What follows belongs to an exercise in optimizing a design on an open flow for small area; a production flow would make more cautious choices. Where RTL was checked, it was by simulation tests only, not by an equivalence proof against the original. Some runs may be left out. An edit can pass the tests and still lose a function that they never use. No functional check of the RTL was part of runs 3 to 8. Power is estimated from default activity; no workload was simulated.

`flow/config.mk`:
```
export PLATFORM = sky130hd
export DESIGN_NAME = microcontroller
export DESIGN_NICKNAME = microcontroller
export VERILOG_FILES = /design/flow/design.v
export SDC_FILE = /design/flow/constraint.sdc
export NUM_CORES = 4
export LEC_CHECK = 0
export ABC_AREA = 1
export CAP_MARGIN = 20
export CORE_MARGIN = 2
export CORE_UTILIZATION = 40
export SLEW_MARGIN = 20
```
`flow/standard.sh`:
```
#!/bin/bash
# synth_recipe.tcl (not shown) runs the flow's synth.tcl, then flattens the netlist and writes it again
# the make line also repeats each setting of config.mk as NAME=value (left out here)
make -C /OpenROAD-flow-scripts/flow DESIGN_CONFIG=/design/flow/config.mk WORK_HOME=/design/flow/orfs CLKGATE_MAP_FILE= SYNTH_SCRIPT=/design/flow/synth_recipe.tcl "${@:-finish}"
```
`flow/design.v`:
```
module microcontroller #(parameter M = 3,
                         parameter N = 16)
                        (input  [15:0]  din,
                         input          clk, rst,
                         output         rw,
                         output [N-1:0] addr,
                         output [N-1:0] dout);
    localparam EX = 3'd0, A2 = 3'd1, A3 = 3'd2, L2 = 3'd3,
               S2 = 3'd4, S3 = 3'd5, CLR = 3'd6;
    reg [2:0]   ph;              
    reg [2:0]   st;              
    reg [111:0] rf;              
    reg [15:0]  r7, t, mar;
    reg [2:0]   rsave;           
    reg         fz, fn, fo;      
    reg         nz;              
    reg         cf;              
    wire [3:0] op = din[15:12];
    wire [2:0] rd = din[11:9];
    wire [2:0] ra = din[8:6];
    wire [2:0] rb = din[5:3];
    wire ex    = (st == EX);
    wire isbin = ~op[3] & (op[2:0] <= 3'd4);
    wire ismn  = (op == 4'd5) | (op == 4'd6);
    wire isnop = (op == 4'd7) | (op == 4'd11);
    wire isldi = (op == 4'd10);
    wire isbr  = (op[3:2] == 2'b11);
    wire isld  = (op == 4'd8);
    wire isst  = (op == 4'd9);
    wire last  = (ph == 3'd7);
    wire taken = (op[1:0] == 2'b11) | (op[1:0] == 2'b00 & fz) |
                 (op[1:0] == 2'b01 & fn) | (op[1:0] == 2'b10 & fo);
    localparam Y_ZERO = 3'd0, Y_ONE = 3'd1, Y_T = 3'd2,
               Y_OFF = 3'd4, Y_ONES = 3'd5;
    localparam F_ADD = 2'd0, F_AND = 2'd1, F_OR = 2'd2, F_XOR = 2'd3;
    reg [2:0] xsel;      
    reg       x7;        
    reg       xt;        
    reg [2:0] ysel;
    reg [1:0] fn_sel;
    reg       cin0;      
    reg       xinv;      
    reg       we7;       
    reg       wen;       
    reg [2:0] dst;
    reg       wdin;      
    reg [1:0] tmode;     
    reg       fset, fzero, osel;
    reg [2:0] nst;
    always @(*) begin
        xsel = 3'd7; x7 = 1'b0; xt = 1'b0; ysel = Y_ZERO; fn_sel = F_ADD; cin0 = 1'b0; xinv = 1'b0;
        we7 = 1'b0; wen = 1'b0; dst = rd; wdin = 1'b0; tmode = 2'd0;
        fset = 1'b0; fzero = 1'b0; osel = 1'b0; nst = EX;
        case (st)
        EX: begin
            xsel = ra;
            if (isbin) begin
                xsel = ra; tmode = 2'd1; nst = A2;
            end else if (ismn) begin
                xsel = ra; ysel = op[0] ? Y_ONES : Y_ZERO; fn_sel = F_XOR;
                wen = 1'b1; fset = 1'b1; nst = A3;
            end else if (isld | isst) begin
                xsel = ra; we7 = 1'b1; tmode = 2'd2; fset = isld;
                nst = isld ? L2 : S2;
            end else if (isbr) begin
                x7 = 1'b1; ysel = taken ? Y_OFF : Y_ONE; we7 = 1'b1;
                fset = taken; osel = 1'b1;
            end else begin           
                x7 = 1'b1; ysel = Y_ONE; we7 = 1'b1; fset = 1'b1;
                fzero = isnop; wen = isldi; wdin = isldi;
            end
        end
        A2: begin
            xsel = rb; wen = 1'b1; fset = 1'b1; nst = A3;
            case (op[2:0])
            3'd0: begin ysel = Y_T; osel = 1'b1; end
            3'd1: begin ysel = Y_T; xinv = 1'b1; cin0 = 1'b1; osel = 1'b1; end
            3'd2: begin ysel = Y_T; fn_sel = F_AND; end
            3'd3: begin ysel = Y_T; fn_sel = F_OR; end
            default: begin ysel = Y_T; fn_sel = F_XOR; end
            endcase
        end
        A3: begin
            ysel = Y_ONE; we7 = 1'b1;
        end
        L2: begin
            xt = 1'b1; ysel = Y_ONE; we7 = 1'b1;
            wen = 1'b1; dst = rsave; wdin = 1'b1;
        end
        S2: begin
            xsel = rsave; xt = (rsave == 3'd7); we7 = 1'b1; fset = 1'b1;
            nst = S3;
        end
        S3: begin
            xt = 1'b1; ysel = Y_ONE; we7 = 1'b1;
        end
        default: begin               
            fn_sel = F_AND; we7 = 1'b1;
        end
        endcase
    end
    reg [1:0] xv, xr;
    always @(*) begin
        case (xsel)
        3'd0: xv = rf[1:0];
        3'd1: xv = rf[17:16];
        3'd2: xv = rf[33:32];
        3'd3: xv = rf[49:48];
        3'd4: xv = rf[65:64];
        3'd5: xv = rf[81:80];
        3'd6: xv = rf[97:96];
        default: xv = r7[1:0];
        endcase
        xr = xv;
        if (x7) xv = r7[1:0];
        if (xt) xv = t[1:0];
        if (xinv) xv = ~xv;
    end
    wire [1:0] draw = din[{ph, 1'b0} +: 2];
    wire       sxl  = ex & isldi & ph[2];
    wire       sxb  = ex & isbr & (ph[2:1] == 2'b11);
    wire [1:0] dv   = sxl ? {2{din[8]}} : sxb ? {2{din[11]}} : draw;
    reg [1:0] yv;
    always @(*) begin
        case (ysel)
        Y_ONE:  yv = {1'b0, (ph == 3'd0)};
        Y_T:    yv = t[1:0];
        Y_OFF:  yv = dv;
        Y_ONES: yv = 2'b11;
        default: yv = 2'b00;
        endcase
    end
    wire       c0 = (ph == 3'd0) ? cin0 : cf;
    wire       s0 = xv[0] ^ yv[0] ^ c0;
    wire       c1 = (xv[0] & yv[0]) | (xv[0] & c0) | (yv[0] & c0);
    wire       s1 = xv[1] ^ yv[1] ^ c1;
    wire       c2 = (xv[1] & yv[1]) | (xv[1] & c1) | (yv[1] & c1);
    wire       ovf = c1 ^ c2;
    reg [1:0] res;
    always @(*) begin
        case (fn_sel)
        F_AND: res = xv & yv;
        F_OR:  res = xv | yv;
        F_XOR: res = xv ^ yv;
        default: res = {s1, s0};
        endcase
    end
    wire [1:0] wd   = wdin ? dv : res;
    wire [1:0] fd   = fzero ? 2'b00 : wd;
    wire       clr  = (st == CLR);
    wire [1:0] r7in = we7 ? res : r7[1:0];
    wire [15:0] r7d = {r7in, r7[15:2]};
    wire       mar_ld = last & (st != S2);
    wire [1:0] ta  = (ex & (isld | isst)) ? xr : xt ? t[1:0] : r7[1:0];
    wire [1:0] tb  = (ex & isbr & taken) ? {2{din[11]}} : 2'b00;
    wire       tc  = cf & ~(ex & (isbin | ismn)) & (st != A2);
    wire [1:0] top = clr ? 2'b00 : ta + tb + {1'b0, tc};
    assign addr = mar_ld ? {top, r7[15:2]} : mar;
    assign dout = r7;
    assign rw   = (st == S3) & (ph == 3'd0);
    integer k;
    always @(posedge clk) begin
        for (k = 0; k < 7; k = k + 1)
            rf[16*k +: 16] <= {(clr | (wen & (dst == k))) ? wd : rf[16*k +: 2],
                               rf[16*k+2 +: 14]};
        r7 <= r7d;
        t  <= {(tmode == 2'd1) ? res : (tmode == 2'd2) ? r7[1:0] : t[1:0], t[15:2]};
        mar <= addr;
        cf <= c2;
        nz <= ((ph != 3'd0) & nz) | (|fd);
        if (ex) rsave <= din[12] ? rb : rd;
        if (rst) begin
            ph <= 3'd0;
            st <= CLR;
            fz <= 1'b0; fn <= 1'b0; fo <= 1'b0;
        end else begin
            ph <= ph + 3'd1;
            if (last) begin
                st <= nst;
                if (fset) begin
                    fz <= ~(nz | (|fd));
                    fn <= fd[1];
                    fo <= osel & ovf;
                end
            end
        end
    end
endmodule
```
`flow/flow/run.sh`:
```
#!/bin/bash
# Standard ORFS layout, except:
#  - synthesis maps with an area-only ABC script (flow/abc_area.script),
#    through a copy of ORFS's scripts folder; everything else in synthesis
#    is the standard synthesis (synth_recipe.tcl),
#  - ports are buffered with buf_1,
#  - the clock tree uses clkbuf_8 and no dummy loads.
# Each make run's output goes to its own log file here.
set -euo pipefail
rm -rf scr
cp -r "$FLOW_HOME/scripts" scr
cp flow/abc_area.script scr/abc_area.script
bash standard.sh synth "SCRIPTS_DIR=$PWD/scr" > synth_make.log 2>&1
bash standard.sh finish \
  "BUFFER_PORTS_ARGS=-buffer_cell sky130_fd_sc_hd__buf_1" \
  "CTS_ARGS=-sink_clustering_enable -repair_clock_nets -dont_use_dummy_load -buf_list sky130_fd_sc_hd__clkbuf_8" \
  > flow_make.log 2>&1
```
`flow/constraint.sdc`:
```
create_clock -name core_clock -period 7.0 [get_ports {clk}]
set_input_delay 1.4000 -clock core_clock [delete_from_list [all_inputs] [get_ports {clk}]]
set_output_delay 1.4000 -clock core_clock [all_outputs]
set_load 0.01 [all_outputs]
```
`flow/flow/abc_area.script`:
```
strash
dch -f
amap
topo
```
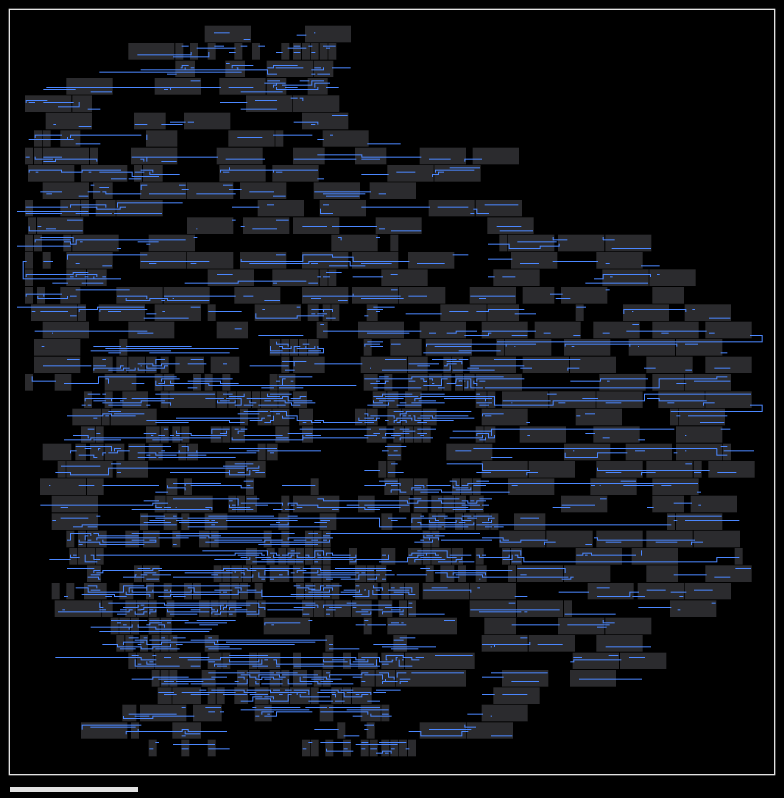
run_1/met1.png
Bar = 20 um.
551 nets have wire on it. The longest straight run is 41.4 um. The layer carries 5050 um of wire. The layer holds 48% of the routed length. The wires run mostly horizontal.
final wirelength: 10.48 mm
via count: 3654
met1 Usage GRT: 20.27%

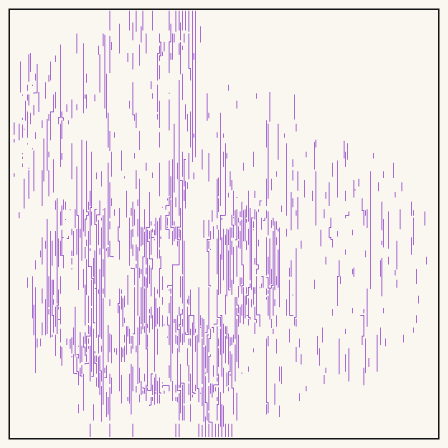
run_1/met2.png
The longest straight run is 42.1 um. 519 nets have wire on it. The layer carries 4770 um of wire.
met2 Use GR: 24.39%

==> out/results.txt, run 1 <==
DIE AREA -> 0.01425 mm^2
Clk sink count -> 174
Post-synth cell types -> 36
Hold buffer count at CTS -> 0
CORE AREA -> 0.01314 mm^2
RSZ-0062 raised after global routing -> false
Reg2Reg Setup Slack -> 1.15 ns
Final Hold Viols -> 0
Final Max Slew Viols -> 0
Status -> no timing/DRC/antenna violations
Final Setup Violations -> 0
Fin nets -> 587
Area grow syn2layout -> 10.79%
# diodes -> 0
Yosys Warn Count -> 1
Post-CTS Setup Inserts -> 0
Vias per cell -> 4.985
Remaining DRCs -> 0
Reg2reg path depth -> 25
Leak -> 2.186 nW
Clock Skew -> 0.04040 ns
HP Class -> register to register
Upper clock frequency limit -> 166.6 MHz
WHS Path Cells -> 0
Num rows -> 42
Relative slew slack -> 56.58%
Die height -> 119.4 um
H-tree depth -> 4
IO Pins -> 51
Top cell by count, worst path -> clkinv_1
Req. time, crit path -> 5.60 ns
CP max FO -> 8
Largest net degree at the start of global routing -> 18
Maximum vdd drop -> 0.1501 mV
# Max-Cap Violations -> 0
Post_cts resized -> 0
Commonest non-fill, non-tap cells in the layout -> dfxtp_1, clkinv_1, nor2_1
Detail Route Antenna Nets -> 0
CP max stage delay -> 0.52 ns
CTS tree -> done
Hpwl dp -> 7.753 mm
CP Launch Type -> register
Critical path's slowest cell -> nor2_1
Area of the mapped netlist -> 0.005323 mm^2
Syn Nets -> 527
FF+latch count, synth -> 174
Final core utilization -> 44.89%
Most common cell after layout, fill and taps aside -> dfxtp_1
Data arrival, critical path -> 4.60 ns
Worst Setup End Kind -> output port
CTS clk-pin slew, worst paths -> 0.09 ns
Initial core utilization -> 40.51%
Tmin final -> 6.001 ns
First-pass DRT Iterations -> 5
Detailed Route Iter0 Violations -> 239
Hold Slack -> 0.3007 ns
First-pass GRT wire length -> 17.22 mm
GP Congestion -> 0.8729
Initial antenna violation count -> 0
Tot GR Track Use -> 15.63%
Syn_area_per_cell -> 10.67 um^2
Root buffer cell -> clkbuf_8
Chip width -> 119.4 um
Worst slew pin tran -> 0.6444 ns
Post-synthesis sequential area ratio -> 66.01%
Clock Tree Buf Depth -> 2
GRT overflow -> 0
Later-pin clock latency in the skew report -> 0.44 ns
Buffers added on ports -> 50
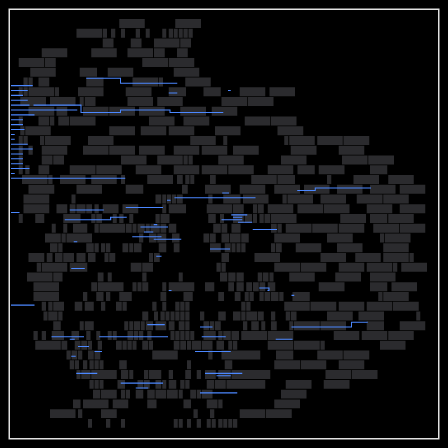
run_1/met3.png
The wires run mostly horizontal. The longest straight run is 31.5 um. The layer holds 4.6% of the routed length. The layer carries 480 um of wire.
M3 GR Usage: 4.741%

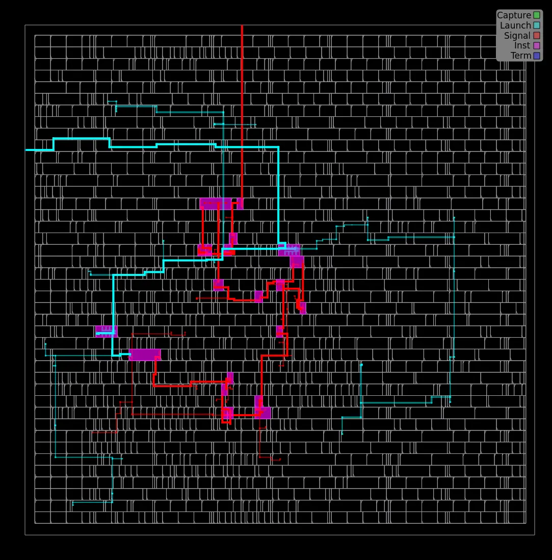
run_1/final_worst_path.png
Final TNS setup: 0 ns
final worst slack: 0.9985 ns
Layout Cells excl Fill: 733

[run 1: cells in the mapped netlist]
library cell	instances	area (um^2)
dfxtp_1	171	3423
a221o_1	2	20.02
nor4_1	1	6.260
a211oi_1	1	7.510
or2_0	1	6.260
nor2_1	51	191.4
a222oi_1	2	20.02
o21ai_0	30	150.1
o221a_1	1	11.26
and3_1	2	12.51
edfxtp_1	3	90.09
a311oi_1	1	8.760
nor3_1	8	40.04
nand3_1	6	30.03
a32oi_1	2	17.52
a2111oi_0	3	26.28
a21o_1	1	7.510
or3_1	6	37.54
o22ai_1	28	175.2
o21a_1	1	7.510
a21oi_1	17	85.08
o32ai_1	1	8.760
o32a_1	1	10.01
o22a_1	19	166.4
nor2b_1	3	18.77
buf_4	14	105.1
clkinv_1	69	259.0
nand2_1	27	101.4
o211ai_1	1	7.510
a31oi_1	3	18.77
o41ai_1	1	8.760
fa_1	3	60.06
o221ai_1	3	26.28
ha_1	7	87.58
a221oi_1	2	17.52
a22oi_1	7	52.55
[run 1: final timing paths]
kind | from | to
worst max-delay path | st[0]$_SDFFE_PP0N_ | addr[15]
worst min register to register | rf[92]$_DFF_P_ | rf[90]$_DFF_P_
worst min-delay path | rf[92]$_DFF_P_ | rf[90]$_DFF_P_
worst max register to register | st[0]$_SDFFE_PP0N_ | fz$_SDFFE_PP0P_
[run 1: critical path: cells and delay by family (launching register included)]
family                   cells  cell delay [ns]
flip-flops                   1             0.41
buffers and inverters        5             0.76
AO/OA/AOI/OAI                8             1.91
AND/OR/NAND/NOR              4             0.87
adder cells (fa/ha/maj)      1             0.24
[run 1: layout make-up]
| cell class | instances | area (um^2) |
|---|---|---|
| multi-input combinational | 242 | 1445 |
| timing repair buffer | 55 | 225.2 |
| fill | 1276 | 7241 |
| tap | 176 | 220.2 |
| sequential | 174 | 3513 |
| clock buffer | 17 | 234.0 |
| inverter | 69 | 259.0 |
[run 1: metrics by stage]
step / std cells / total power [W] / worst slack [ns] / area, um^2
CTS: 733 / 0.001677 / 1.009 / 5897
floorplan: 499 / 0.001140 / 1.115 / 5323
finish: 733 / 0.001652 / 0.9985 / 5897
global route: 733 / 0.001732 / 0.4204 / 5897
global placement: 716 / 0.001179 / 1.066 / 5663
detailed placement: 716 / 0.001182 / 0.8383 / 5663
[run 1: per-layer routing]
metal / up-vias / GRT usage, % / part of all wire [%]
li1: 1813 / - / -
met2: 102 / 24.39 / 45
met1: 1721 / 20.27 / 48
met5: - / 0 / 0
met3: 18 / 4.741 / 4.6
met4: 0 / 6.397 / 1.8
[run 1: report_power, final]
group          total [W]  switching (W)  internal [W]
Combinational   0.000111      0.0000656     0.0000455
Sequential       0.00105      0.0000135       0.00103
Clock           0.000493       0.000278      0.000215
Total            0.00165       0.000358       0.00129
[run 1: sequential cells by signal (all words and copies together), names as in the netlist]
signal  cells
fn          1
ph          3
t          16
nz          1
mar        16
cf          1
r7         16
rsave       3
rf        112
fz          1
st          3
fo          1
[run 1: cell families (layout without fill, tap and decap cells)]
family	count (synthesis)	count (layout)	share of synthesized area, %
flip-flops	174	174	66.01
adder cells (fa/ha/maj)	10	10	2.774
buffers and inverters	83	141	6.841
AO/OA/AOI/OAI	127	127	16.03
AND/OR/NAND/NOR	105	105	8.345
==> inputs of run 2 (changes only) <==
--- a/flow/config.mk
+++ b/flow/config.mk
@@ -8,5 +8,5 @@
 export ABC_AREA = 1
 export CAP_MARGIN = 20
 export CORE_MARGIN = 2
-export CORE_UTILIZATION = 40
+export CORE_UTILIZATION = 65
 export SLEW_MARGIN = 20
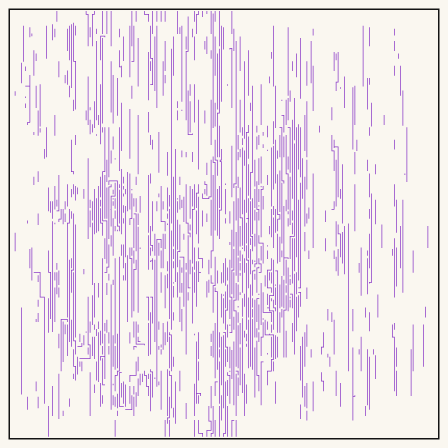
run_2/met2.png
The wires run mostly vertical. The longest straight run is 38.4 um. 521 nets have wire on it. The layer holds 48% of the routed length.
via count: 3764
met2 Use GR: 40.77%
final wirelength: 10.54 mm

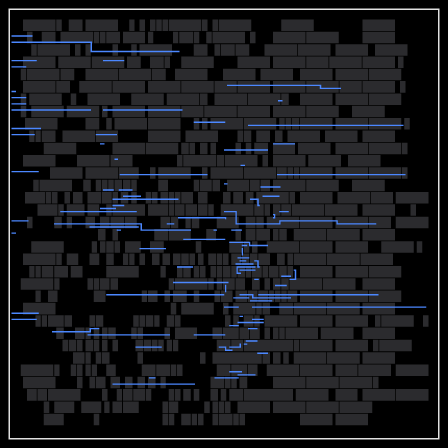
run_2/met3.png
The layer holds 6.6% of the routed length. The wires run mostly horizontal. The layer carries 692 um of wire.
M3 GR Usage: 7.183%

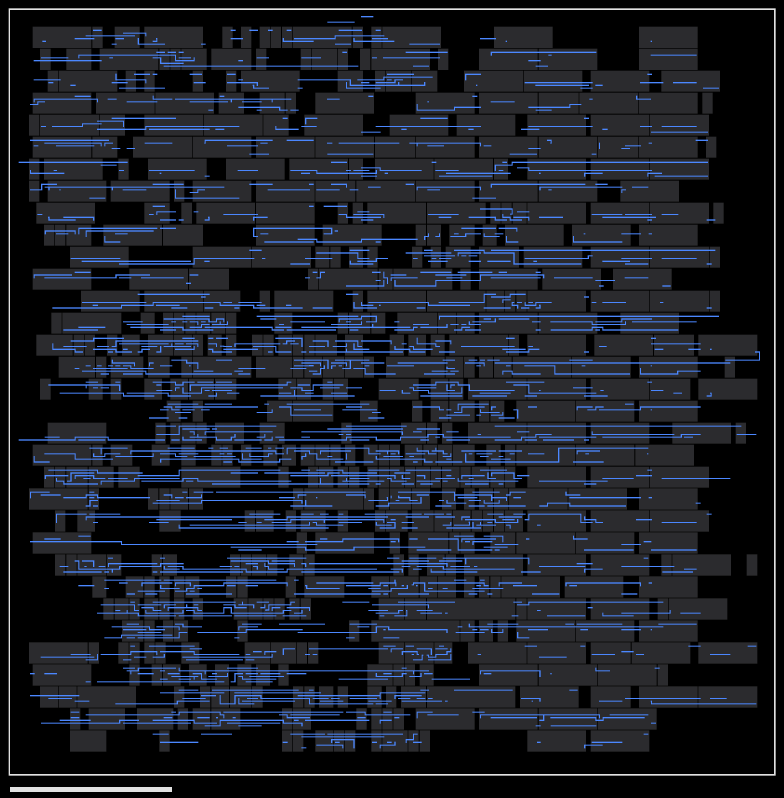
run_2/met1.png
Bar = 20 um.
The layer holds 43% of the routed length. The layer carries 4500 um of wire. The longest straight run is 34.5 um. The wires run mostly horizontal. 551 nets have wire on it.
met1 Usage GRT: 31.35%

==> run 2 against run 1 <==
Net effect:
- sequential share of layout area up 0.91 points
- clock power hardly changed
- die area shrank 37%
- largest power group unchanged
- critical endpoint unchanged
- critical path type is now input pin to output port
==> out/results.txt, run 2 <==
Syn_area_per_cell -> 10.67 um^2 (unchanged)
Final Setup Violations -> 0 (unchanged)
CP max FO -> 8 (unchanged)
First-pass GRT wire length -> 16.74 mm (-2.8%)
Synth top cells by count -> dfxtp_1, clkinv_1, nor2_1
Vias in the first global route -> 3628
Num rows -> 33 (-21%)
Top cell by count, worst path -> nor2_1
Hpwl dp -> 7.767 mm (+0.18%)
Post-CTS Setup Inserts -> 0 (unchanged)
HP Class -> register to register
Vias per cell -> 5.686 (+14%)
Final Hold Viols -> 0 (unchanged)
Worst Setup End Kind -> output port
Top reg by flops -> rf
Final period util -> 83.33%
Buffers added on ports -> 50 (unchanged)
H-tree depth -> 4 (unchanged)
Critical path class -> input pin to output port
CP Launch Type -> input pin
FF+latch count, synth -> 174 (unchanged)
Initial core utilization -> 65.77% (+25 points)
GRT overflow -> 0 (unchanged)
Most common cell after layout, fill and taps aside -> dfxtp_1
Area of the mapped netlist -> 0.005323 mm^2 (unchanged)
CP bufs+invs -> 4 (-1)
Final Max Slew Viols -> 0 (unchanged)
Delay-heaviest family, CP -> simple AND/OR/NAND/NOR gates
RSZ-0062 raised after global routing -> false
TritonCTS Buffers -> 17
GP Congestion -> 0.8837 (+1.2%)
Data arrival, critical path -> 4.43 ns (-0.17 ns)
Relative slew slack -> 62.59% (+6.0 points)
Leak -> 2.187 nW (about the same)
Post-Synthesis Cells -> 499
Async S/R FF share, synth -> 0% (unchanged)
Fin nets -> 587 (unchanged)
Detail Route Antenna Nets -> 0 (unchanged)
Most common cell in the netlist -> dfxtp_1
Post-synth cell types -> 36 (unchanged)
CORE AREA -> 0.008093 mm^2 (-38%)
Critical path's slowest cell -> fa_1
Area grow syn2layout -> 9.121%
Synth area leader -> dfxtp_1
Final TNS setup -> 0 ns (unchanged)
Detailed Route Iter0 Violations -> 256 (+7.1%)
Upper clock frequency limit -> 171.4 MHz (+2.9%)
Yosys Warn Count -> 1 (unchanged)
Initial antenna violation count -> 0 (unchanged)
Largest register FFs -> 112 (unchanged)
Tot GR Track Use -> 25.26% (+9.6 points)
CTS tree -> done
Status -> no timing/DRC/antenna violations
# diodes -> 0 (unchanged)
Worst slew pin tran -> 0.5612 ns (-0.08321 ns)
Die height -> 94.49 um (-21%)
Req. time, crit path -> 5.60 ns (about the same)
Tmin final -> 5.833 ns (-0.1686 ns)
IO Pins -> 51 (unchanged)
Later-pin clock latency in the skew report -> 0.45 ns (about the same)
Hold Slack -> 0.3093 ns (+0.008538 ns)
Post-synthesis sequential area ratio -> 66.01% (unchanged)
Yosys top cell area share -> 64.32% (unchanged)
Top FF cell, synth -> dfxtp_1
Largest net degree at the start of global routing -> 21 (+3)
Number of flops mapped to enable cells by yosys -> 3 (unchanged)
Avg WL per Cell -> 15.91 um
CP max stage delay -> 0.40 ns (-0.12 ns)
Maximum vdd drop -> 0.1620 mV (+7.9%)
Top cells by area, synth -> dfxtp_1, clkinv_1, nor2_1
Chip width -> 94.49 um (-21%)
Clock Skew -> 0.03890 ns (-0.001494 ns)
DIE AREA -> 0.008928 mm^2 (-37%)
Root buffer cell -> clkbuf_8
First-pass DRT Iterations -> 6 (+1)
Clock Tree Buf Depth -> 2 (unchanged)
Syn Nets -> 527 (unchanged)
Share of cells above drive strength 1 -> 3.950%
Commonest non-fill, non-tap cells in the layout -> dfxtp_1, clkinv_1, nor2_1
Hold buffer count at CTS -> 0 (unchanged)
CTS clk-pin slew, worst paths -> 0.10 ns (about the same)
Clk sink count -> 174 (unchanged)
Post_cts resized -> 0 (unchanged)
Cell Pwr Density -> 284.8 mW/mm^2
Remaining DRCs -> 0 (unchanged)
CP cell instances -> buf_1 > clkinv_1 > nor2_1 > nor3_1 > clkinv_1 > nor2_1 > nor3_1 > nand2_1 > fa_1 > nor2_1 > a21oi_1 > nor2_1 > a21oi_1 > o21ai_0 > buf_1
# Max-Cap Violations -> 0 (unchanged)
run 2: cell counts after synthesis:
No cell type changed its count.
run 2: per-layer routing:
layer  global-route usage, %  routed length (um)  vias up
met5                       0                   0        -
met4                   12.20                 272        0
met3                   7.183                 691       34
met2                   40.77                5070      151
met1                   31.35                4500     1769
li1                        -                   -     1810
run 2: power by group:
part / switching [W] / total, W / internal (W) / leakage [nW]
clock: 0.000281 / 0.000495 / 0.000215 / 0.122
combinational: 0.0000657 / 0.000111 / 0.0000451 / 0.655
sequential: 0.0000136 / 0.00105 / 0.00103 / 1.41
total: 0.000360 / 0.00165 / 0.00129 / 2.19
run 2: final timing paths:
kind | slack, ns | startpoint | to | cells past startpoint
max | 1.17 | din[12] | addr[15] | 15
min | 0.31 | rf[28]$_DFF_P_ | rf[26]$_DFF_P_ | 0
max reg2reg | 1.53 | st[0]$_SDFFE_PP0N_ | fz$_SDFFE_PP0P_ | 27
min reg2reg | 0.31 | rf[28]$_DFF_P_ | rf[26]$_DFF_P_ | 0
run 2: cell families (layout without fill, tap and decap cells):
group,Yosys count,count (layout),share of synthesized area [%]
buffers and inverters,83,141,6.841
AND/OR/NAND/NOR,105,105,8.345
AO/OA/AOI/OAI,127,127,16.03
flip-flops,174,174,66.01
adder cells (fa/ha/maj),10,10,2.774
run 2: cell type report:
cell class / count / area, um^2
fillers: 596 / 2285
repair buffers: 55 / 225.2
flip-flops and latches: 174 / 3513
well taps: 105 / 131.4
inverters: 69 / 259.0
clock buffers: 17 / 234.0
multi-input cells: 242 / 1445
run 2: through the flow:
stage	area (um^2)	setup WS (ns)	total power [W]	util [%]	std cells
final	5808	1.167	0.001654	71.77	662
after global routing	5808	0.8160	0.001719	71.77	662
after CTS	5808	1.239	0.001667	71.77	662
after detailed placement	5574	0.9708	0.001181	68.88	645
after global placement	5574	1.193	0.001176	68.88	645
after floorplan	5323	1.115	0.001140	-	499
run_2/final_worst_path.png
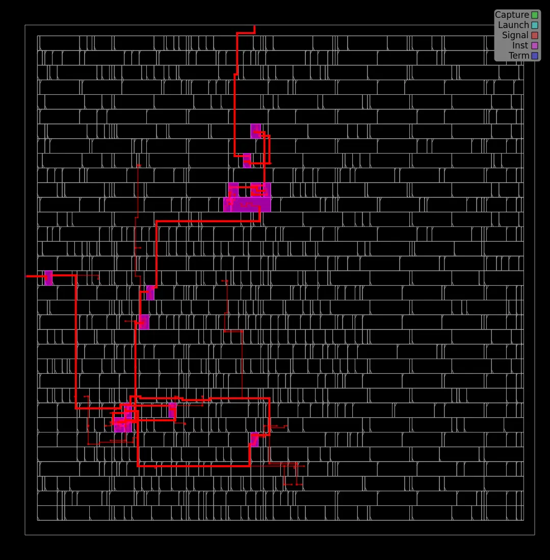

==> inputs of run 3 (changes only) <==
--- a/flow/design.v
+++ b/flow/design.v
@@ -34,7 +34,6 @@
                Y_OFF = 3'd4, Y_ONES = 3'd5;
     localparam F_ADD = 2'd0, F_AND = 2'd1, F_OR = 2'd2, F_XOR = 2'd3;
     reg [2:0] xsel;      
-    reg       x7;        
     reg       xt;        
     reg [2:0] ysel;
     reg [1:0] fn_sel;
@@ -48,12 +47,11 @@
     reg       fset, fzero, osel;
     reg [2:0] nst;
     always @(*) begin
-        xsel = 3'd7; x7 = 1'b0; xt = 1'b0; ysel = Y_ZERO; fn_sel = F_ADD; cin0 = 1'b0; xinv = 1'b0;
+        xsel = 3'd7; xt = 1'b0; ysel = Y_ZERO; fn_sel = F_ADD; cin0 = 1'b0; xinv = 1'b0;
         we7 = 1'b0; wen = 1'b0; dst = rd; wdin = 1'b0; tmode = 2'd0;
         fset = 1'b0; fzero = 1'b0; osel = 1'b0; nst = EX;
         case (st)
         EX: begin
-            xsel = ra;
             if (isbin) begin
                 xsel = ra; tmode = 2'd1; nst = A2;
             end else if (ismn) begin
@@ -63,10 +61,10 @@
                 xsel = ra; we7 = 1'b1; tmode = 2'd2; fset = isld;
                 nst = isld ? L2 : S2;
             end else if (isbr) begin
-                x7 = 1'b1; ysel = taken ? Y_OFF : Y_ONE; we7 = 1'b1;
+                ysel = taken ? Y_OFF : Y_ONE; we7 = 1'b1;
                 fset = taken; osel = 1'b1;
             end else begin           
-                x7 = 1'b1; ysel = Y_ONE; we7 = 1'b1; fset = 1'b1;
+                ysel = Y_ONE; we7 = 1'b1; fset = 1'b1;
                 fzero = isnop; wen = isldi; wdin = isldi;
             end
         end
@@ -99,7 +97,7 @@
         end
         endcase
     end
-    reg [1:0] xv, xr;
+    reg [1:0] xv;
     always @(*) begin
         case (xsel)
         3'd0: xv = rf[1:0];
@@ -111,8 +109,6 @@
         3'd6: xv = rf[97:96];
         default: xv = r7[1:0];
         endcase
-        xr = xv;
-        if (x7) xv = r7[1:0];
         if (xt) xv = t[1:0];
         if (xinv) xv = ~xv;
     end
@@ -151,11 +147,7 @@
     wire [1:0] r7in = we7 ? res : r7[1:0];
     wire [15:0] r7d = {r7in, r7[15:2]};
     wire       mar_ld = last & (st != S2);
-    wire [1:0] ta  = (ex & (isld | isst)) ? xr : xt ? t[1:0] : r7[1:0];
-    wire [1:0] tb  = (ex & isbr & taken) ? {2{din[11]}} : 2'b00;
-    wire       tc  = cf & ~(ex & (isbin | ismn)) & (st != A2);
-    wire [1:0] top = clr ? 2'b00 : ta + tb + {1'b0, tc};
-    assign addr = mar_ld ? {top, r7[15:2]} : mar;
+    assign addr = mar_ld ? r7d : mar;
     assign dout = r7;
     assign rw   = (st == S3) & (ph == 3'd0);
     integer k;
--- a/flow/config.mk
+++ b/flow/config.mk
@@ -8,5 +8,5 @@
 export ABC_AREA = 1
 export CAP_MARGIN = 20
 export CORE_MARGIN = 2
-export CORE_UTILIZATION = 65
+export CORE_UTILIZATION = 40
 export SLEW_MARGIN = 20
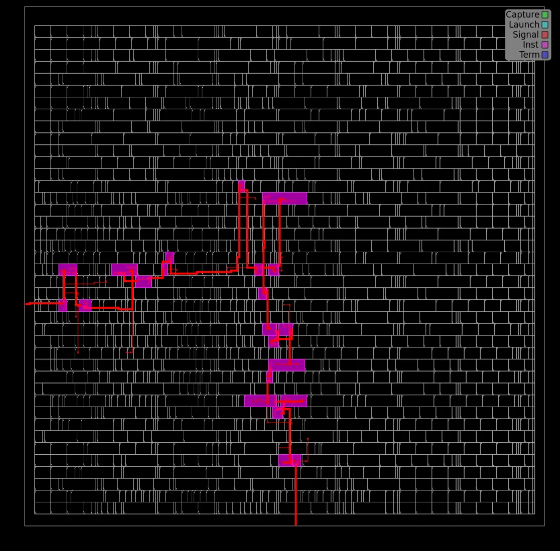
run_3/final_worst_path.png
Layout Cells excl Fill: 755
Tmin final: 6.846 ns
final core utilization: 49.51%
final worst slack: 0.1536 ns

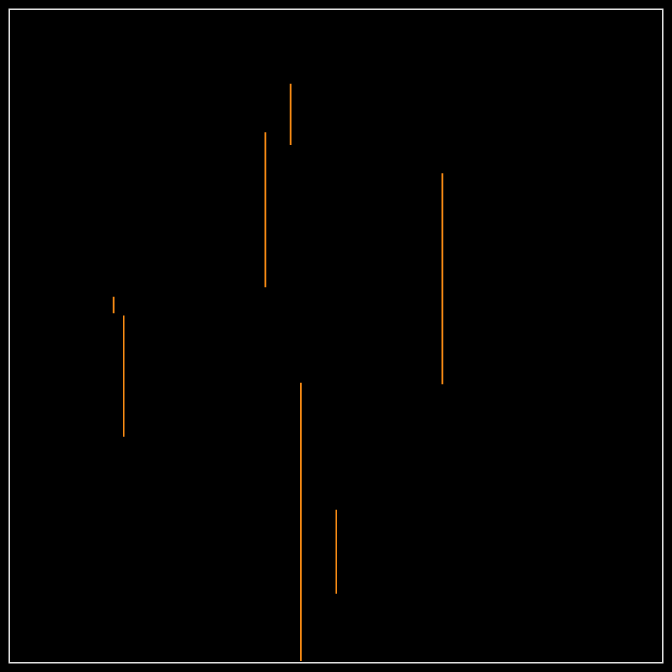
run_3/met4.png
The layer holds 1.6% of the routed length. The longest straight run is 50.3 um. 5 nets have wire on it. The wires run mostly vertical. The layer carries 167 um of wire.
via count: 3631
final wirelength: 10.15 mm

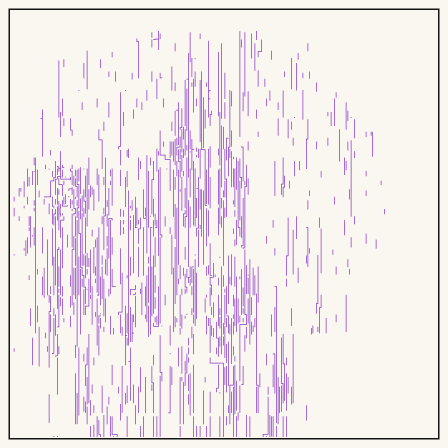
run_3/met2.png
The longest straight run is 48.6 um. The layer holds 47% of the routed length.
met2 Use GR: 22.05%

==> run 3 against run 2 <==
Net effect:
- synthesized cell count shrank 3.4%
- hold slack worse by 0.0025 ns
- maximum frequency decreased by 15%
- cell count increased by 14%
- clock power decreased by 2%
- global-route usage down 11 points
- critical path depth increased by 7
- sequential cell count unchanged
- critical path type unchanged
- critical endpoint unchanged
==> out/results.txt, run 3 <==
Final Hold Viols -> 0 (unchanged)
Root buffer cell -> clkbuf_8
Final Max Slew Viols -> 0 (unchanged)
Chip width -> 118.6 um (+26%)
Syn Nets -> 509 (-3.4%)
Sw power -> 0.0003593 W (-0.24%)
CP Launch Type -> input pin
Detailed Route Iter0 Violations -> 169 (-34%)
Num rows -> 41 (+24%)
Die height -> 118.6 um (+26%)
Data arrival, critical path -> 5.45 ns (+1.02 ns)
Most common cell after layout, fill and taps aside -> dfxtp_1
Sw frac -> 21.40% (-0.37 points)
Syn_area_per_cell -> 10.90 um^2 (+2.2%)
Placed instance count -> 730 (+13%)
Final period util -> 97.81% (+14 points)
Later-pin clock latency in the skew report -> 0.44 ns (about the same)
Tot GR Track Use -> 14.64% (-11 points)
First-pass GRT wire length -> 15.94 mm (-4.8%)
Post-synthesis sequential area ratio -> 66.87% (+0.86 points)
Req. time, crit path -> 5.60 ns (about the same)
Initial antenna violation count -> 0 (unchanged)
HP Class -> register to register
Final Setup Violations -> 0 (unchanged)
Relative slew slack -> 43.92% (-19 points)
Fin nets -> 612 (+4.3%)
Initial core utilization -> 41.30% (-24 points)
Clock Skew -> 0.04016 ns (+0.001255 ns)
Number of flops mapped to enable cells by yosys -> 3 (unchanged)
GP Congestion -> 0.9435 (+6.8%)
DIE AREA -> 0.01407 mm^2 (+58%)
Synth top cells by count -> dfxtp_1, clkinv_1, nor2_1
Area of the mapped netlist -> 0.005254 mm^2 (-1.3%)
Hold path start -> rf[23]$_DFF_P_
First-pass DRT Iterations -> 4 (-2)
# Max-Cap Violations -> 0 (unchanged)
Worst slew pin tran -> 0.8325 ns (+0.2712 ns)
Remaining DRCs -> 0 (unchanged)
CORE AREA -> 0.01272 mm^2 (+57%)
Yosys top cell area share -> 65.16% (+0.84 points)
Detail Route Antenna Nets -> 0 (unchanged)
Design Area, Final -> 0.006299 mm^2 (+8.4%)
CTS tree -> done
Largest register FFs -> 112 (unchanged)
Final TNS setup -> 0 ns (unchanged)
Yosys Warn Count -> 1 (unchanged)
Cell Pwr Density -> 266.5 mW/mm^2 (-6.4%)
CP max stage delay -> 0.42 ns (+0.02 ns)
Top reg by flops -> rf
Avg WL per Cell -> 13.45 um (-16%)
Hpwl dp -> 7.525 mm (-3.1%)
Area grow syn2layout -> 19.89%
Buffers added on ports -> 50 (unchanged)
Clock Tree Buf Depth -> 2 (unchanged)
Upper clock frequency limit -> 146.1 MHz (-15%)
Status -> no timing/DRC/antenna violations
Delay-heaviest family, CP -> compound AO/OA/AOI/OAI gates
Synth area leader -> dfxtp_1
IO Pins -> 51 (unchanged)
Critical path class -> input pin to output port
Worst r2r src -> st[2]$_SDFFE_PP1N_
FF+latch count, synth -> 174 (unchanged)
H-tree depth -> 4 (unchanged)
GRT overflow -> 0 (unchanged)
Clk sink count -> 174 (unchanged)
RSZ-0062 raised after global routing -> true
Most common cell in the netlist -> dfxtp_1
==> run 3: final cells by class <==
class                           instances  share of cell area, %
Inverter                               59                  3.556
Sequential cell                       174                  55.78
Tap cell                              172                  3.417
Timing Repair Buffer                   98                  9.019
Clock buffer                           17                  3.715
Multi-Input combinational cell        235                  24.51
==> run 3: power by group through the flow <==
stage,logic (W),registers [W],clock network [W]
3_5_place_dp,0.000122,0.00109,0
5_1_grt,0.000140,0.00107,0.000545
6_report,0.000129,0.00106,0.000485
2_1_floorplan,0.0000767,0.00108,0
4_1_cts,0.000124,0.00106,0.000508
3_3_place_gp,0.000120,0.00108,0
==> run 3: worst register-to-register path, delay by kind of cell (launching register included) <==
family | cells | cell delay (ns)
AND/OR/NAND/NOR | 7 | 0.79
adder cells (fa/ha/maj) | 2 | 0.78
AO/OA/AOI/OAI | 12 | 2.12
flip-flops | 1 | 0.42
buffers and inverters | 7 | 0.91
==> run 3: through the flow <==
| stage | worst slack (ns) | util (%) | total power [W] | hold slack, ns |
|---|---|---|---|---|
| after global routing | -0.1126 | 49.51 | 0.001755 | 0.3093 |
| final | 0.1536 | 49.51 | 0.001679 | 0.3067 |
| after CTS | 0.007597 | 48.11 | 0.001696 | 0.3098 |
| after floorplan | 0.2207 | - | 0.001157 | 0.3096 |
| after detailed placement | -0.2546 | 46.00 | 0.001209 | 0.3121 |
| after global placement | -0.1302 | 46.00 | 0.001204 | 0.3098 |
==> run 3: what timing repair did <==
action                                  CTS  global route
pin swaps                                 1            18
endpoints found under the setup margin    2             2
gates resized for setup                   9            42
hold buffers                              0             0
setup buffers                             0             8
==> run 3: worst paths after layout <==
| check | depth (start not counted) | endpoint | slack, ns |
|---|---|---|---|
| hold reg to reg | 0 | rf[21]$_DFF_P_ | 0.31 |
| setup reg to reg | 28 | fz$_SDFFE_PP0P_ | 1.93 |
| setup / recovery | 22 | addr[15] | 0.15 |
| hold / removal | 0 | rf[21]$_DFF_P_ | 0.31 |
==> run 3: routing by layer <==
layer	GRT usage, %	part of all wire, %
met1	19.49	47
met2	22.05	47
met3	4.247	4.5
met4	6.399	1.6
met5	0	0
==> run 3: kinds of logic after synthesis <==
family / Yosys count / share of synthesized area [%]
DFF: 174 / 66.87
AOI/OAI and AO/OA: 119 / 15.79
and+or+nand+nor: 107 / 8.692
buffers and inverters: 73 / 6.216
adders and majority gates: 9 / 2.429
run_3/met3.png
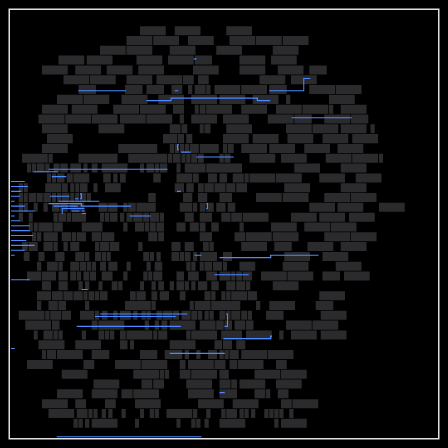

==> inputs of run 4 (changes only) <==
--- a/flow/design.v
+++ b/flow/design.v
@@ -30,7 +30,7 @@
     wire last  = (ph == 3'd7);
     wire taken = (op[1:0] == 2'b11) | (op[1:0] == 2'b00 & fz) |
                  (op[1:0] == 2'b01 & fn) | (op[1:0] == 2'b10 & fo);
-    localparam Y_ZERO = 3'd0, Y_ONE = 3'd1, Y_T = 3'd2,
+    localparam Y_ZERO = 3'd0, Y_ONE = 3'd1, Y_T = 3'd2, Y_NT = 3'd3,
                Y_OFF = 3'd4, Y_ONES = 3'd5;
     localparam F_ADD = 2'd0, F_AND = 2'd1, F_OR = 2'd2, F_XOR = 2'd3;
     reg [2:0] xsel;      
@@ -38,7 +38,6 @@
     reg [2:0] ysel;
     reg [1:0] fn_sel;
     reg       cin0;      
-    reg       xinv;      
     reg       we7;       
     reg       wen;       
     reg [2:0] dst;
@@ -47,13 +46,13 @@
     reg       fset, fzero, osel;
     reg [2:0] nst;
     always @(*) begin
-        xsel = 3'd7; xt = 1'b0; ysel = Y_ZERO; fn_sel = F_ADD; cin0 = 1'b0; xinv = 1'b0;
+        xsel = 3'd7; xt = 1'b0; ysel = Y_ZERO; fn_sel = F_ADD; cin0 = 1'b0;
         we7 = 1'b0; wen = 1'b0; dst = rd; wdin = 1'b0; tmode = 2'd0;
         fset = 1'b0; fzero = 1'b0; osel = 1'b0; nst = EX;
         case (st)
         EX: begin
             if (isbin) begin
-                xsel = ra; tmode = 2'd1; nst = A2;
+                xsel = rb; tmode = 2'd1; nst = A2;
             end else if (ismn) begin
                 xsel = ra; ysel = op[0] ? Y_ONES : Y_ZERO; fn_sel = F_XOR;
                 wen = 1'b1; fset = 1'b1; nst = A3;
@@ -69,10 +68,10 @@
             end
         end
         A2: begin
-            xsel = rb; wen = 1'b1; fset = 1'b1; nst = A3;
+            xsel = ra; wen = 1'b1; fset = 1'b1; nst = A3;
             case (op[2:0])
             3'd0: begin ysel = Y_T; osel = 1'b1; end
-            3'd1: begin ysel = Y_T; xinv = 1'b1; cin0 = 1'b1; osel = 1'b1; end
+            3'd1: begin ysel = Y_NT; cin0 = 1'b1; osel = 1'b1; end
             3'd2: begin ysel = Y_T; fn_sel = F_AND; end
             3'd3: begin ysel = Y_T; fn_sel = F_OR; end
             default: begin ysel = Y_T; fn_sel = F_XOR; end
@@ -110,7 +109,6 @@
         default: xv = r7[1:0];
         endcase
         if (xt) xv = t[1:0];
-        if (xinv) xv = ~xv;
     end
     wire [1:0] draw = din[{ph, 1'b0} +: 2];
     wire       sxl  = ex & isldi & ph[2];
@@ -121,6 +119,7 @@
         case (ysel)
         Y_ONE:  yv = {1'b0, (ph == 3'd0)};
         Y_T:    yv = t[1:0];
+        Y_NT:   yv = ~t[1:0];
         Y_OFF:  yv = dv;
         Y_ONES: yv = 2'b11;
         default: yv = 2'b00;
@@ -148,8 +147,8 @@
     wire [15:0] r7d = {r7in, r7[15:2]};
     wire       mar_ld = last & (st != S2);
     assign addr = mar_ld ? r7d : mar;
-    assign dout = r7;
-    assign rw   = (st == S3) & (ph == 3'd0);
+    assign dout = r7d;
+    assign rw   = (st == S2) & last;
     integer k;
     always @(posedge clk) begin
         for (k = 0; k < 7; k = k + 1)
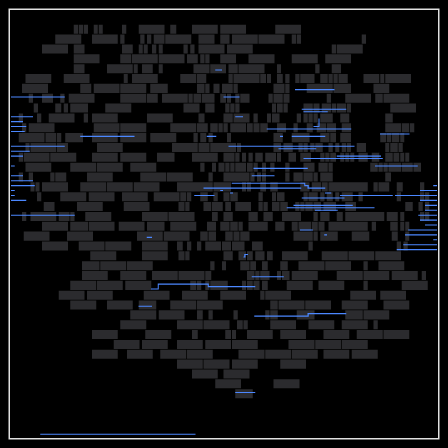
run_4/met3.png
56 nets have wire on it. The longest straight run is 42.6 um. The layer holds 6.0% of the routed length. The wires run mostly horizontal.
via count: 3584
final wirelength: 10.51 mm

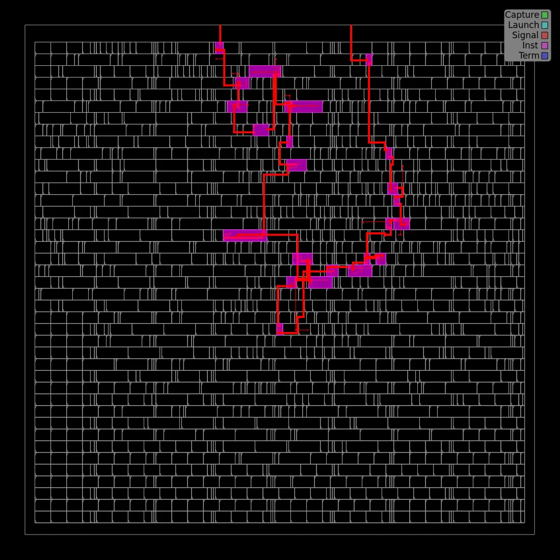
run_4/final_worst_path.png
final core utilization: 47.90%
Layout Cells excl Fill: 729

==> run 4 against run 3 <==
Net effect:
- largest cell class unchanged
- sequential power is essentially flat
- critical path type unchanged
- sequential cell count unchanged
- register-to-register slack worse by 0.13 ns
==> out/results.txt, run 4 <==
Top reg by flops -> rf
Worst r2r src -> st[2]$_SDFFE_PP1N_
CTS tree -> done
Status -> no timing/DRC/antenna violations
IO Pins -> 51 (unchanged)
Area of the mapped netlist -> 0.005218 mm^2 (-0.69%)
Num rows -> 41 (unchanged)
Yosys Warn Count -> 1 (unchanged)
Clock Skew -> 0.03133 ns (-0.008824 ns)
Reg2Reg Setup Slack -> 1.80 ns (-0.13 ns)
Detailed Route Iter0 Violations -> 189 (+12%)
Design Area, Final -> 0.006070 mm^2 (-3.6%)
Final Max Slew Viols -> 0 (unchanged)
Synth top cells by count -> dfxtp_1, nor2_1, clkinv_1
Yosys top cell area share -> 65.61% (+0.45 points)
Synth area leader -> dfxtp_1
Fin nets -> 586 (-4.2%)
Hold EP -> rf[97]$_DFF_P_
Number of flops mapped to enable cells by yosys -> 3 (unchanged)
HP Class -> register to register
Final TNS setup -> 0 ns (unchanged)
Final Setup Violations -> 0 (unchanged)
Syn_area_per_cell -> 10.98 um^2 (+0.77%)
Post-Synth Adder-Cell Area -> 2.446% (+0.017 points)
First-pass DRT Iterations -> 4 (unchanged)
Largest family of logic cells by synthesized area -> compound AO/OA/AOI/OAI gates
GP Congestion -> 1.007 (+6.7%)
Final Hold Viols -> 0 (unchanged)
First-pass GRT wire length -> 16.74 mm (+5.0%)
Clk sink count -> 174 (unchanged)
Relative slew slack -> 36.03% (-7.9 points)
Die height -> 118.2 um (-0.33%)
# Max-Cap Violations -> 0 (unchanged)
Post-synthesis sequential area ratio -> 67.34% (+0.47 points)
Largest register FFs -> 112 (unchanged)
Reg2reg path depth -> 22 (-21%)
Buffers added on ports -> 50 (unchanged)
Data arrival, critical path -> 5.35 ns (-0.10 ns)
Critical path class -> input pin to output port
Mux contribution to synthesized area -> 0% (unchanged)
Tmin final -> 6.754 ns (-0.09263 ns)
Hold path start -> rf[99]$_DFF_P_
Leak -> 2.357 nW
CP Launch Type -> input pin
Most common cell in the netlist -> dfxtp_1
WHS Path Cells -> 0 (unchanged)
Initial core utilization -> 41.18% (-0.12 points)
Remaining DRCs -> 0 (unchanged)
Hpwl dp -> 7.654 mm (+1.7%)
Cell Pwr Density -> 273.6 mW/mm^2 (+2.7%)
Synth Area in Compound Gates -> 15.40% (-0.39 points)
Req. time, crit path -> 5.60 ns (about the same)
GRT overflow -> 0 (unchanged)
Initial antenna violation count -> 0 (unchanged)
H-tree depth -> 4 (unchanged)
RR Endpoint -> fz$_SDFFE_PP0P_
Final period util -> 96.48% (-1.3 points)
Tot GR Track Use -> 15.52% (+0.88 points)
CP max stage delay -> 0.56 ns (+0.14 ns)
Syn Nets -> 502 (-1.4%)
Upper clock frequency limit -> 148.1 MHz (+1.4%)
Root buffer cell -> clkbuf_8
DIE AREA -> 0.01397 mm^2 (-0.66%)
CORE AREA -> 0.01267 mm^2 (-0.40%)
Hold buffer count at CTS -> 0 (unchanged)
RSZ-0062 raised after global routing -> false
FF+latch count, synth -> 174 (unchanged)
Worst slew pin tran -> 0.9472 ns (+0.1147 ns)
Later-pin clock latency in the skew report -> 0.45 ns (about the same)
Chip width -> 118.2 um (-0.33%)
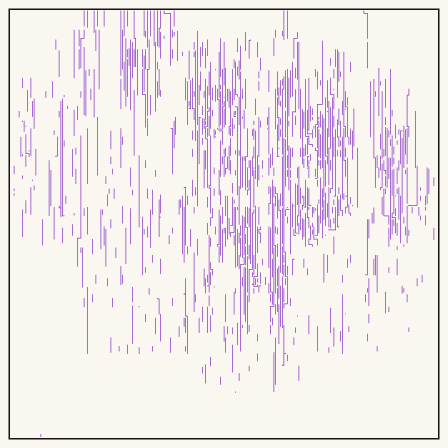
run_4/met2.png
508 nets have wire on it. The longest straight run is 32.3 um. The wires run mostly vertical. The layer holds 45% of the routed length.
met2 Use GR: 23.01%

run 4: cell types whose count changed in the layout (fill, tap and decap cells not counted), moves of 4 or more:
cell	change
nand3_1	-4
nor2_1	+4
o22ai_2	+5
buf_4	-17
buf_1	+4
o22a_1	-7
o21a_1	-5
a21oi_1	+4
inv_2	-7
run 4: layout make-up:
| cell class | instances | share of cell area, % |
|---|---|---|
| clock buffers | 17 | 3.855 |
| inverters | 53 | 3.278 |
| multi-input cells | 234 | 24.74 |
| flip-flops and latches | 174 | 57.88 |
| well taps | 172 | 3.546 |
| repair buffers | 79 | 6.700 |
run 4: how the worst max path moves through the flow:
stage               end  depth (start not counted)
2_1_floorplan  addr[15]                         21
6_report       addr[15]                         24
4_1_cts        addr[15]                         24
5_1_grt        addr[15]                         24
3_3_place_gp   addr[15]                         24
3_5_place_dp   addr[15]                         24
run 4: critical path, delay by kind of cell:
kind	cells	cell delay (ns)
buffers and inverters	8	0.94
AO/OA/AOI/OAI	9	1.62
AND/OR/NAND/NOR	5	0.66
adder cells (fa/ha/maj)	2	0.73
run 4: metal layers:
layer  track usage (%)  vias up  part of all wire (%)
met3             4.826       17                   6.0
li1                  -     1789                     -
met4             8.509        0                   2.3
met1             20.12     1675                    47
met5                 0        -                     0
met2             23.01      103                    45
run 4: kinds of logic after synthesis:
family,count (synthesis)
compound gates,117
fa+ha+maj,9
buf+inv,67
flops,174
simple gates,108
run 4: stage by stage:
stage	hold slack (ns)	util (%)	instances	total power, W	setup WS (ns)
after floorplan	0.3096	-	475	0.001142	0.08221
after global placement	0.3096	44.96	707	0.001184	-0.1130
after detailed placement	0.3121	44.96	707	0.001189	-0.2950
after CTS	0.3083	46.95	725	0.001681	0.001124
after global routing	0.3181	47.90	729	0.001737	0.003606
final	0.3055	47.90	729	0.001661	0.2462
run 4: report_power, final:
group	switching, W	leakage (nW)	internal (W)	total [W]
Sequential	0.0000152	1.41	0.00104	0.00105
Combinational	0.0000658	0.824	0.0000497	0.000116
Clock	0.000278	0.122	0.000214	0.000492
run 4: what timing repair did:
action,4_1_cts,5_1_grt
setup buffers,1,4
gates resized for setup,4,20
pin swaps,0,3
setup endpoints to repair,4,4
run_4/met1.png
Bar = 20 um.
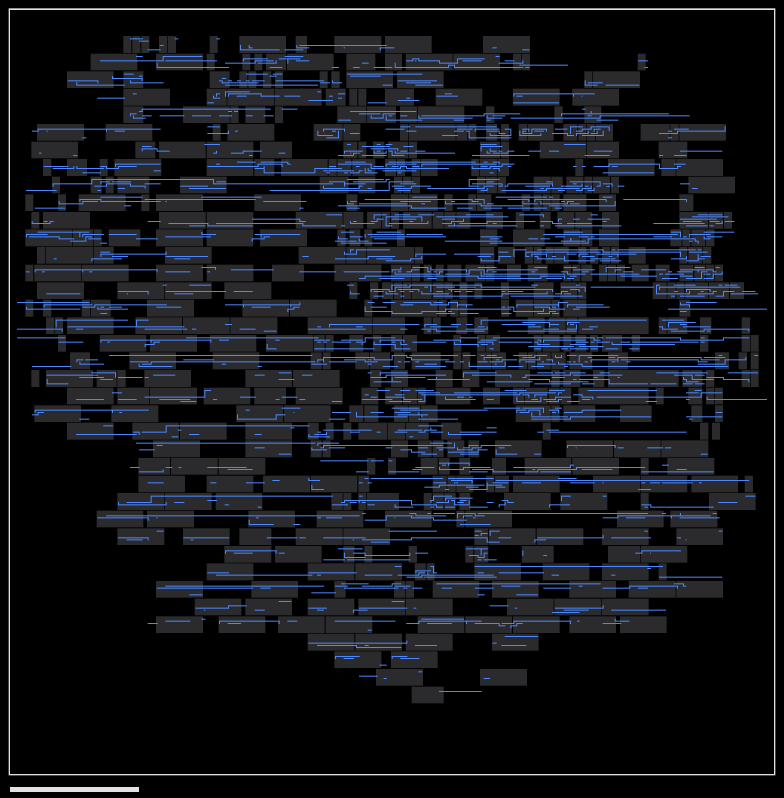

==> inputs of run 5 (changes only) <==
--- a/flow/config.mk
+++ b/flow/config.mk
@@ -6,7 +6,8 @@
 export NUM_CORES = 4
 export LEC_CHECK = 0
 export ABC_AREA = 1
-export CAP_MARGIN = 20
+export CAP_MARGIN = 5
 export CORE_MARGIN = 2
 export CORE_UTILIZATION = 40
-export SLEW_MARGIN = 20
+export GPL_TIMING_DRIVEN = 0
+export SLEW_MARGIN = 5
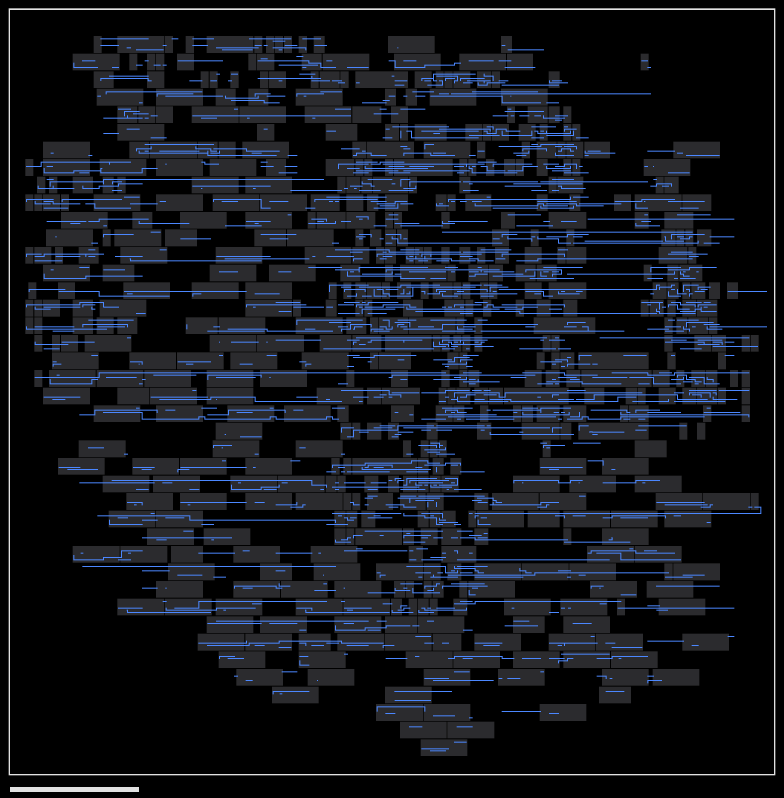
run_5/met1.png
Bar = 20 um.
The wires run mostly horizontal. 535 nets have wire on it.
met1 Usage GRT: 19.65%
via count: 3626
final wirelength: 10.45 mm

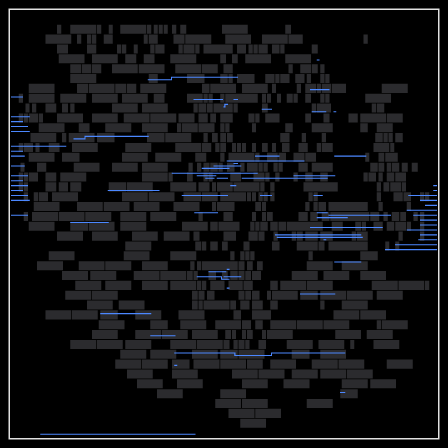
run_5/met3.png
The layer carries 637 um of wire. 58 nets have wire on it.
M3 GR Usage: 5.261%

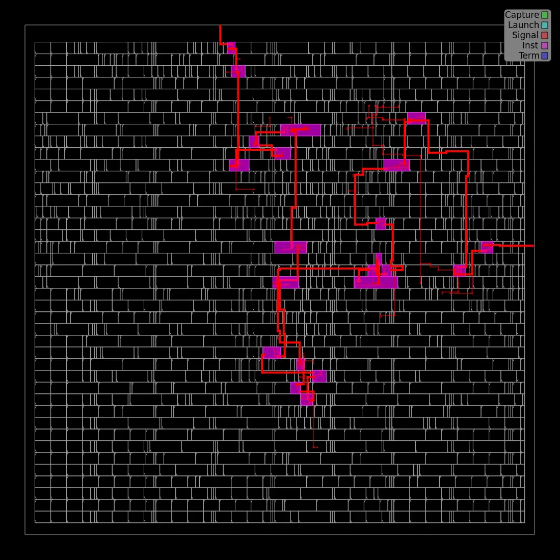
run_5/final_worst_path.png
Tmin final: 6.805 ns
final worst slack: 0.1948 ns
Layout Cells excl Fill: 725
final core utilization: 48.88%

==> run 5 against run 4 <==
Net effect:
- still clean on timing, DRC and antenna
- clock skew up 0.0021 ns
- utilization grew 0.98 points
- power hardly changed
- maximum frequency fell by 0.76%
- first-iteration DRC count grew 32%
- cell area rose by 2.0%
- synthesized cell count did not move
- register-to-register slack worse by 0.70 ns
- highest routed layer unchanged
==> out/results.txt, run 5 <==
Vias per cell -> 5.001
Chip width -> 118.2 um (unchanged)
HP Class -> register to register
Buffers added on ports -> 50 (unchanged)
Final Hold Viols -> 0 (unchanged)
Final Max Slew Viols -> 0 (unchanged)
Initial core utilization -> 41.18% (unchanged)
Share of cells above drive strength 1 -> 15.01%
Met2 WL post-DR -> 4.761 mm (+0.98%)
CORE AREA -> 0.01267 mm^2 (unchanged)
Num rows -> 41 (unchanged)
Hold Slack -> 0.3089 ns (+0.003396 ns)
Met3 wire length -> 637 um (+1.3%)
FF+latch count, synth -> 174 (unchanged)
Root buffer cell -> clkbuf_8
Maximum vdd drop -> 0.1756 mV
Die height -> 118.2 um (unchanged)
Post-synthesis sequential area ratio -> 67.34% (unchanged)
Syn_area_per_cell -> 10.98 um^2 (unchanged)
RR Endpoint -> fz$_SDFFE_PP0P_
Yosys top cell area share -> 65.61% (unchanged)
Highest Signal Layer -> met4
# Max-Cap Violations -> 0 (unchanged)
Post-synth cell types -> 36
Reg2reg path depth -> 23 (+4.5%)
Initial antenna violation count -> 0 (unchanged)
Fin nets -> 582 (-0.68%)
Upper clock frequency limit -> 146.9 MHz (-0.76%)
Relative slew slack -> 25.93% (-10 points)
Detailed Route Iter0 Violations -> 250 (+32%)
DIE AREA -> 0.01397 mm^2 (unchanged)
Synth area leader -> dfxtp_1
Clock Skew -> 0.03345 ns (+0.002116 ns)
Hpwl dp -> 7.519 mm (-1.8%)
First-pass GRT wire length -> 16.84 mm (+0.58%)
Avg WL per Cell -> 14.42 um
Area grow syn2layout -> 18.71%
Clock Tree Buf Depth -> 2
IO Pins -> 51 (unchanged)
CP endpoint -> addr[15]
GRT overflow -> 0 (unchanged)
Reg2Reg Setup Slack -> 1.10 ns (-0.70 ns)
Most common cell in the netlist -> dfxtp_1
Data arrival, critical path -> 5.41 ns (+0.06 ns)
Design Area, Final -> 0.006193 mm^2 (+2.0%)
Final TNS setup -> 0 ns (unchanged)
Synth top cells by count -> dfxtp_1, nor2_1, clkinv_1
Worst slew pin tran -> 1.107 ns (+0.1597 ns)
Later-pin clock latency in the skew report -> 0.44 ns (about the same)
RSZ-0062 raised after global routing -> true
Largest register FFs -> 112 (unchanged)
H-tree depth -> 4 (unchanged)
Area of the mapped netlist -> 0.005218 mm^2 (unchanged)
CP Launch Type -> input pin
Remaining DRCs -> 0 (unchanged)
Number of flops mapped to enable cells by yosys -> 3 (unchanged)
Tot GR Track Use -> 15.67% (+0.15 points)
Status -> no timing/DRC/antenna violations
Yosys Warn Count -> 1 (unchanged)
Syn Nets -> 502 (unchanged)
Met1 WL -> 4.798 mm (-2.6%)
# diodes -> 0
Worst r2r src -> st[2]$_SDFFE_PP1N_
First-pass DRT Iterations -> 4 (unchanged)
Clk sink count -> 174 (unchanged)
Leak -> 2.374 nW (+0.75%)
Top FF cell, synth -> dfxtp_1
Top reg by flops -> rf
Worst Setup End Kind -> output port
Placed instance count -> 697 (-1.4%)
Final period util -> 97.22% (+0.73 points)
Cell Pwr Density -> 268.4 mW/mm^2 (-1.9%)
Critical path class -> input pin to output port
GP Congestion -> 0.9003 (-11%)
Req. time, crit path -> 5.60 ns (about the same)
CTS tree -> done
Final Setup Violations -> 0 (unchanged)
## run 5: changes by cell type in the layout (fill, tap and decap cells not counted), moves of 2 or more
cell,delta
clkinv_2,+4
nor3_2,-2
o22ai_4,+2
nor2_4,+2
nor2_1,-3
o21ai_1,-2
buf_1,-4
o22ai_2,-2
buf_2,+2
clkinv_1,-7
buf_4,-4
nor3_4,+2
## run 5: final cells by class
type | instances | share of cell area [%]
inverter | 53 | 3.434
tap | 172 | 3.475
sequential | 174 | 56.73
clock buffer | 17 | 3.778
buffer | 14 | 1.697
multi-input combinational | 234 | 26.28
timing repair buffer | 61 | 4.606
## run 5: critical path: stages
cell	delay (ns)
clkbuf_4	0.17
clkinvlp_4	0.15
nor2_4	0.07
nor3_4	0.23
nor2_2	0.09
o22ai_1	0.17
nor2_1	0.08
a2111oi_4	0.31
buf_4	0.19
clkinv_2	0.06
and3_1	0.20
a22oi_1	0.19
o221ai_1	0.15
or4_4	0.46
a21oi_4	0.15
o22ai_4	0.11
ha_4	0.23
and3_1	0.18
o32a_1	0.37
o22ai_2	0.19
o21ai_2	0.07
buf_2	0.15
## run 5: routing by layer
metal,vias up,track usage [%]
met1,1696,19.65
li1,1790,-
met2,114,24.21
met3,26,5.261
met5,-,0
met4,0,7.605
## run 5: repair_timing
item	CTS	global route
gates resized for setup	36	24
buffers inserted	3	8
hold buffers	0	0
endpoints found under the setup margin	14	4
pin swaps	7	12
## run 5: where the power goes
| group | internal [W] | switching, W |
|---|---|---|
| registers | 0.00104 | 0.0000144 |
| logic | 0.0000498 | 0.0000683 |
| clock network | 0.000214 | 0.000278 |
| total | 0.00130 | 0.000360 |
## run 5: how the worst min path moves through the flow
stage                      end  depth (start not counted)  slack, ns             from
5_1_grt        rf[104]$_DFF_P_                          0       0.30  rf[106]$_DFF_P_
2_1_floorplan    rf[0]$_DFF_P_                          0       0.31    rf[2]$_DFF_P_
3_3_place_gp    rf[21]$_DFF_P_                          0       0.31   rf[23]$_DFF_P_
3_5_place_dp    rf[97]$_DFF_P_                          0       0.31   rf[99]$_DFF_P_
4_1_cts        rf[104]$_DFF_P_                          0       0.31  rf[106]$_DFF_P_
6_report        rf[49]$_DFF_P_                          0       0.31   rf[51]$_DFF_P_
## run 5: logic make-up (layout without fill, tap and decap cells)
group	count (synthesis)	in the layout	share of synthesized area, %
AND/OR/NAND/NOR	108	108	8.993
flip-flops	174	174	67.34
buffers and inverters	67	145	5.827
AO/OA/AOI/OAI	117	117	15.40
adder cells (fa/ha/maj)	9	9	2.446
## run 5: per-stage QoR
step | setup slack [ns] | total power (W)
final | 0.1948 | 0.001662
after global routing | -0.05995 | 0.001740
after CTS | 0.01277 | 0.001683
after detailed placement | -1.449 | 0.001184
after global placement | -1.390 | 0.001181
after floorplan | 0.08221 | 0.001142
run_5/met2.png
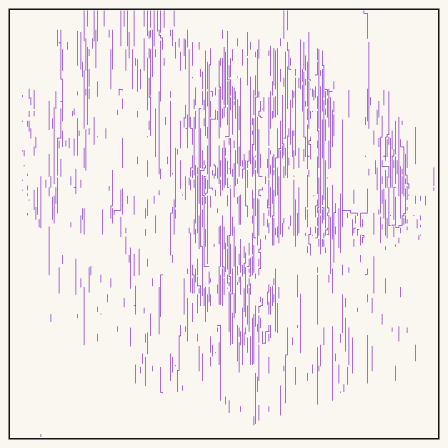

==> inputs of run 6 (changes only) <==
--- a/flow/config.mk
+++ b/flow/config.mk
@@ -6,8 +6,7 @@
 export NUM_CORES = 4
 export LEC_CHECK = 0
 export ABC_AREA = 1
-export CAP_MARGIN = 5
+export CAP_MARGIN = 0
 export CORE_MARGIN = 2
 export CORE_UTILIZATION = 40
-export GPL_TIMING_DRIVEN = 0
-export SLEW_MARGIN = 5
+export SLEW_MARGIN = 0
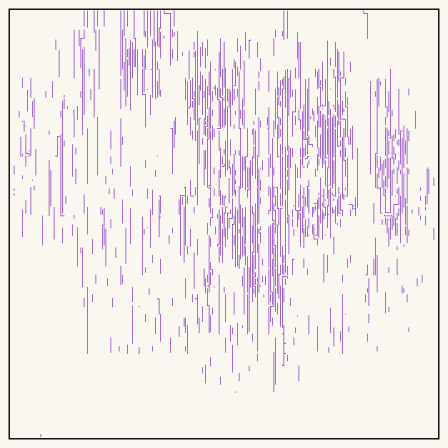
run_6/met2.png
510 nets have wire on it. The wires run mostly vertical. The layer holds 44% of the routed length. The layer carries 4620 um of wire. The longest straight run is 35.0 um.
final wirelength: 10.53 mm
via count: 3597

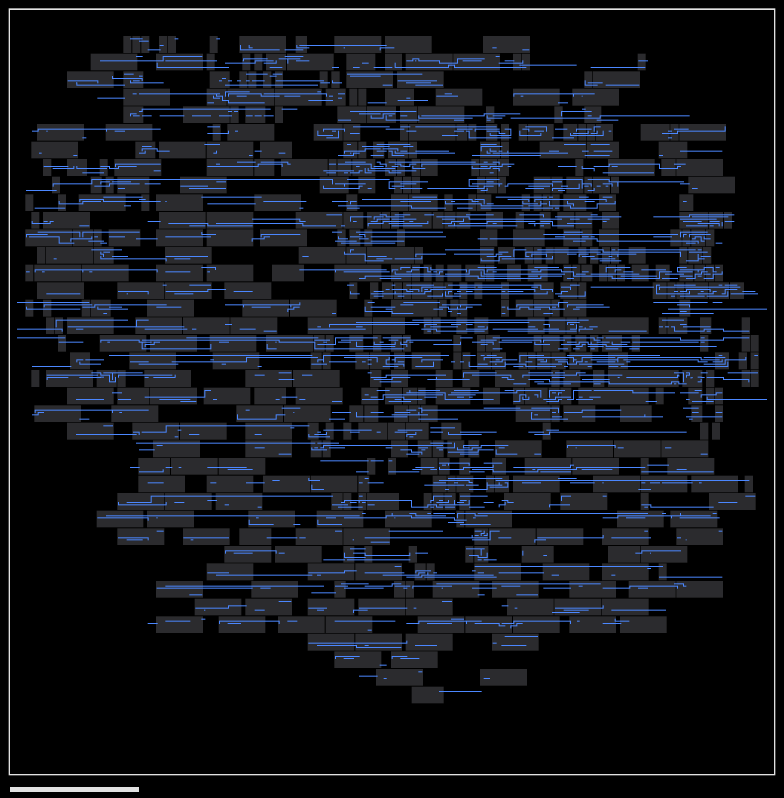
run_6/met1.png
Bar = 20 um.
The layer holds 47% of the routed length. The layer carries 4990 um of wire. 546 nets have wire on it. The wires run mostly horizontal.
met1 Usage GRT: 20.12%

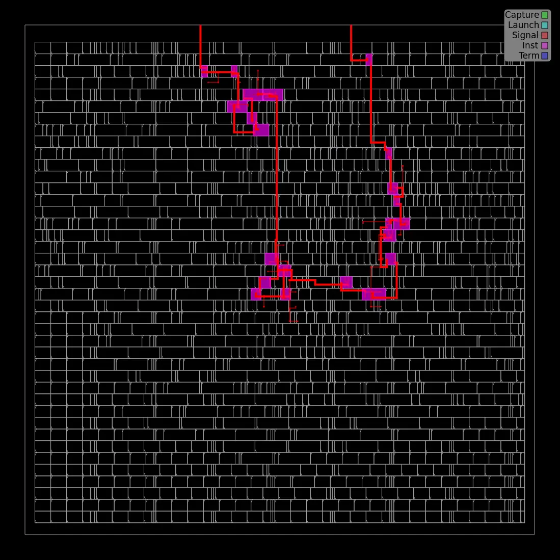
run_6/final_worst_path.png
Tmin final: 6.745 ns
final worst slack: 0.2551 ns
final core utilization: 47.88%
Layout Cells excl Fill: 729

==> run 6 against run 5 <==
Net effect:
- die area unchanged
- utilization down 1.0 points
- hold slack worse by 0.0034 ns
- worst setup slack better by 0.060 ns
- cell count up 0.55%
- global-route usage down 0.15 points
==> out/results.txt, run 6 <==
Reg2reg path depth -> 22 (-4.3%)
Vias per cell -> 4.934 (-1.3%)
Area of the mapped netlist -> 0.005218 mm^2 (unchanged)
# Max-Cap Violations -> 0 (unchanged)
Detailed Route Iter0 Violations -> 199 (-20%)
DIE AREA -> 0.01397 mm^2 (unchanged)
Initial antenna violation count -> 0 (unchanged)
Number of flops mapped to enable cells by yosys -> 3 (unchanged)
Async S/R FF share, synth -> 0%
WHS Path Cells -> 0 (unchanged)
Tot GR Track Use -> 15.52% (-0.15 points)
Initial core utilization -> 41.18% (unchanged)
CTS clk-pin slew, worst paths -> 0.08 ns
RR Endpoint -> fz$_SDFFE_PP0P_
Delay-heaviest family, CP -> simple AND/OR/NAND/NOR gates
Hold EP -> rf[97]$_DFF_P_
Buffers added on ports -> 50 (unchanged)
Synth area leader -> dfxtp_1
Post-Synthesis Cells -> 475
Post-synthesis sequential area ratio -> 67.34% (unchanged)
CTS tree -> done
Detail Route Antenna Nets -> 0
Final Hold Viols -> 0 (unchanged)
Syn Nets -> 502 (unchanged)
Largest net degree at the start of global routing -> 21
Leak -> 2.357 nW (-0.72%)
Reg2Reg Setup Slack -> 1.82 ns (+0.72 ns)
GP Congestion -> 1.007 (+12%)
Area after DPL -> 0.005697 mm^2
First-pass DRT Iterations -> 5 (+1)
Setup crit start -> din[14]
Root buffer cell -> clkbuf_8
Worst slew pin tran -> 1.153 ns (+0.04587 ns)
Num rows -> 41 (unchanged)
GRT overflow -> 0 (unchanged)
Data arrival, critical path -> 5.34 ns (-0.07 ns)
RSZ-0062 raised after global routing -> false
Final Max Slew Viols -> 0 (unchanged)
Critical path class -> input pin to output port
First-pass GRT wire length -> 16.74 mm (-0.58%)
Critical path's slowest cell -> or4_1
Later-pin clock latency in the skew report -> 0.46 ns (+0.02 ns)
Commonest non-fill, non-tap cells in the layout -> dfxtp_1, nor2_1, clkinv_1
Final Setup Violations -> 0 (unchanged)
CORE AREA -> 0.01267 mm^2 (unchanged)
Top reg by flops -> rf
Final TNS setup -> 0 ns (unchanged)
Yosys Warn Count -> 1 (unchanged)
FF+latch count, synth -> 174 (unchanged)
# diodes -> 0 (unchanged)
Clk sink count -> 174 (unchanged)
Req. time, crit path -> 5.60 ns (about the same)
Upper clock frequency limit -> 148.3 MHz (+0.89%)
Chip width -> 118.2 um (unchanged)
Worst r2r src -> st[2]$_SDFFE_PP1N_
CP max FO -> 6
Area grow syn2layout -> 16.28%
Top cells by area, synth -> dfxtp_1, nor2_1, clkinv_1
Syn_area_per_cell -> 10.98 um^2 (unchanged)
Yosys top cell area share -> 65.61% (unchanged)
Most common cell after layout, fill and taps aside -> dfxtp_1
Remaining DRCs -> 0 (unchanged)
Placed instance count -> 707 (+1.4%)
CP cell instances -> buf_1 > clkinv_1 > nor2_2 > clkinv_1 > nor3_2 > nor2_1 > buf_4 > or3_1 > a221oi_2 > buf_4 > buf_4 > or3_1 > nor2b_1 > or4_1 > a21oi_2 > o22ai_2 > ha_1 > and3_1 > o32a_1 > o22ai_2 > clkinv_1 > buf_1
WP depth -> 22 (unchanged)
CP bufs+invs -> 8 (+3)
Hpwl dp -> 7.654 mm (+1.8%)
Hold Slack -> 0.3055 ns (-0.003415 ns)
Post-synth cell types -> 36 (unchanged)
Cell Pwr Density -> 273.9 mW/mm^2 (+2.1%)
Avg WL per Cell -> 14.45 um (+0.21%)
Maximum vdd drop -> 0.1887 mV (+7.5%)
Clock Skew -> 0.03038 ns (-0.003071 ns)
CP Launch Type -> input pin
Largest register FFs -> 112 (unchanged)
Relative slew slack -> 22.86% (-3.1 points)
Design Area, Final -> 0.006067 mm^2 (-2.0%)
Vias in the first global route -> 3455
Share of cells above drive strength 1 -> 11.49% (-3.5 points)
Most common cell in the netlist -> dfxtp_1
Die height -> 118.2 um (unchanged)
Final period util -> 96.36% (-0.86 points)
CP max stage delay -> 0.52 ns (+0.06 ns)
Fill count -> 1174
Clock Tree Buf Depth -> 2 (unchanged)
TritonCTS Buffers -> 17
IO Pins -> 51 (unchanged)
Hold path start -> rf[99]$_DFF_P_
H-tree depth -> 4 (unchanged)
Synth top cells by count -> dfxtp_1, nor2_1, clkinv_1
Status -> no timing/DRC/antenna violations
Top FF cell, synth -> dfxtp_1
Worst Setup End Kind -> output port
HP Class -> register to register
Fin nets -> 586 (+0.69%)
[run 6: cell counts after synthesis]
Identical to the previous run, type by type.
[run 6: repair_timing]
action / in CTS / in global routing
buffers inserted: 1 / 4
endpoints found under the setup margin: 4 / 4
resized for setup: 4 / 20
hold buffers: 0 / 0
pin swaps: 0 / 3
[run 6: through the flow]
stage	setup slack [ns]	util, %	total power [W]
floorplan	0.08221	-	0.001142
global placement	-0.1130	44.96	0.001184
detailed placement	-0.2950	44.96	0.001189
CTS	0.001124	46.95	0.001681
global route	0.001612	47.88	0.001737
finish	0.2551	47.88	0.001662
[run 6: area by class of cell]
cell class | count | area [um^2] | share of cell area, %
multi-input cells | 234 | 1499 | 24.71
flip-flops and latches | 174 | 3513 | 57.91
clock buffers | 17 | 234.0 | 3.856
repair buffers | 79 | 406.6 | 6.702
well taps | 172 | 215.2 | 3.547
inverters | 53 | 198.9 | 3.279
[run 6: worst max-delay path by stage]
stage	to	slack (ns)
final	dout[15]	0.26
after detailed placement	addr[15]	-0.29
after global routing	addr[15]	0.002
after global placement	addr[15]	-0.11
after floorplan	addr[15]	0.08
after CTS	addr[15]	0.001
[run 6: logic make-up after synthesis]
group / Yosys count / synth area share (%)
compound gates: 117 / 15.40
fa+ha+maj: 9 / 2.446
buf+inv: 67 / 5.827
flops: 174 / 67.34
simple gates: 108 / 8.993
[run 6: metal layers]
layer	track usage (%)	up-vias	part of all wire, %
li1	-	1786	-
met1	20.12	1676	47
met2	23.01	111	44
met3	4.826	24	5.8
met4	8.509	0	2.9
met5	0	-	0
[run 6: report_power, final]
part / total (W) / internal, W / switching (W)
Sequential: 0.00105 / 0.00104 / 0.0000152
Combinational: 0.000116 / 0.0000497 / 0.0000659
Clock: 0.000493 / 0.000214 / 0.000279
run_6/met3.png
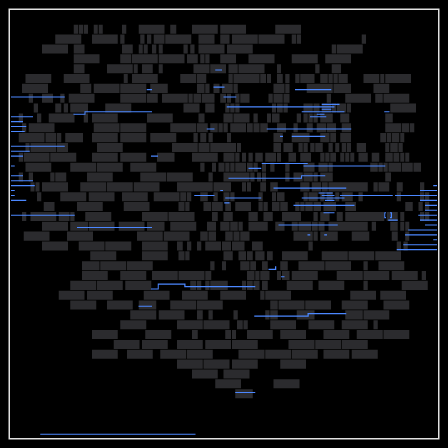

==> inputs of run 7 (changes only) <==
==> flow/flow/run.sh (replaced) <==
#!/bin/bash
set -euo pipefail
bash standard.sh finish \
  "BUFFER_PORTS_ARGS=-buffer_cell sky130_fd_sc_hd__buf_1" \
  "CTS_ARGS=-sink_clustering_enable -repair_clock_nets -dont_use_dummy_load -buf_list sky130_fd_sc_hd__clkbuf_8" \
  > flow_make.log 2>&1
--- a/flow/config.mk
+++ b/flow/config.mk
@@ -6,7 +6,7 @@
 export NUM_CORES = 4
 export LEC_CHECK = 0
 export ABC_AREA = 1
-export CAP_MARGIN = 0
+export CAP_MARGIN = 20
 export CORE_MARGIN = 2
 export CORE_UTILIZATION = 40
-export SLEW_MARGIN = 0
+export SLEW_MARGIN = 20
removed: flow/flow/abc_area.script
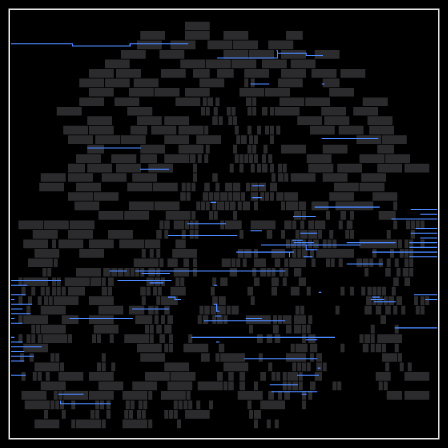
run_7/met3.png
62 nets have wire on it. The longest straight run is 42.8 um. The wires run mostly horizontal. The layer carries 725 um of wire.
via count: 4023
final wirelength: 11.54 mm
M3 GR Usage: 5.904%

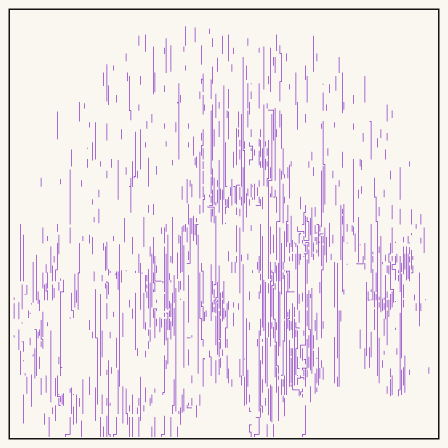
run_7/met2.png
The wires run mostly vertical. 580 nets have wire on it. The layer holds 42% of the routed length. The longest straight run is 44.2 um.
met2 Use GR: 23.62%

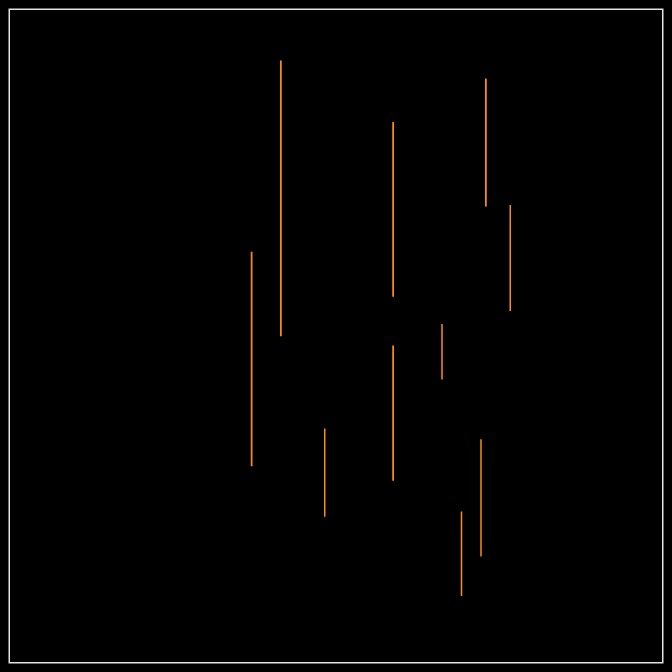
run_7/met4.png
The longest straight run is 51.7 um. The layer holds 2.2% of the routed length. The layer carries 257 um of wire. The wires run mostly vertical.

==> run 7 against run 6 <==
Net effect:
- cell count rose by 17%
- hold slack got worse by 0.0089 ns
- cell area rose by 1.6%
- first-iteration DRC count rose by 5.0%
- utilization fell by 3.3 points
- clock power rose by 1%
- routed wire length rose by 9.6%
- largest power group unchanged
==> out/results.txt, run 7 <==
Worst slew pin tran -> 0.7864 ns (-0.3664 ns)
Initial antenna violation count -> 0 (unchanged)
Detail Route Antenna Nets -> 0 (unchanged)
Maximum vdd drop -> 0.1695 mV (-10%)
Buffers added on ports -> 50 (unchanged)
Post-Synthesis Cells -> 626 (+32%)
Post-synthesis sequential area ratio -> 62.12% (-5.2 points)
Top cells by area, synth -> dfxtp_1, nand2_1, inv_1
Hold buffer count at CTS -> 0 (unchanged)
Leak -> 2.775 nW (+18%)
Final core utilization -> 44.58% (-3.3 points)
CTS clk-pin slew, worst paths -> 0.10 ns (+0.02 ns)
Req. time, crit path -> 5.60 ns (about the same)
Area of the mapped netlist -> 0.005655 mm^2 (+8.4%)
Vias per cell -> 4.716 (-4.4%)
Synth area leader -> dfxtp_1
CP max FO -> 10 (+4)
Clock Skew -> 0.03636 ns (+0.005987 ns)
DIE AREA -> 0.01511 mm^2 (+8.1%)
Largest net degree at the start of global routing -> 20 (-4.8%)
Status -> no timing/DRC/antenna violations
Upper clock frequency limit -> 158.5 MHz (+6.9%)
IO Pins -> 51 (unchanged)
Die height -> 122.9 um (+4.0%)
Post-synth cell types -> 35 (-2.8%)
Final Max Slew Viols -> 0 (unchanged)
CTS tree -> done
Critical path class -> input pin to output port
Fill count -> 1353 (+15%)
Final period util -> 90.11% (-6.2 points)
Worst Setup End Kind -> output port
Largest register FFs -> 112 (unchanged)
Avg WL per Cell -> 13.53 um (-6.3%)
Post_cts resized -> 0 (-4)
Share of cells above drive strength 1 -> 6.092% (-5.4 points)
Yosys top cell area share -> 60.53% (-5.1 points)
Tot GR Track Use -> 16.78% (+1.3 points)
Root buffer cell -> clkbuf_8
Number of flops mapped to enable cells by yosys -> 3 (unchanged)
CORE AREA -> 0.01383 mm^2 (+9.1%)
Syn_area_per_cell -> 9.034 um^2 (-18%)
Sw power -> 0.0003386 W (-6.1%)
Chip width -> 122.9 um (+4.0%)
Fin nets -> 702 (+20%)
Clock share of power -> 31.6% (+1.9 points)
# Max-Cap Violations -> 0 (unchanged)
Commonest non-fill, non-tap cells in the layout -> nand2_1, dfxtp_1, inv_1
Synth top cells by count -> nand2_1, dfxtp_1, inv_1
TritonCTS Buffers -> 17 (unchanged)
Hold Slack -> 0.2966 ns (-0.008902 ns)
Initial core utilization -> 40.90% (-0.28 points)
Reg2reg path depth -> 21 (-4.5%)
First-pass GRT wire length -> 18.80 mm (+12%)
FF+latch count, synth -> 174 (unchanged)
Num rows -> 43 (+4.9%)
Detailed Route Iter0 Violations -> 209 (+5.0%)
Most common cell in the netlist -> nand2_1
Internal power -> 0.001242 W (-4.6%)
Tmin final -> 6.308 ns (-0.4373 ns)
Area grow syn2layout -> 9.004%
Later-pin clock latency in the skew report -> 0.46 ns (about the same)
Relative slew slack -> 47.52% (+25 points)
Sw frac -> 21.42% (-0.27 points)
Post-CTS Setup Inserts -> 0 (-1)
Storage element area -> 0.003513 mm^2 (unchanged)
Final Hold Viols -> 0 (unchanged)
First-pass DRT Iterations -> 4 (-1)
RSZ-0062 raised after global routing -> false
Data arrival, critical path -> 4.91 ns (-0.43 ns)
Cell Pwr Density -> 256.4 mW/mm^2 (-6.4%)
Multi-input gate area -> 0.001760 mm^2 (+17%)
Remaining DRCs -> 0 (unchanged)
Comb power frac -> 4.3% (-2.7 points)
Top FF cell, synth -> dfxtp_1
Clk sink count -> 174 (unchanged)
HP Class -> register to register
H-tree depth -> 4 (unchanged)
# diodes -> 0 (unchanged)
Vias in the first global route -> 3780 (+9.4%)
CP Launch Type -> input pin
Hpwl dp -> 8.591 mm (+12%)
WHS Path Cells -> 0 (unchanged)
Clock Tree Buf Depth -> 2 (unchanged)
Top reg by flops -> rf
Async S/R FF share, synth -> 0% (unchanged)
GRT overflow -> 0 (unchanged)
Most common cell after layout, fill and taps aside -> nand2_1
Syn Nets -> 653 (+30%)
Yosys Warn Count -> 1 (unchanged)
GP Congestion -> 0.8900 (-12%)
Final Setup Violations -> 0 (unchanged)
Final TNS setup -> 0 ns (unchanged)
Sequential share of power -> 64.2% (+0.8 points)
[run 7: cell count changes after synthesis, sizes merged, moves of 18 or more]
cell / delta
clkinv: -51
inv: +63
nand2: +172
nand3: +36
o21ai: +18
o22ai: -21
[run 7: layer usage]
layer | up-vias | GRT usage [%] | part of all wire [%]
li1 | 2056 | - | -
met2 | 116 | 23.62 | 42
met3 | 24 | 5.904 | 6.3
met4 | 0 | 7.902 | 2.2
met1 | 1827 | 22.96 | 49
met5 | - | 0 | 0
[run 7: cell type report]
type	count	share of cell area, %
multi-input combinational	367	28.56
inverter	65	3.958
clock buffer	17	3.795
timing repair buffer	50	3.044
tap	180	3.653
sequential	174	56.99
[run 7: critical path, cell delays in order]
cell     delay (ns)
buf_1          0.35
inv_1          0.26
nand2_1        0.13
nand3_2        0.13
nand2_2        0.11
nand3_1        0.08
nand2_1        0.10
nand2_2        0.11
nand2_1        0.08
inv_1          0.06
nand2_2        0.08
nand2_1        0.06
nor2_1         0.09
nand2_1        0.09
a21oi_2        0.20
fa_1           0.23
inv_1          0.07
fa_1           0.53
nand2_1        0.06
and3_1         0.22
o21ai_2        0.15
nand2_1        0.06
nand2_1        0.10
buf_1          0.15
[run 7: stage by stage]
step / std cells / cell area, um^2 / worst slack, ns / total power (W)
4_1_cts: 853 / 6165 / 0.7221 / 0.001606
5_1_grt: 853 / 6165 / 0.2092 / 0.001655
6_report: 853 / 6165 / 0.6923 / 0.001580
3_5_place_dp: 836 / 5931 / 0.7301 / 0.001104
2_1_floorplan: 626 / 5655 / 1.425 / 0.001080
3_3_place_gp: 836 / 5931 / 0.7588 / 0.001103
[run 7: worst paths after layout]
kind	from	to	slack, ns
worst max-delay path	din[12]	addr[15]	0.69
worst max register to register	st[2]$_SDFFE_PP1N_	rf[15]$_DFF_P_	3.16
worst min register to register	rf[45]$_DFF_P_	rf[43]$_DFF_P_	0.30
worst min-delay path	rf[45]$_DFF_P_	rf[43]$_DFF_P_	0.30
[run 7: kinds of logic (layout without fill, tap and decap cells)]
group,Yosys count,after routing,share of synthesized area [%]
AND/OR/NAND/NOR,298,298,22.61
flip-flops,174,174,62.12
buffers and inverters,85,132,6.748
AO/OA/AOI/OAI,59,59,6.106
adder cells (fa/ha/maj),9,9,2.257
XOR/XNOR,1,1,0.1549
[run 7: power groups by stage]
stage               combinational [W]  clock, W  sequential (W)
floorplan                   0.0000463         0         0.00103
global placement            0.0000664         0         0.00104
detailed placement          0.0000668         0         0.00104
CTS                         0.0000672  0.000524         0.00101
global route                0.0000768  0.000562         0.00102
finish                      0.0000674  0.000499         0.00101
run_7/met1.png
Bar = 20 um.
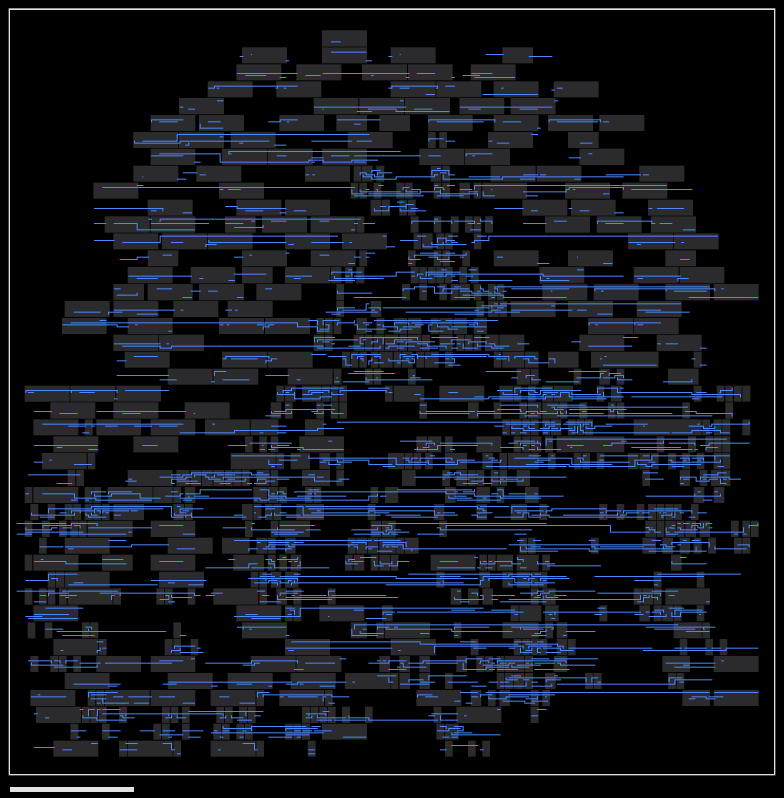

==> inputs of run 8 (changes only) <==
==> flow/run.sh (new file) <==
#!/bin/bash
# synth_recipe.tcl (not shown) runs the flow's synth.tcl, then flattens the netlist and writes it again
# the make line also repeats each setting of config.mk as NAME=value (left out here)
make -C /OpenROAD-flow-scripts/flow DESIGN_CONFIG=/design/flow/config.mk WORK_HOME=/design/flow/orfs CLKGATE_MAP_FILE= SYNTH_SCRIPT=/design/flow/synth_recipe.tcl finish
--- a/flow/config.mk
+++ b/flow/config.mk
@@ -5,7 +5,6 @@
 export SDC_FILE = /design/flow/constraint.sdc
 export NUM_CORES = 4
 export LEC_CHECK = 0
-export ABC_AREA = 1
 export CAP_MARGIN = 20
 export CORE_MARGIN = 2
 export CORE_UTILIZATION = 40
removed: flow/flow/run.sh
removed: flow/standard.sh
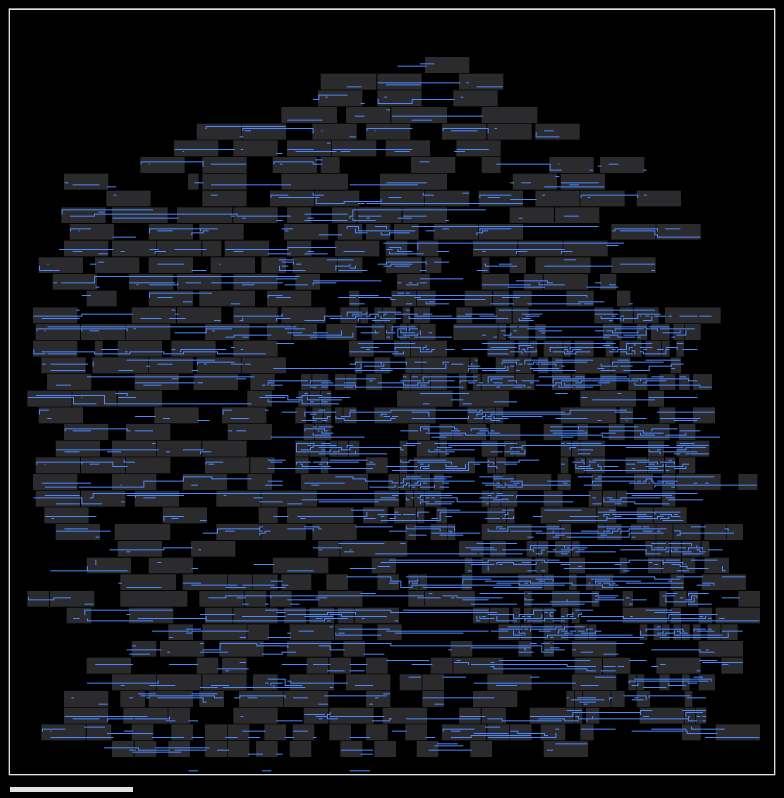
run_8/met1.png
Bar = 20 um.
The wires run mostly horizontal. The layer carries 5660 um of wire. The layer holds 45% of the routed length. The longest straight run is 65.3 um. 542 nets have wire on it.
via count: 3767
met1 Usage GRT: 20.83%
final wirelength: 12.53 mm

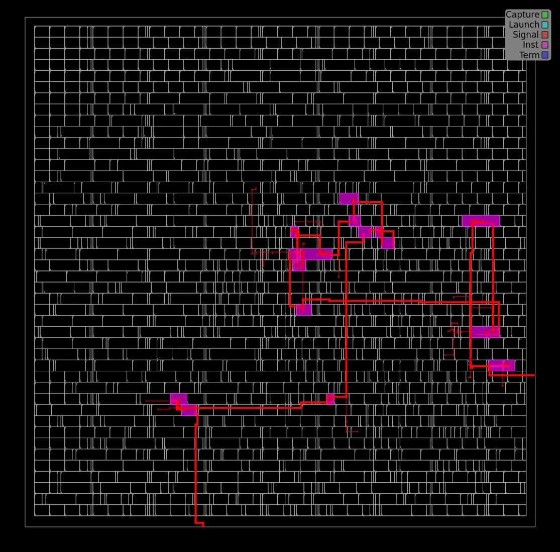
run_8/final_worst_path.png
final worst slack: 0.2563 ns
final core utilization: 50.52%

==> run 8 against run 7 <==
Net effect:
- still clean
- cell count decreased by 12%
- clock skew decreased by 0.022 ns
- critical path depth decreased by 7
- worst setup slack got worse by 0.44 ns
- non-clock buffer count increased by 29
- die area increased by 2.7%
- global-route usage decreased by 0.22 points
- largest cell class unchanged
- largest power group unchanged
- highest routed layer unchanged
==> out/results.txt, run 8 <==
Tot GR Track Use -> 16.57% (-0.22 points)
Final Hold Viols -> 0 (unchanged)
Commonest non-fill, non-tap cells in the layout -> dfxtp_1, clkdlybuf4s50_1, mux2_2
Detailed Route Iter0 Violations -> 197 (-5.7%)
Remaining DRCs -> 0 (unchanged)
Clk sink count -> 174 (unchanged)
Later-pin clock latency in the skew report -> 0.42 ns (-0.04 ns)
Hpwl dp -> 8.735 mm (+1.7%)
Clock share of power -> 47.1% (+16 points)
Number of flops mapped to enable cells by yosys -> 3 (unchanged)
GP Congestion -> 0.8846 (-0.61%)
Reg2reg path depth -> 14 (-33%)
HP Class -> register to register
Top reg by flops -> rf
Syn Nets -> 518 (-21%)
Largest net degree at the start of global routing -> 23 (+15%)
Comb power frac -> 4.3% (about the same)
Fin nets -> 577 (-18%)
DIE AREA -> 0.01552 mm^2 (+2.7%)
WHS Path Cells -> 0 (unchanged)
Area after DPL -> 0.006482 mm^2 (+9.3%)
Synth top cells by count -> dfxtp_1, mux2_2, nand2_1
Num rows -> 44 (+2.3%)
CORE AREA -> 0.01437 mm^2 (+3.9%)
Initial antenna violation count -> 0 (unchanged)
Top cells by area, synth -> dfxtp_1, mux2_2, a21oi_1
Critical path class -> input pin to output port
Hold buffer count at CTS -> 0 (unchanged)
Final Setup Violations -> 0 (unchanged)
Tmin final -> 6.744 ns (+0.4360 ns)
GRT overflow -> 0 (unchanged)
Most common cell after layout, fill and taps aside -> dfxtp_1
Post-synthesis sequential area ratio -> 60.43% (-1.7 points)
Sw frac -> 21.42% (about the same)
Clock Skew -> 0.01470 ns (-0.02166 ns)
Area grow syn2layout -> 24.85%
Yosys Warn Count -> 1 (unchanged)
Synth area leader -> dfxtp_1
Design Area, Final -> 0.007259 mm^2 (+18%)
FF+latch count, synth -> 174 (unchanged)
Async S/R FF share, synth -> 0% (unchanged)
Maximum vdd drop -> 0.1891 mV (+12%)
Sw power -> 0.0004491 W (+33%)
H-tree depth -> 4 (unchanged)
Chip width -> 124.6 um (+1.4%)
Status -> no timing/DRC/antenna violations
Vias per cell -> 5.043 (+6.9%)
RSZ-0062 raised after global routing -> false
Req. time, crit path -> 5.60 ns (about the same)
Clock Tree Buf Depth -> 2 (unchanged)
Data arrival, critical path -> 5.34 ns (+0.43 ns)
Cell Pwr Density -> 288.7 mW/mm^2 (+13%)
Internal power -> 0.001647 W (+33%)
CTS tree -> done
First-pass GRT wire length -> 19.84 mm (+5.6%)
Worst slew pin tran -> 0.8694 ns (+0.08298 ns)
Relative slew slack -> 41.96% (-5.6 points)
Final period util -> 96.34% (+6.2 points)
Yosys top cell area share -> 58.88% (-1.7 points)
Final TNS setup -> 0 ns (unchanged)
Detail Route Antenna Nets -> 0 (unchanged)
Buffers added on ports -> 50 (unchanged)
Die height -> 124.6 um (+1.4%)
Root buffer cell -> clkbuf_16
IO Pins -> 51 (unchanged)
Top FF cell, synth -> dfxtp_1
Initial core utilization -> 40.46% (-0.44 points)
Share of cells above drive strength 1 -> 22.56% (+16 points)
# Max-Cap Violations -> 0 (unchanged)
Syn_area_per_cell -> 11.84 um^2 (+31%)
Post-synth cell types -> 67 (+91%)
Avg WL per Cell -> 16.77 um (+24%)
Leak -> 2.920 nW (+5.2%)
Largest register FFs -> 112 (unchanged)
Post-Synthesis Cells -> 491 (-22%)
CP max FO -> 10 (unchanged)
Final Max Slew Viols -> 0 (unchanged)
TritonCTS Buffers -> 17 (unchanged)
Area of the mapped netlist -> 0.005814 mm^2 (+2.8%)
Vias in the first global route -> 3730 (-1.3%)
Upper clock frequency limit -> 148.3 MHz (-6.5%)
# diodes -> 0 (unchanged)
CP Launch Type -> input pin
CTS clk-pin slew, worst paths -> 0.07 ns (-0.03 ns)
Worst Setup End Kind -> output port
Most common cell in the netlist -> dfxtp_1
First-pass DRT Iterations -> 4 (unchanged)
Sequential share of power -> 48.6% (-16 points)
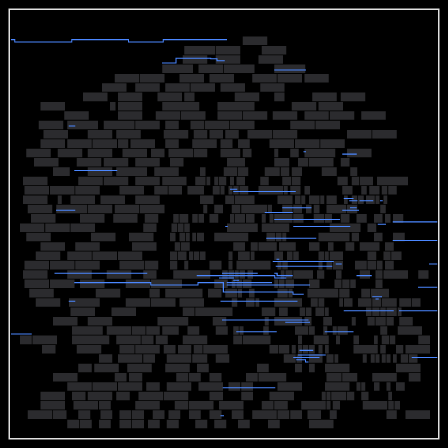
run_8/met3.png
The wires run mostly horizontal. 39 nets have wire on it. The longest straight run is 26.7 um. The layer holds 5.0% of the routed length.
M3 GR Usage: 4.725%

==> run 8: changes by cell type in the layout (fill, tap and decap cells not counted), sizes merged, moves of 17 or more <==
cell           delta
nand2           -162
mux2             +36
inv              -48
clkdlybuf4s50    +46
nand3            -33
buf              -21
a21oi            +17
nor2             -22
==> run 8: cell type report <==
| type | instances | area [um^2] |
|---|---|---|
| Multi-Input combinational cell | 267 | 2110 |
| Clock buffer | 20 | 456.7 |
| Clock inverter | 12 | 175.2 |
| Inverter | 11 | 53.80 |
| Tap cell | 184 | 230.2 |
| Timing Repair Buffer | 79 | 720.7 |
| Sequential cell | 174 | 3513 |
| Fill cell | 1302 | 7109 |
==> run 8: final timing paths <==
| kind | start | to | slack [ns] |
|---|---|---|---|
| hold reg to reg | rf[7]$_DFF_P_ | rf[5]$_DFF_P_ | 0.32 |
| setup reg to reg | st[1]$_SDFFE_PP1N_ | rf[15]$_DFF_P_ | 2.56 |
| setup / recovery | din[13] | addr[14] | 0.26 |
| hold / removal | rf[7]$_DFF_P_ | rf[5]$_DFF_P_ | 0.32 |
==> run 8: timing repair <==
| action | CTS | global route |
|---|---|---|
| pin swaps | 4 | 6 |
| buffers inserted | 1 | 4 |
| endpoints found under the setup margin | 2 | 2 |
| gates resized for setup | 12 | 11 |
==> run 8: per-layer routing <==
layer	wire [um]	share of wire, %	GRT usage, %	vias up
met3	628	5.0	4.725	24
met2	5948	47	26.58	99
li1	-	-	-	1844
met4	293	2.3	7.270	0
met1	5658	45	20.83	1800
met5	0	0	0	-
==> run 8: worst max-delay path: stages <==
cell and delay, ns:
clkdlybuf4s50_1 0.39, buf_4 0.18, nor4bb_4 0.34, a211oi_4 0.10, o22a_2 0.27, buf_4 0.15, nor4b_1 0.14, o21ai_1 0.30
o31ai_4 0.14, buf_4 0.15, ha_1 0.19, a22o_1 0.19, o21ai_0 0.19, o21ai_2 0.14, o21ai_1 0.28, mux2_2 0.22
clkdlybuf4s50_1 0.55
==> run 8: logic make-up (layout without fill, tap and decap cells) <==
family,Yosys count,count (layout),synth area share [%]
AOI/OAI and AO/OA,104,104,12.89
xor gates and xnor gates,3,3,0.4520
adders and majority gates,9,9,2.195
buffers and inverters,50,122,5.100
DFF,174,174,60.43
muxes,45,45,9.383
and+or+nand+nor,106,106,9.555
==> run 8: stage by stage <==
step                      utilization, %  hold slack [ns]  power [W]  instances  setup slack, ns
after detailed placement           45.11           0.3121   0.001127        710          -0.2179
after floorplan                        -           0.3096   0.001090        491           0.9679
final                              50.52           0.3203   0.002096        747           0.2563
after global routing               50.52           0.3282   0.002171        747          0.01826
after global placement             45.11           0.3099   0.001126        710         -0.02291
after CTS                          49.94           0.3222   0.002116        743          0.02281
==> run 8: power by group through the flow <==
stage / clock network (W) / logic (W) / registers [W]
floorplan: 0 / 0.0000542 / 0.00104
global placement: 0 / 0.0000841 / 0.00104
detailed placement: 0 / 0.0000852 / 0.00104
CTS: 0.00101 / 0.0000879 / 0.00102
global route: 0.00105 / 0.0000973 / 0.00102
finish: 0.000986 / 0.0000899 / 0.00102
run_8/met2.png
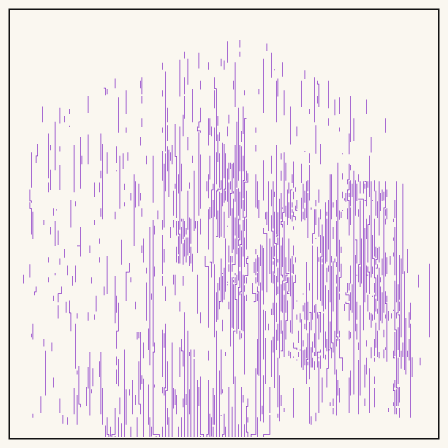

--- run 9 (changed files replaced; the others as in run 8) ---
removed: flow/run.sh
==> flow/design.v <==
module microcontroller #(parameter M = 3,
                         parameter N = 16)
                        (input  [15:0]  din,
                         input          clk, rst,
                         output         rw,
                         output [N-1:0] addr,
                         output [N-1:0] dout);
    localparam EX = 3'd0, A3 = 3'd1, L2 = 3'd2, S2 = 3'd3,
               S3 = 3'd4, S4 = 3'd5, CLR = 3'd6;
    reg [2:0]   ph;              
    reg [2:0]   st;              
    reg [111:0] rf;              
    reg [15:0]  r7, mar;
    reg [2:0]   sa, sb;          
    reg         fz, fn, fo;      
    reg         nz;              
    reg         cf;              
    wire [3:0] op = din[15:12];
    wire [2:0] rd = din[11:9];
    wire [2:0] ra = din[8:6];
    wire [2:0] rb = din[5:3];
    wire ex    = (st == EX);
    wire isbin = ~op[3] & (op[2:0] <= 3'd4);
    wire ismn  = (op == 4'd5) | (op == 4'd6);
    wire isnop = (op == 4'd7) | (op == 4'd11);
    wire isldi = (op == 4'd10);
    wire isbr  = (op[3:2] == 2'b11);
    wire isld  = (op == 4'd8);
    wire isst  = (op == 4'd9);
    wire ld7   = isld & (rd == 3'd7);    
    wire last  = (ph == 3'd7);
    wire s34   = (st == S3) | (st == S4);
    wire taken = (op[1:0] == 2'b11) | (op[1:0] == 2'b00 & fz) |
                 (op[1:0] == 2'b01 & fn) | (op[1:0] == 2'b10 & fo);
    localparam Y_ZERO = 3'd0, Y_ONE = 3'd1, Y_Z = 3'd2, Y_NZ = 3'd3,
               Y_OFF = 3'd4, Y_ONES = 3'd5;
    localparam F_ADD = 2'd0, F_AND = 2'd1, F_OR = 2'd2, F_XOR = 2'd3;
    localparam W_RES = 2'd0, W_DIN = 2'd1, W_R7 = 2'd2;
    wire [2:0] xs  = ex ? ra : s34 ? sb : sa;
    wire [2:0] dst = ex ? (isst ? ra : rd) : xs;
    reg       x7;
    reg [2:0] ysel;
    reg [1:0] fn_sel;
    reg       cin0;      
    reg       we7;       
    reg       wen;       
    reg [1:0] wsel;
    reg       fset, fzero, fdin, osel;
    reg [2:0] nst;
    always @(*) begin
        x7 = 1'b0; ysel = Y_ZERO; fn_sel = F_ADD; cin0 = 1'b0;
        we7 = 1'b0; wen = 1'b0; wsel = W_RES;
        fset = 1'b0; fzero = 1'b0; fdin = 1'b0; osel = 1'b0; nst = EX;
        case (st)
        EX: begin
            if (isbin) begin
                wen = 1'b1; fset = 1'b1; nst = A3;
                case (op[2:0])
                3'd0: begin ysel = Y_Z; osel = 1'b1; end
                3'd1: begin ysel = Y_NZ; cin0 = 1'b1; osel = 1'b1; end
                3'd2: begin ysel = Y_Z; fn_sel = F_AND; end
                3'd3: begin ysel = Y_Z; fn_sel = F_OR; end
                default: begin ysel = Y_Z; fn_sel = F_XOR; end
                endcase
            end else if (ismn | ld7) begin
                ysel = (op == 4'd5) ? Y_ONES : Y_ZERO; fn_sel = F_XOR;
                wen = ismn; fset = 1'b1; nst = A3;
            end else if (isld | isst) begin
                we7 = 1'b1; wen = 1'b1; wsel = W_R7; fset = isld;
                nst = isld ? L2 : S2;
            end else if (isbr) begin
                x7 = 1'b1; ysel = taken ? Y_OFF : Y_ONE; we7 = 1'b1;
                fset = taken; osel = 1'b1;
            end else begin           
                x7 = 1'b1; ysel = Y_ONE; we7 = 1'b1; fset = 1'b1;
                fzero = isnop; fdin = isldi; wen = isldi; wsel = W_DIN;
            end
        end
        A3: begin
            x7 = 1'b1; ysel = Y_ONE; we7 = 1'b1;
        end
        L2: begin
            ysel = Y_ONE; we7 = 1'b1; wen = 1'b1; wsel = W_DIN;
        end
        S2: begin
            we7 = 1'b1; wen = 1'b1; wsel = W_R7; nst = S3;
        end
        S3: begin
            we7 = 1'b1; wen = 1'b1; wsel = W_R7; fset = 1'b1; nst = S4;
        end
        S4: begin
            ysel = Y_ONE; we7 = 1'b1; wen = 1'b1; wsel = W_R7;
        end
        default: begin               
            fn_sel = F_AND; we7 = 1'b1; wen = 1'b1;
        end
        endcase
    end
    function [1:0] tail(input [2:0] i, input [111:0] f, input [1:0] r);
        case (i)
        3'd0: tail = f[1:0];
        3'd1: tail = f[17:16];
        3'd2: tail = f[33:32];
        3'd3: tail = f[49:48];
        3'd4: tail = f[65:64];
        3'd5: tail = f[81:80];
        3'd6: tail = f[97:96];
        default: tail = r;
        endcase
    endfunction
    wire [1:0] xr = tail(xs, rf, r7[1:0]);
    wire [1:0] xv = x7 ? r7[1:0] : xr;
    wire [1:0] zv = tail(rb, rf, r7[1:0]);
    wire [1:0] draw = din[{ph, 1'b0} +: 2];
    wire       sxl  = ex & isldi & ph[2];
    wire       sxb  = ex & isbr & (ph[2:1] == 2'b11);
    wire [1:0] dv   = sxl ? {2{din[8]}} : sxb ? {2{din[11]}} : draw;
    reg [1:0] yv;
    always @(*) begin
        case (ysel)
        Y_ONE:  yv = {1'b0, (ph == 3'd0)};
        Y_Z:    yv = zv;
        Y_NZ:   yv = ~zv;
        Y_OFF:  yv = dv;
        Y_ONES: yv = 2'b11;
        default: yv = 2'b00;
        endcase
    end
    wire       c0 = (ph == 3'd0) ? cin0 : cf;
    wire       s0 = xv[0] ^ yv[0] ^ c0;
    wire       c1 = (xv[0] & yv[0]) | (xv[0] & c0) | (yv[0] & c0);
    wire       s1 = xv[1] ^ yv[1] ^ c1;
    wire       c2 = (xv[1] & yv[1]) | (xv[1] & c1) | (yv[1] & c1);
    wire       ovf = c1 ^ c2;
    reg [1:0] res;
    always @(*) begin
        case (fn_sel)
        F_AND: res = xv & yv;
        F_OR:  res = xv | yv;
        F_XOR: res = xv ^ yv;
        default: res = {s1, s0};
        endcase
    end
    wire [1:0] wd   = (wsel == W_DIN) ? dv : (wsel == W_R7) ? r7[1:0] : res;
    wire [1:0] fd   = fzero ? 2'b00 : fdin ? dv : res;
    wire       clr  = (st == CLR);
    wire [1:0] r7in = we7 ? res : r7[1:0];
    wire       mar_ld = last & (st != S2) & (st != S3);
    wire [1:0] ta  = ((ex & (isst | (isld & ~ld7))) | (st == L2) | (st == S4)) ? xr : r7[1:0];
    wire [1:0] tb  = (ex & isbr & taken) ? {2{din[11]}} : 2'b00;
    wire       tc  = cf & ~(ex & (isbin | ismn | isld | isst));
    wire [1:0] top = clr ? 2'b00 : ta + tb + {1'b0, tc};
    assign addr = mar_ld ? {top, r7[15:2]} : mar;
    assign dout = r7;
    assign rw   = (st == S4) & (ph == 3'd0);
    integer k;
    always @(posedge clk) begin
        for (k = 0; k < 7; k = k + 1)
            rf[16*k +: 16] <= {(clr | (wen & (dst == k))) ? wd : rf[16*k +: 2],
                               rf[16*k+2 +: 14]};
        r7 <= {r7in, r7[15:2]};
        mar <= addr;
        cf <= c2;
        nz <= ((ph != 3'd0) & nz) | (|fd);
        if (ex) begin
            sa <= dst;
            sb <= rb;
        end
        if (rst) begin
            ph <= 3'd0;
            st <= CLR;
            fz <= 1'b0; fn <= 1'b0; fo <= 1'b0;
        end else begin
            ph <= ph + 3'd1;
            if (last) begin
                st <= nst;
                if (fset) begin
                    fz <= ~(nz | (|fd));
                    fn <= fd[1];
                    fo <= osel & ovf;
                end
            end
        end
    end
endmodule
==> flow/flow/run.sh <==
#!/bin/bash
# Standard ORFS layout, except:
#  - synthesis maps with an area-only ABC script (flow/abc_area.script),
#    through a copy of ORFS's scripts folder; everything else in synthesis
#    is the standard synthesis (synth_recipe.tcl),
#  - ports are buffered with buf_1,
#  - the clock tree uses clkbuf_8 and no dummy loads.
# Each make run's output goes to its own log file here.
set -euo pipefail
rm -rf scr
cp -r "$FLOW_HOME/scripts" scr
cp flow/abc_area.script scr/abc_area.script
bash standard.sh synth "SCRIPTS_DIR=$PWD/scr" > synth_make.log 2>&1
bash standard.sh finish \
  "BUFFER_PORTS_ARGS=-buffer_cell sky130_fd_sc_hd__buf_1" \
  "CTS_ARGS=-sink_clustering_enable -repair_clock_nets -dont_use_dummy_load -buf_list sky130_fd_sc_hd__clkbuf_8" \
  > flow_make.log 2>&1
==> flow/flow/abc_area.script <==
strash
dch -f
amap
topo
==> flow/standard.sh <==
#!/bin/bash
# synth_recipe.tcl (not shown) runs the flow's synth.tcl, then flattens the netlist and writes it again
# the make line also repeats each setting of config.mk as NAME=value (left out here)
make -C /OpenROAD-flow-scripts/flow DESIGN_CONFIG=/design/flow/config.mk WORK_HOME=/design/flow/orfs CLKGATE_MAP_FILE= SYNTH_SCRIPT=/design/flow/synth_recipe.tcl "${@:-finish}"
==> flow/config.mk <==
export PLATFORM = sky130hd
export DESIGN_NAME = microcontroller
export DESIGN_NICKNAME = microcontroller
export VERILOG_FILES = /design/flow/design.v
export SDC_FILE = /design/flow/constraint.sdc
export NUM_CORES = 4
export LEC_CHECK = 0
export ABC_AREA = 1
export CAP_MARGIN = 20
export CORE_MARGIN = 2
export CORE_UTILIZATION = 40
export SLEW_MARGIN = 20
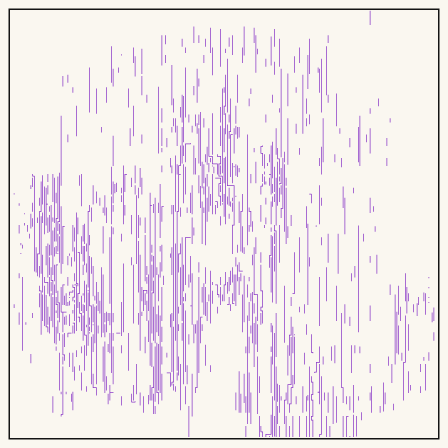
run_9/met2.png
The layer holds 45% of the routed length. 524 nets have wire on it. The longest straight run is 47.3 um. The layer carries 4880 um of wire. The wires run mostly vertical.
via count: 3739
final wirelength: 10.84 mm
met2 Use GR: 25.40%

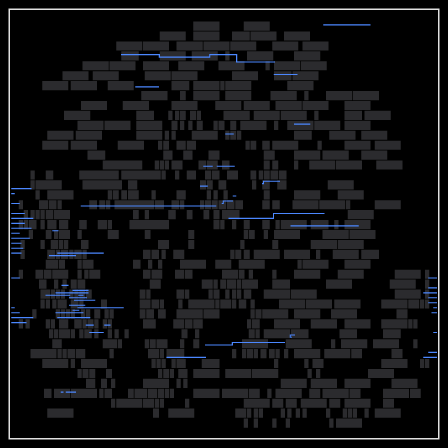
run_9/met3.png
The longest straight run is 36.8 um. The wires run mostly horizontal. The layer carries 384 um of wire.
M3 GR Usage: 5.046%

==> run 9 against run 8 <==
Net effect:
- sequential share of layout area rose by 8.2 points
- routed wire length decreased by 13%
- first-iteration DRC count is 11% lower
- non-clock buffer count shrank 26
- clock skew rose by 0.011 ns
- combinational power rose by 38%
- sequential cell count fell by 13
- cell area down 20%
- critical endpoint is now fz$_SDFFE_PP0P_
==> out/results.txt, run 9 <==
Status -> no timing/DRC/antenna violations
Post-synthesis sequential area ratio -> 63.95% (+3.5 points)
Number of flops mapped to enable cells by yosys -> 6 (+3)
GRT overflow -> 0 (unchanged)
Cell Pwr Density -> 273.3 mW/mm^2 (-5.3%)
CP max FO -> 5 (-5)
TritonCTS Buffers -> 17 (unchanged)
Top FF cell, synth -> dfxtp_1
Multi-input gate area -> 0.001619 mm^2 (-23%)
CTS clk-pin slew, worst paths -> 0.08 ns (about the same)
CORE AREA -> 0.01257 mm^2 (-13%)
RSZ-0062 raised after global routing -> false
Clock Tree Buf Depth -> 2 (unchanged)
Worst slew pin tran -> 0.8516 ns (-0.01773 ns)
Comb power frac -> 7.8% (+3.5 points)
H-tree depth -> 4 (unchanged)
Post-synth cell types -> 36 (-46%)
Hpwl dp -> 8.070 mm (-7.6%)
Critical path's slowest cell -> a2111oi_0
Sw power -> 0.0003520 W (-22%)
Final period util -> 90.26% (-6.1 points)
Maximum vdd drop -> 0.09477 mV (-50%)
Synth top cells by count -> dfxtp_1, clkinv_1, nor2_1
Relative slew slack -> 42.62% (+0.66 points)
Later-pin clock latency in the skew report -> 0.43 ns (about the same)
Hold buffer count at CTS -> 0 (unchanged)
Post_cts resized -> 0 (-12)
Internal power -> 0.001233 W (-25%)
Most common cell after layout, fill and taps aside -> dfxtp_1
Final Setup Violations -> 0 (unchanged)
DIE AREA -> 0.01376 mm^2 (-11%)
Post-Synthesis Cells -> 494 (+0.61%)
HP Class -> register to register
Leak -> 2.125 nW (-27%)
CTS tree -> done
Fin nets -> 594 (+2.9%)
Yosys top cell area share -> 60.44% (+1.6 points)
Share of cells above drive strength 1 -> 3.723% (-19 points)
Data arrival, critical path -> 6.63 ns (+1.29 ns)
Sw frac -> 22.22% (+0.79 points)
Num rows -> 41 (-6.8%)
Clock Skew -> 0.02608 ns (+0.01138 ns)
Largest net degree at the start of global routing -> 21 (-8.7%)
Clk sink count -> 161 (-7.5%)
Synth area leader -> dfxtp_1
Final Hold Viols -> 0 (unchanged)
Sequential share of power -> 62.2% (+14 points)
IO Pins -> 51 (unchanged)
Detailed Route Iter0 Violations -> 175 (-11%)
Delay-heaviest family, CP -> compound AO/OA/AOI/OAI gates
GP Congestion -> 0.9263 (+4.7%)
Commonest non-fill, non-tap cells in the layout -> dfxtp_1, clkinv_1, nor2_1
Yosys Warn Count -> 1 (unchanged)
Most common cell in the netlist -> dfxtp_1
Initial antenna violation count -> 0 (unchanged)
Avg WL per Cell -> 14.73 um (-12%)
CP Launch Type -> input pin
Final TNS setup -> 0 ns (unchanged)
Vias per cell -> 5.080 (+0.74%)
Area grow syn2layout -> 12.94%
Root buffer cell -> clkbuf_8
Buffers added on ports -> 50 (unchanged)
Remaining DRCs -> 0 (unchanged)
Req. time, crit path -> 7.31 ns (+1.71 ns)
Post-CTS Setup Inserts -> 0 (-1)
Clock share of power -> 30.0% (-17 points)
Critical path class -> input pin to register
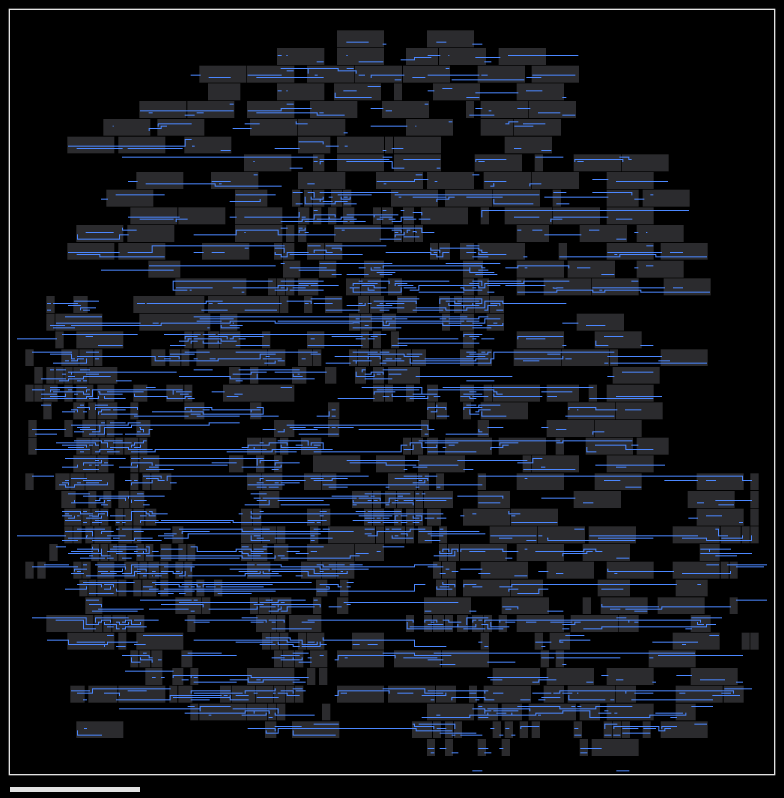
run_9/met1.png
Bar = 20 um.
The wires run mostly horizontal. The longest straight run is 41.9 um. The layer holds 50% of the routed length.
met1 Usage GRT: 22.37%

[run 9: cells by family (layout without fill, tap and decap cells)]
logic type	count (synthesis)	after routing	synth area share [%]
compound gates	129	129	17.26
buf+inv	63	133	4.606
simple gates	131	131	11.31
flops	161	161	63.95
fa+ha+maj	10	10	2.876
[run 9: final timing paths]
kind,cells after the start,slack [ns],start,end
worst max register to register,23,1.25,st[1]$_SDFFE_PP1N_,fz$_SDFFE_PP0P_
worst max-delay path,24,0.68,din[13],fz$_SDFFE_PP0P_
worst min register to register,0,0.30,rf[14]$_DFF_P_,rf[12]$_DFF_P_
worst min-delay path,0,0.30,rf[14]$_DFF_P_,rf[12]$_DFF_P_
[run 9: cell type report]
class / count / share of cell area, %
sequential: 161 / 56.62
timing repair buffer: 53 / 3.625
inverter: 63 / 4.079
multi-input combinational: 270 / 27.92
clock buffer: 17 / 4.035
tap: 172 / 3.712
[run 9: per-layer routing]
layer	wire (um)	vias up	GRT usage, %	share of wire (%)
met3	384	16	5.046	3.5
met4	191	0	7.216	1.8
li1	-	1874	-	-
met1	5383	1753	22.37	50
met2	4880	96	25.40	45
met5	0	-	0	0
[run 9: per-stage QoR]
| step | power [W] | std cells | cell area (um^2) | hold WS [ns] | setup WS [ns] |
|---|---|---|---|---|---|
| floorplan | 0.001082 | 494 | 5134 | 0.3096 | 1.517 |
| global placement | 0.001126 | 719 | 5564 | 0.3100 | 0.7753 |
| detailed placement | 0.001131 | 719 | 5564 | 0.3121 | 0.4198 |
| CTS | 0.001612 | 736 | 5798 | 0.2999 | 0.8806 |
| global route | 0.001661 | 736 | 5798 | 0.3072 | 0.1782 |
| finish | 0.001585 | 736 | 5798 | 0.3023 | 0.6816 |
[run 9: power by group through the flow]
| stage | Combinational (W) | Sequential, W | Clock, W |
|---|---|---|---|
| after floorplan | 0.0000801 | 0.00100 | 0 |
| after global placement | 0.000121 | 0.00100 | 0 |
| after detailed placement | 0.000123 | 0.00101 | 0 |
| after CTS | 0.000124 | 0.000987 | 0.000501 |
| after global routing | 0.000136 | 0.000991 | 0.000534 |
| final | 0.000124 | 0.000986 | 0.000475 |

[separate check: timing with driven ports]
In the flow no input, the clock included, has a driving cell. The finished layouts below were timed again as built, in two steps. Step 1 sets driving cells, clkbuf_16 on the clock port and buf_2 on the other inputs (assumed; they add their load-dependent delay and slew). Step 2 also shifts input and output timing later by t, the mid clock arrival at the registers, as if the neighbouring blocks saw the same clock. a / b / c = ideal ports / drivers / drivers and shift; a / b = the first two.
run | t, ns | setup WS [ns] | worst register clock-pin slew, ns
run 1 | 0.451 | 0.999 / 0.966 / 0.785 | 0.09 / 0.09
run 2 | 0.465 | 1.167 / 1.145 / 0.896 | 0.10 / 0.10
run 3 | 0.449 | 0.154 / 0.131 / 0.131 | 0.09 / 0.09
run 4 | 0.472 | 0.246 / 0.218 / 0.218 | 0.09 / 0.09
run 5 | 0.459 | 0.195 / 0.166 / 0.166 | 0.09 / 0.09
run 6 | 0.473 | 0.255 / 0.227 / 0.227 | 0.09 / 0.09
run 7 | 0.471 | 0.692 / 0.663 / 0.663 | 0.10 / 0.10
run 8 | 0.460 | 0.256 / 0.230 / 0.230 | 0.07 / 0.07
run 9 | 0.450 | 0.682 / 0.693 / 0.243 | 0.08 / 0.08
After both steps every run listed still meets setup and hold. The setup slack of run 9, which loses most, moves by +0.011 ns with the drivers and by -0.439 ns with both steps.
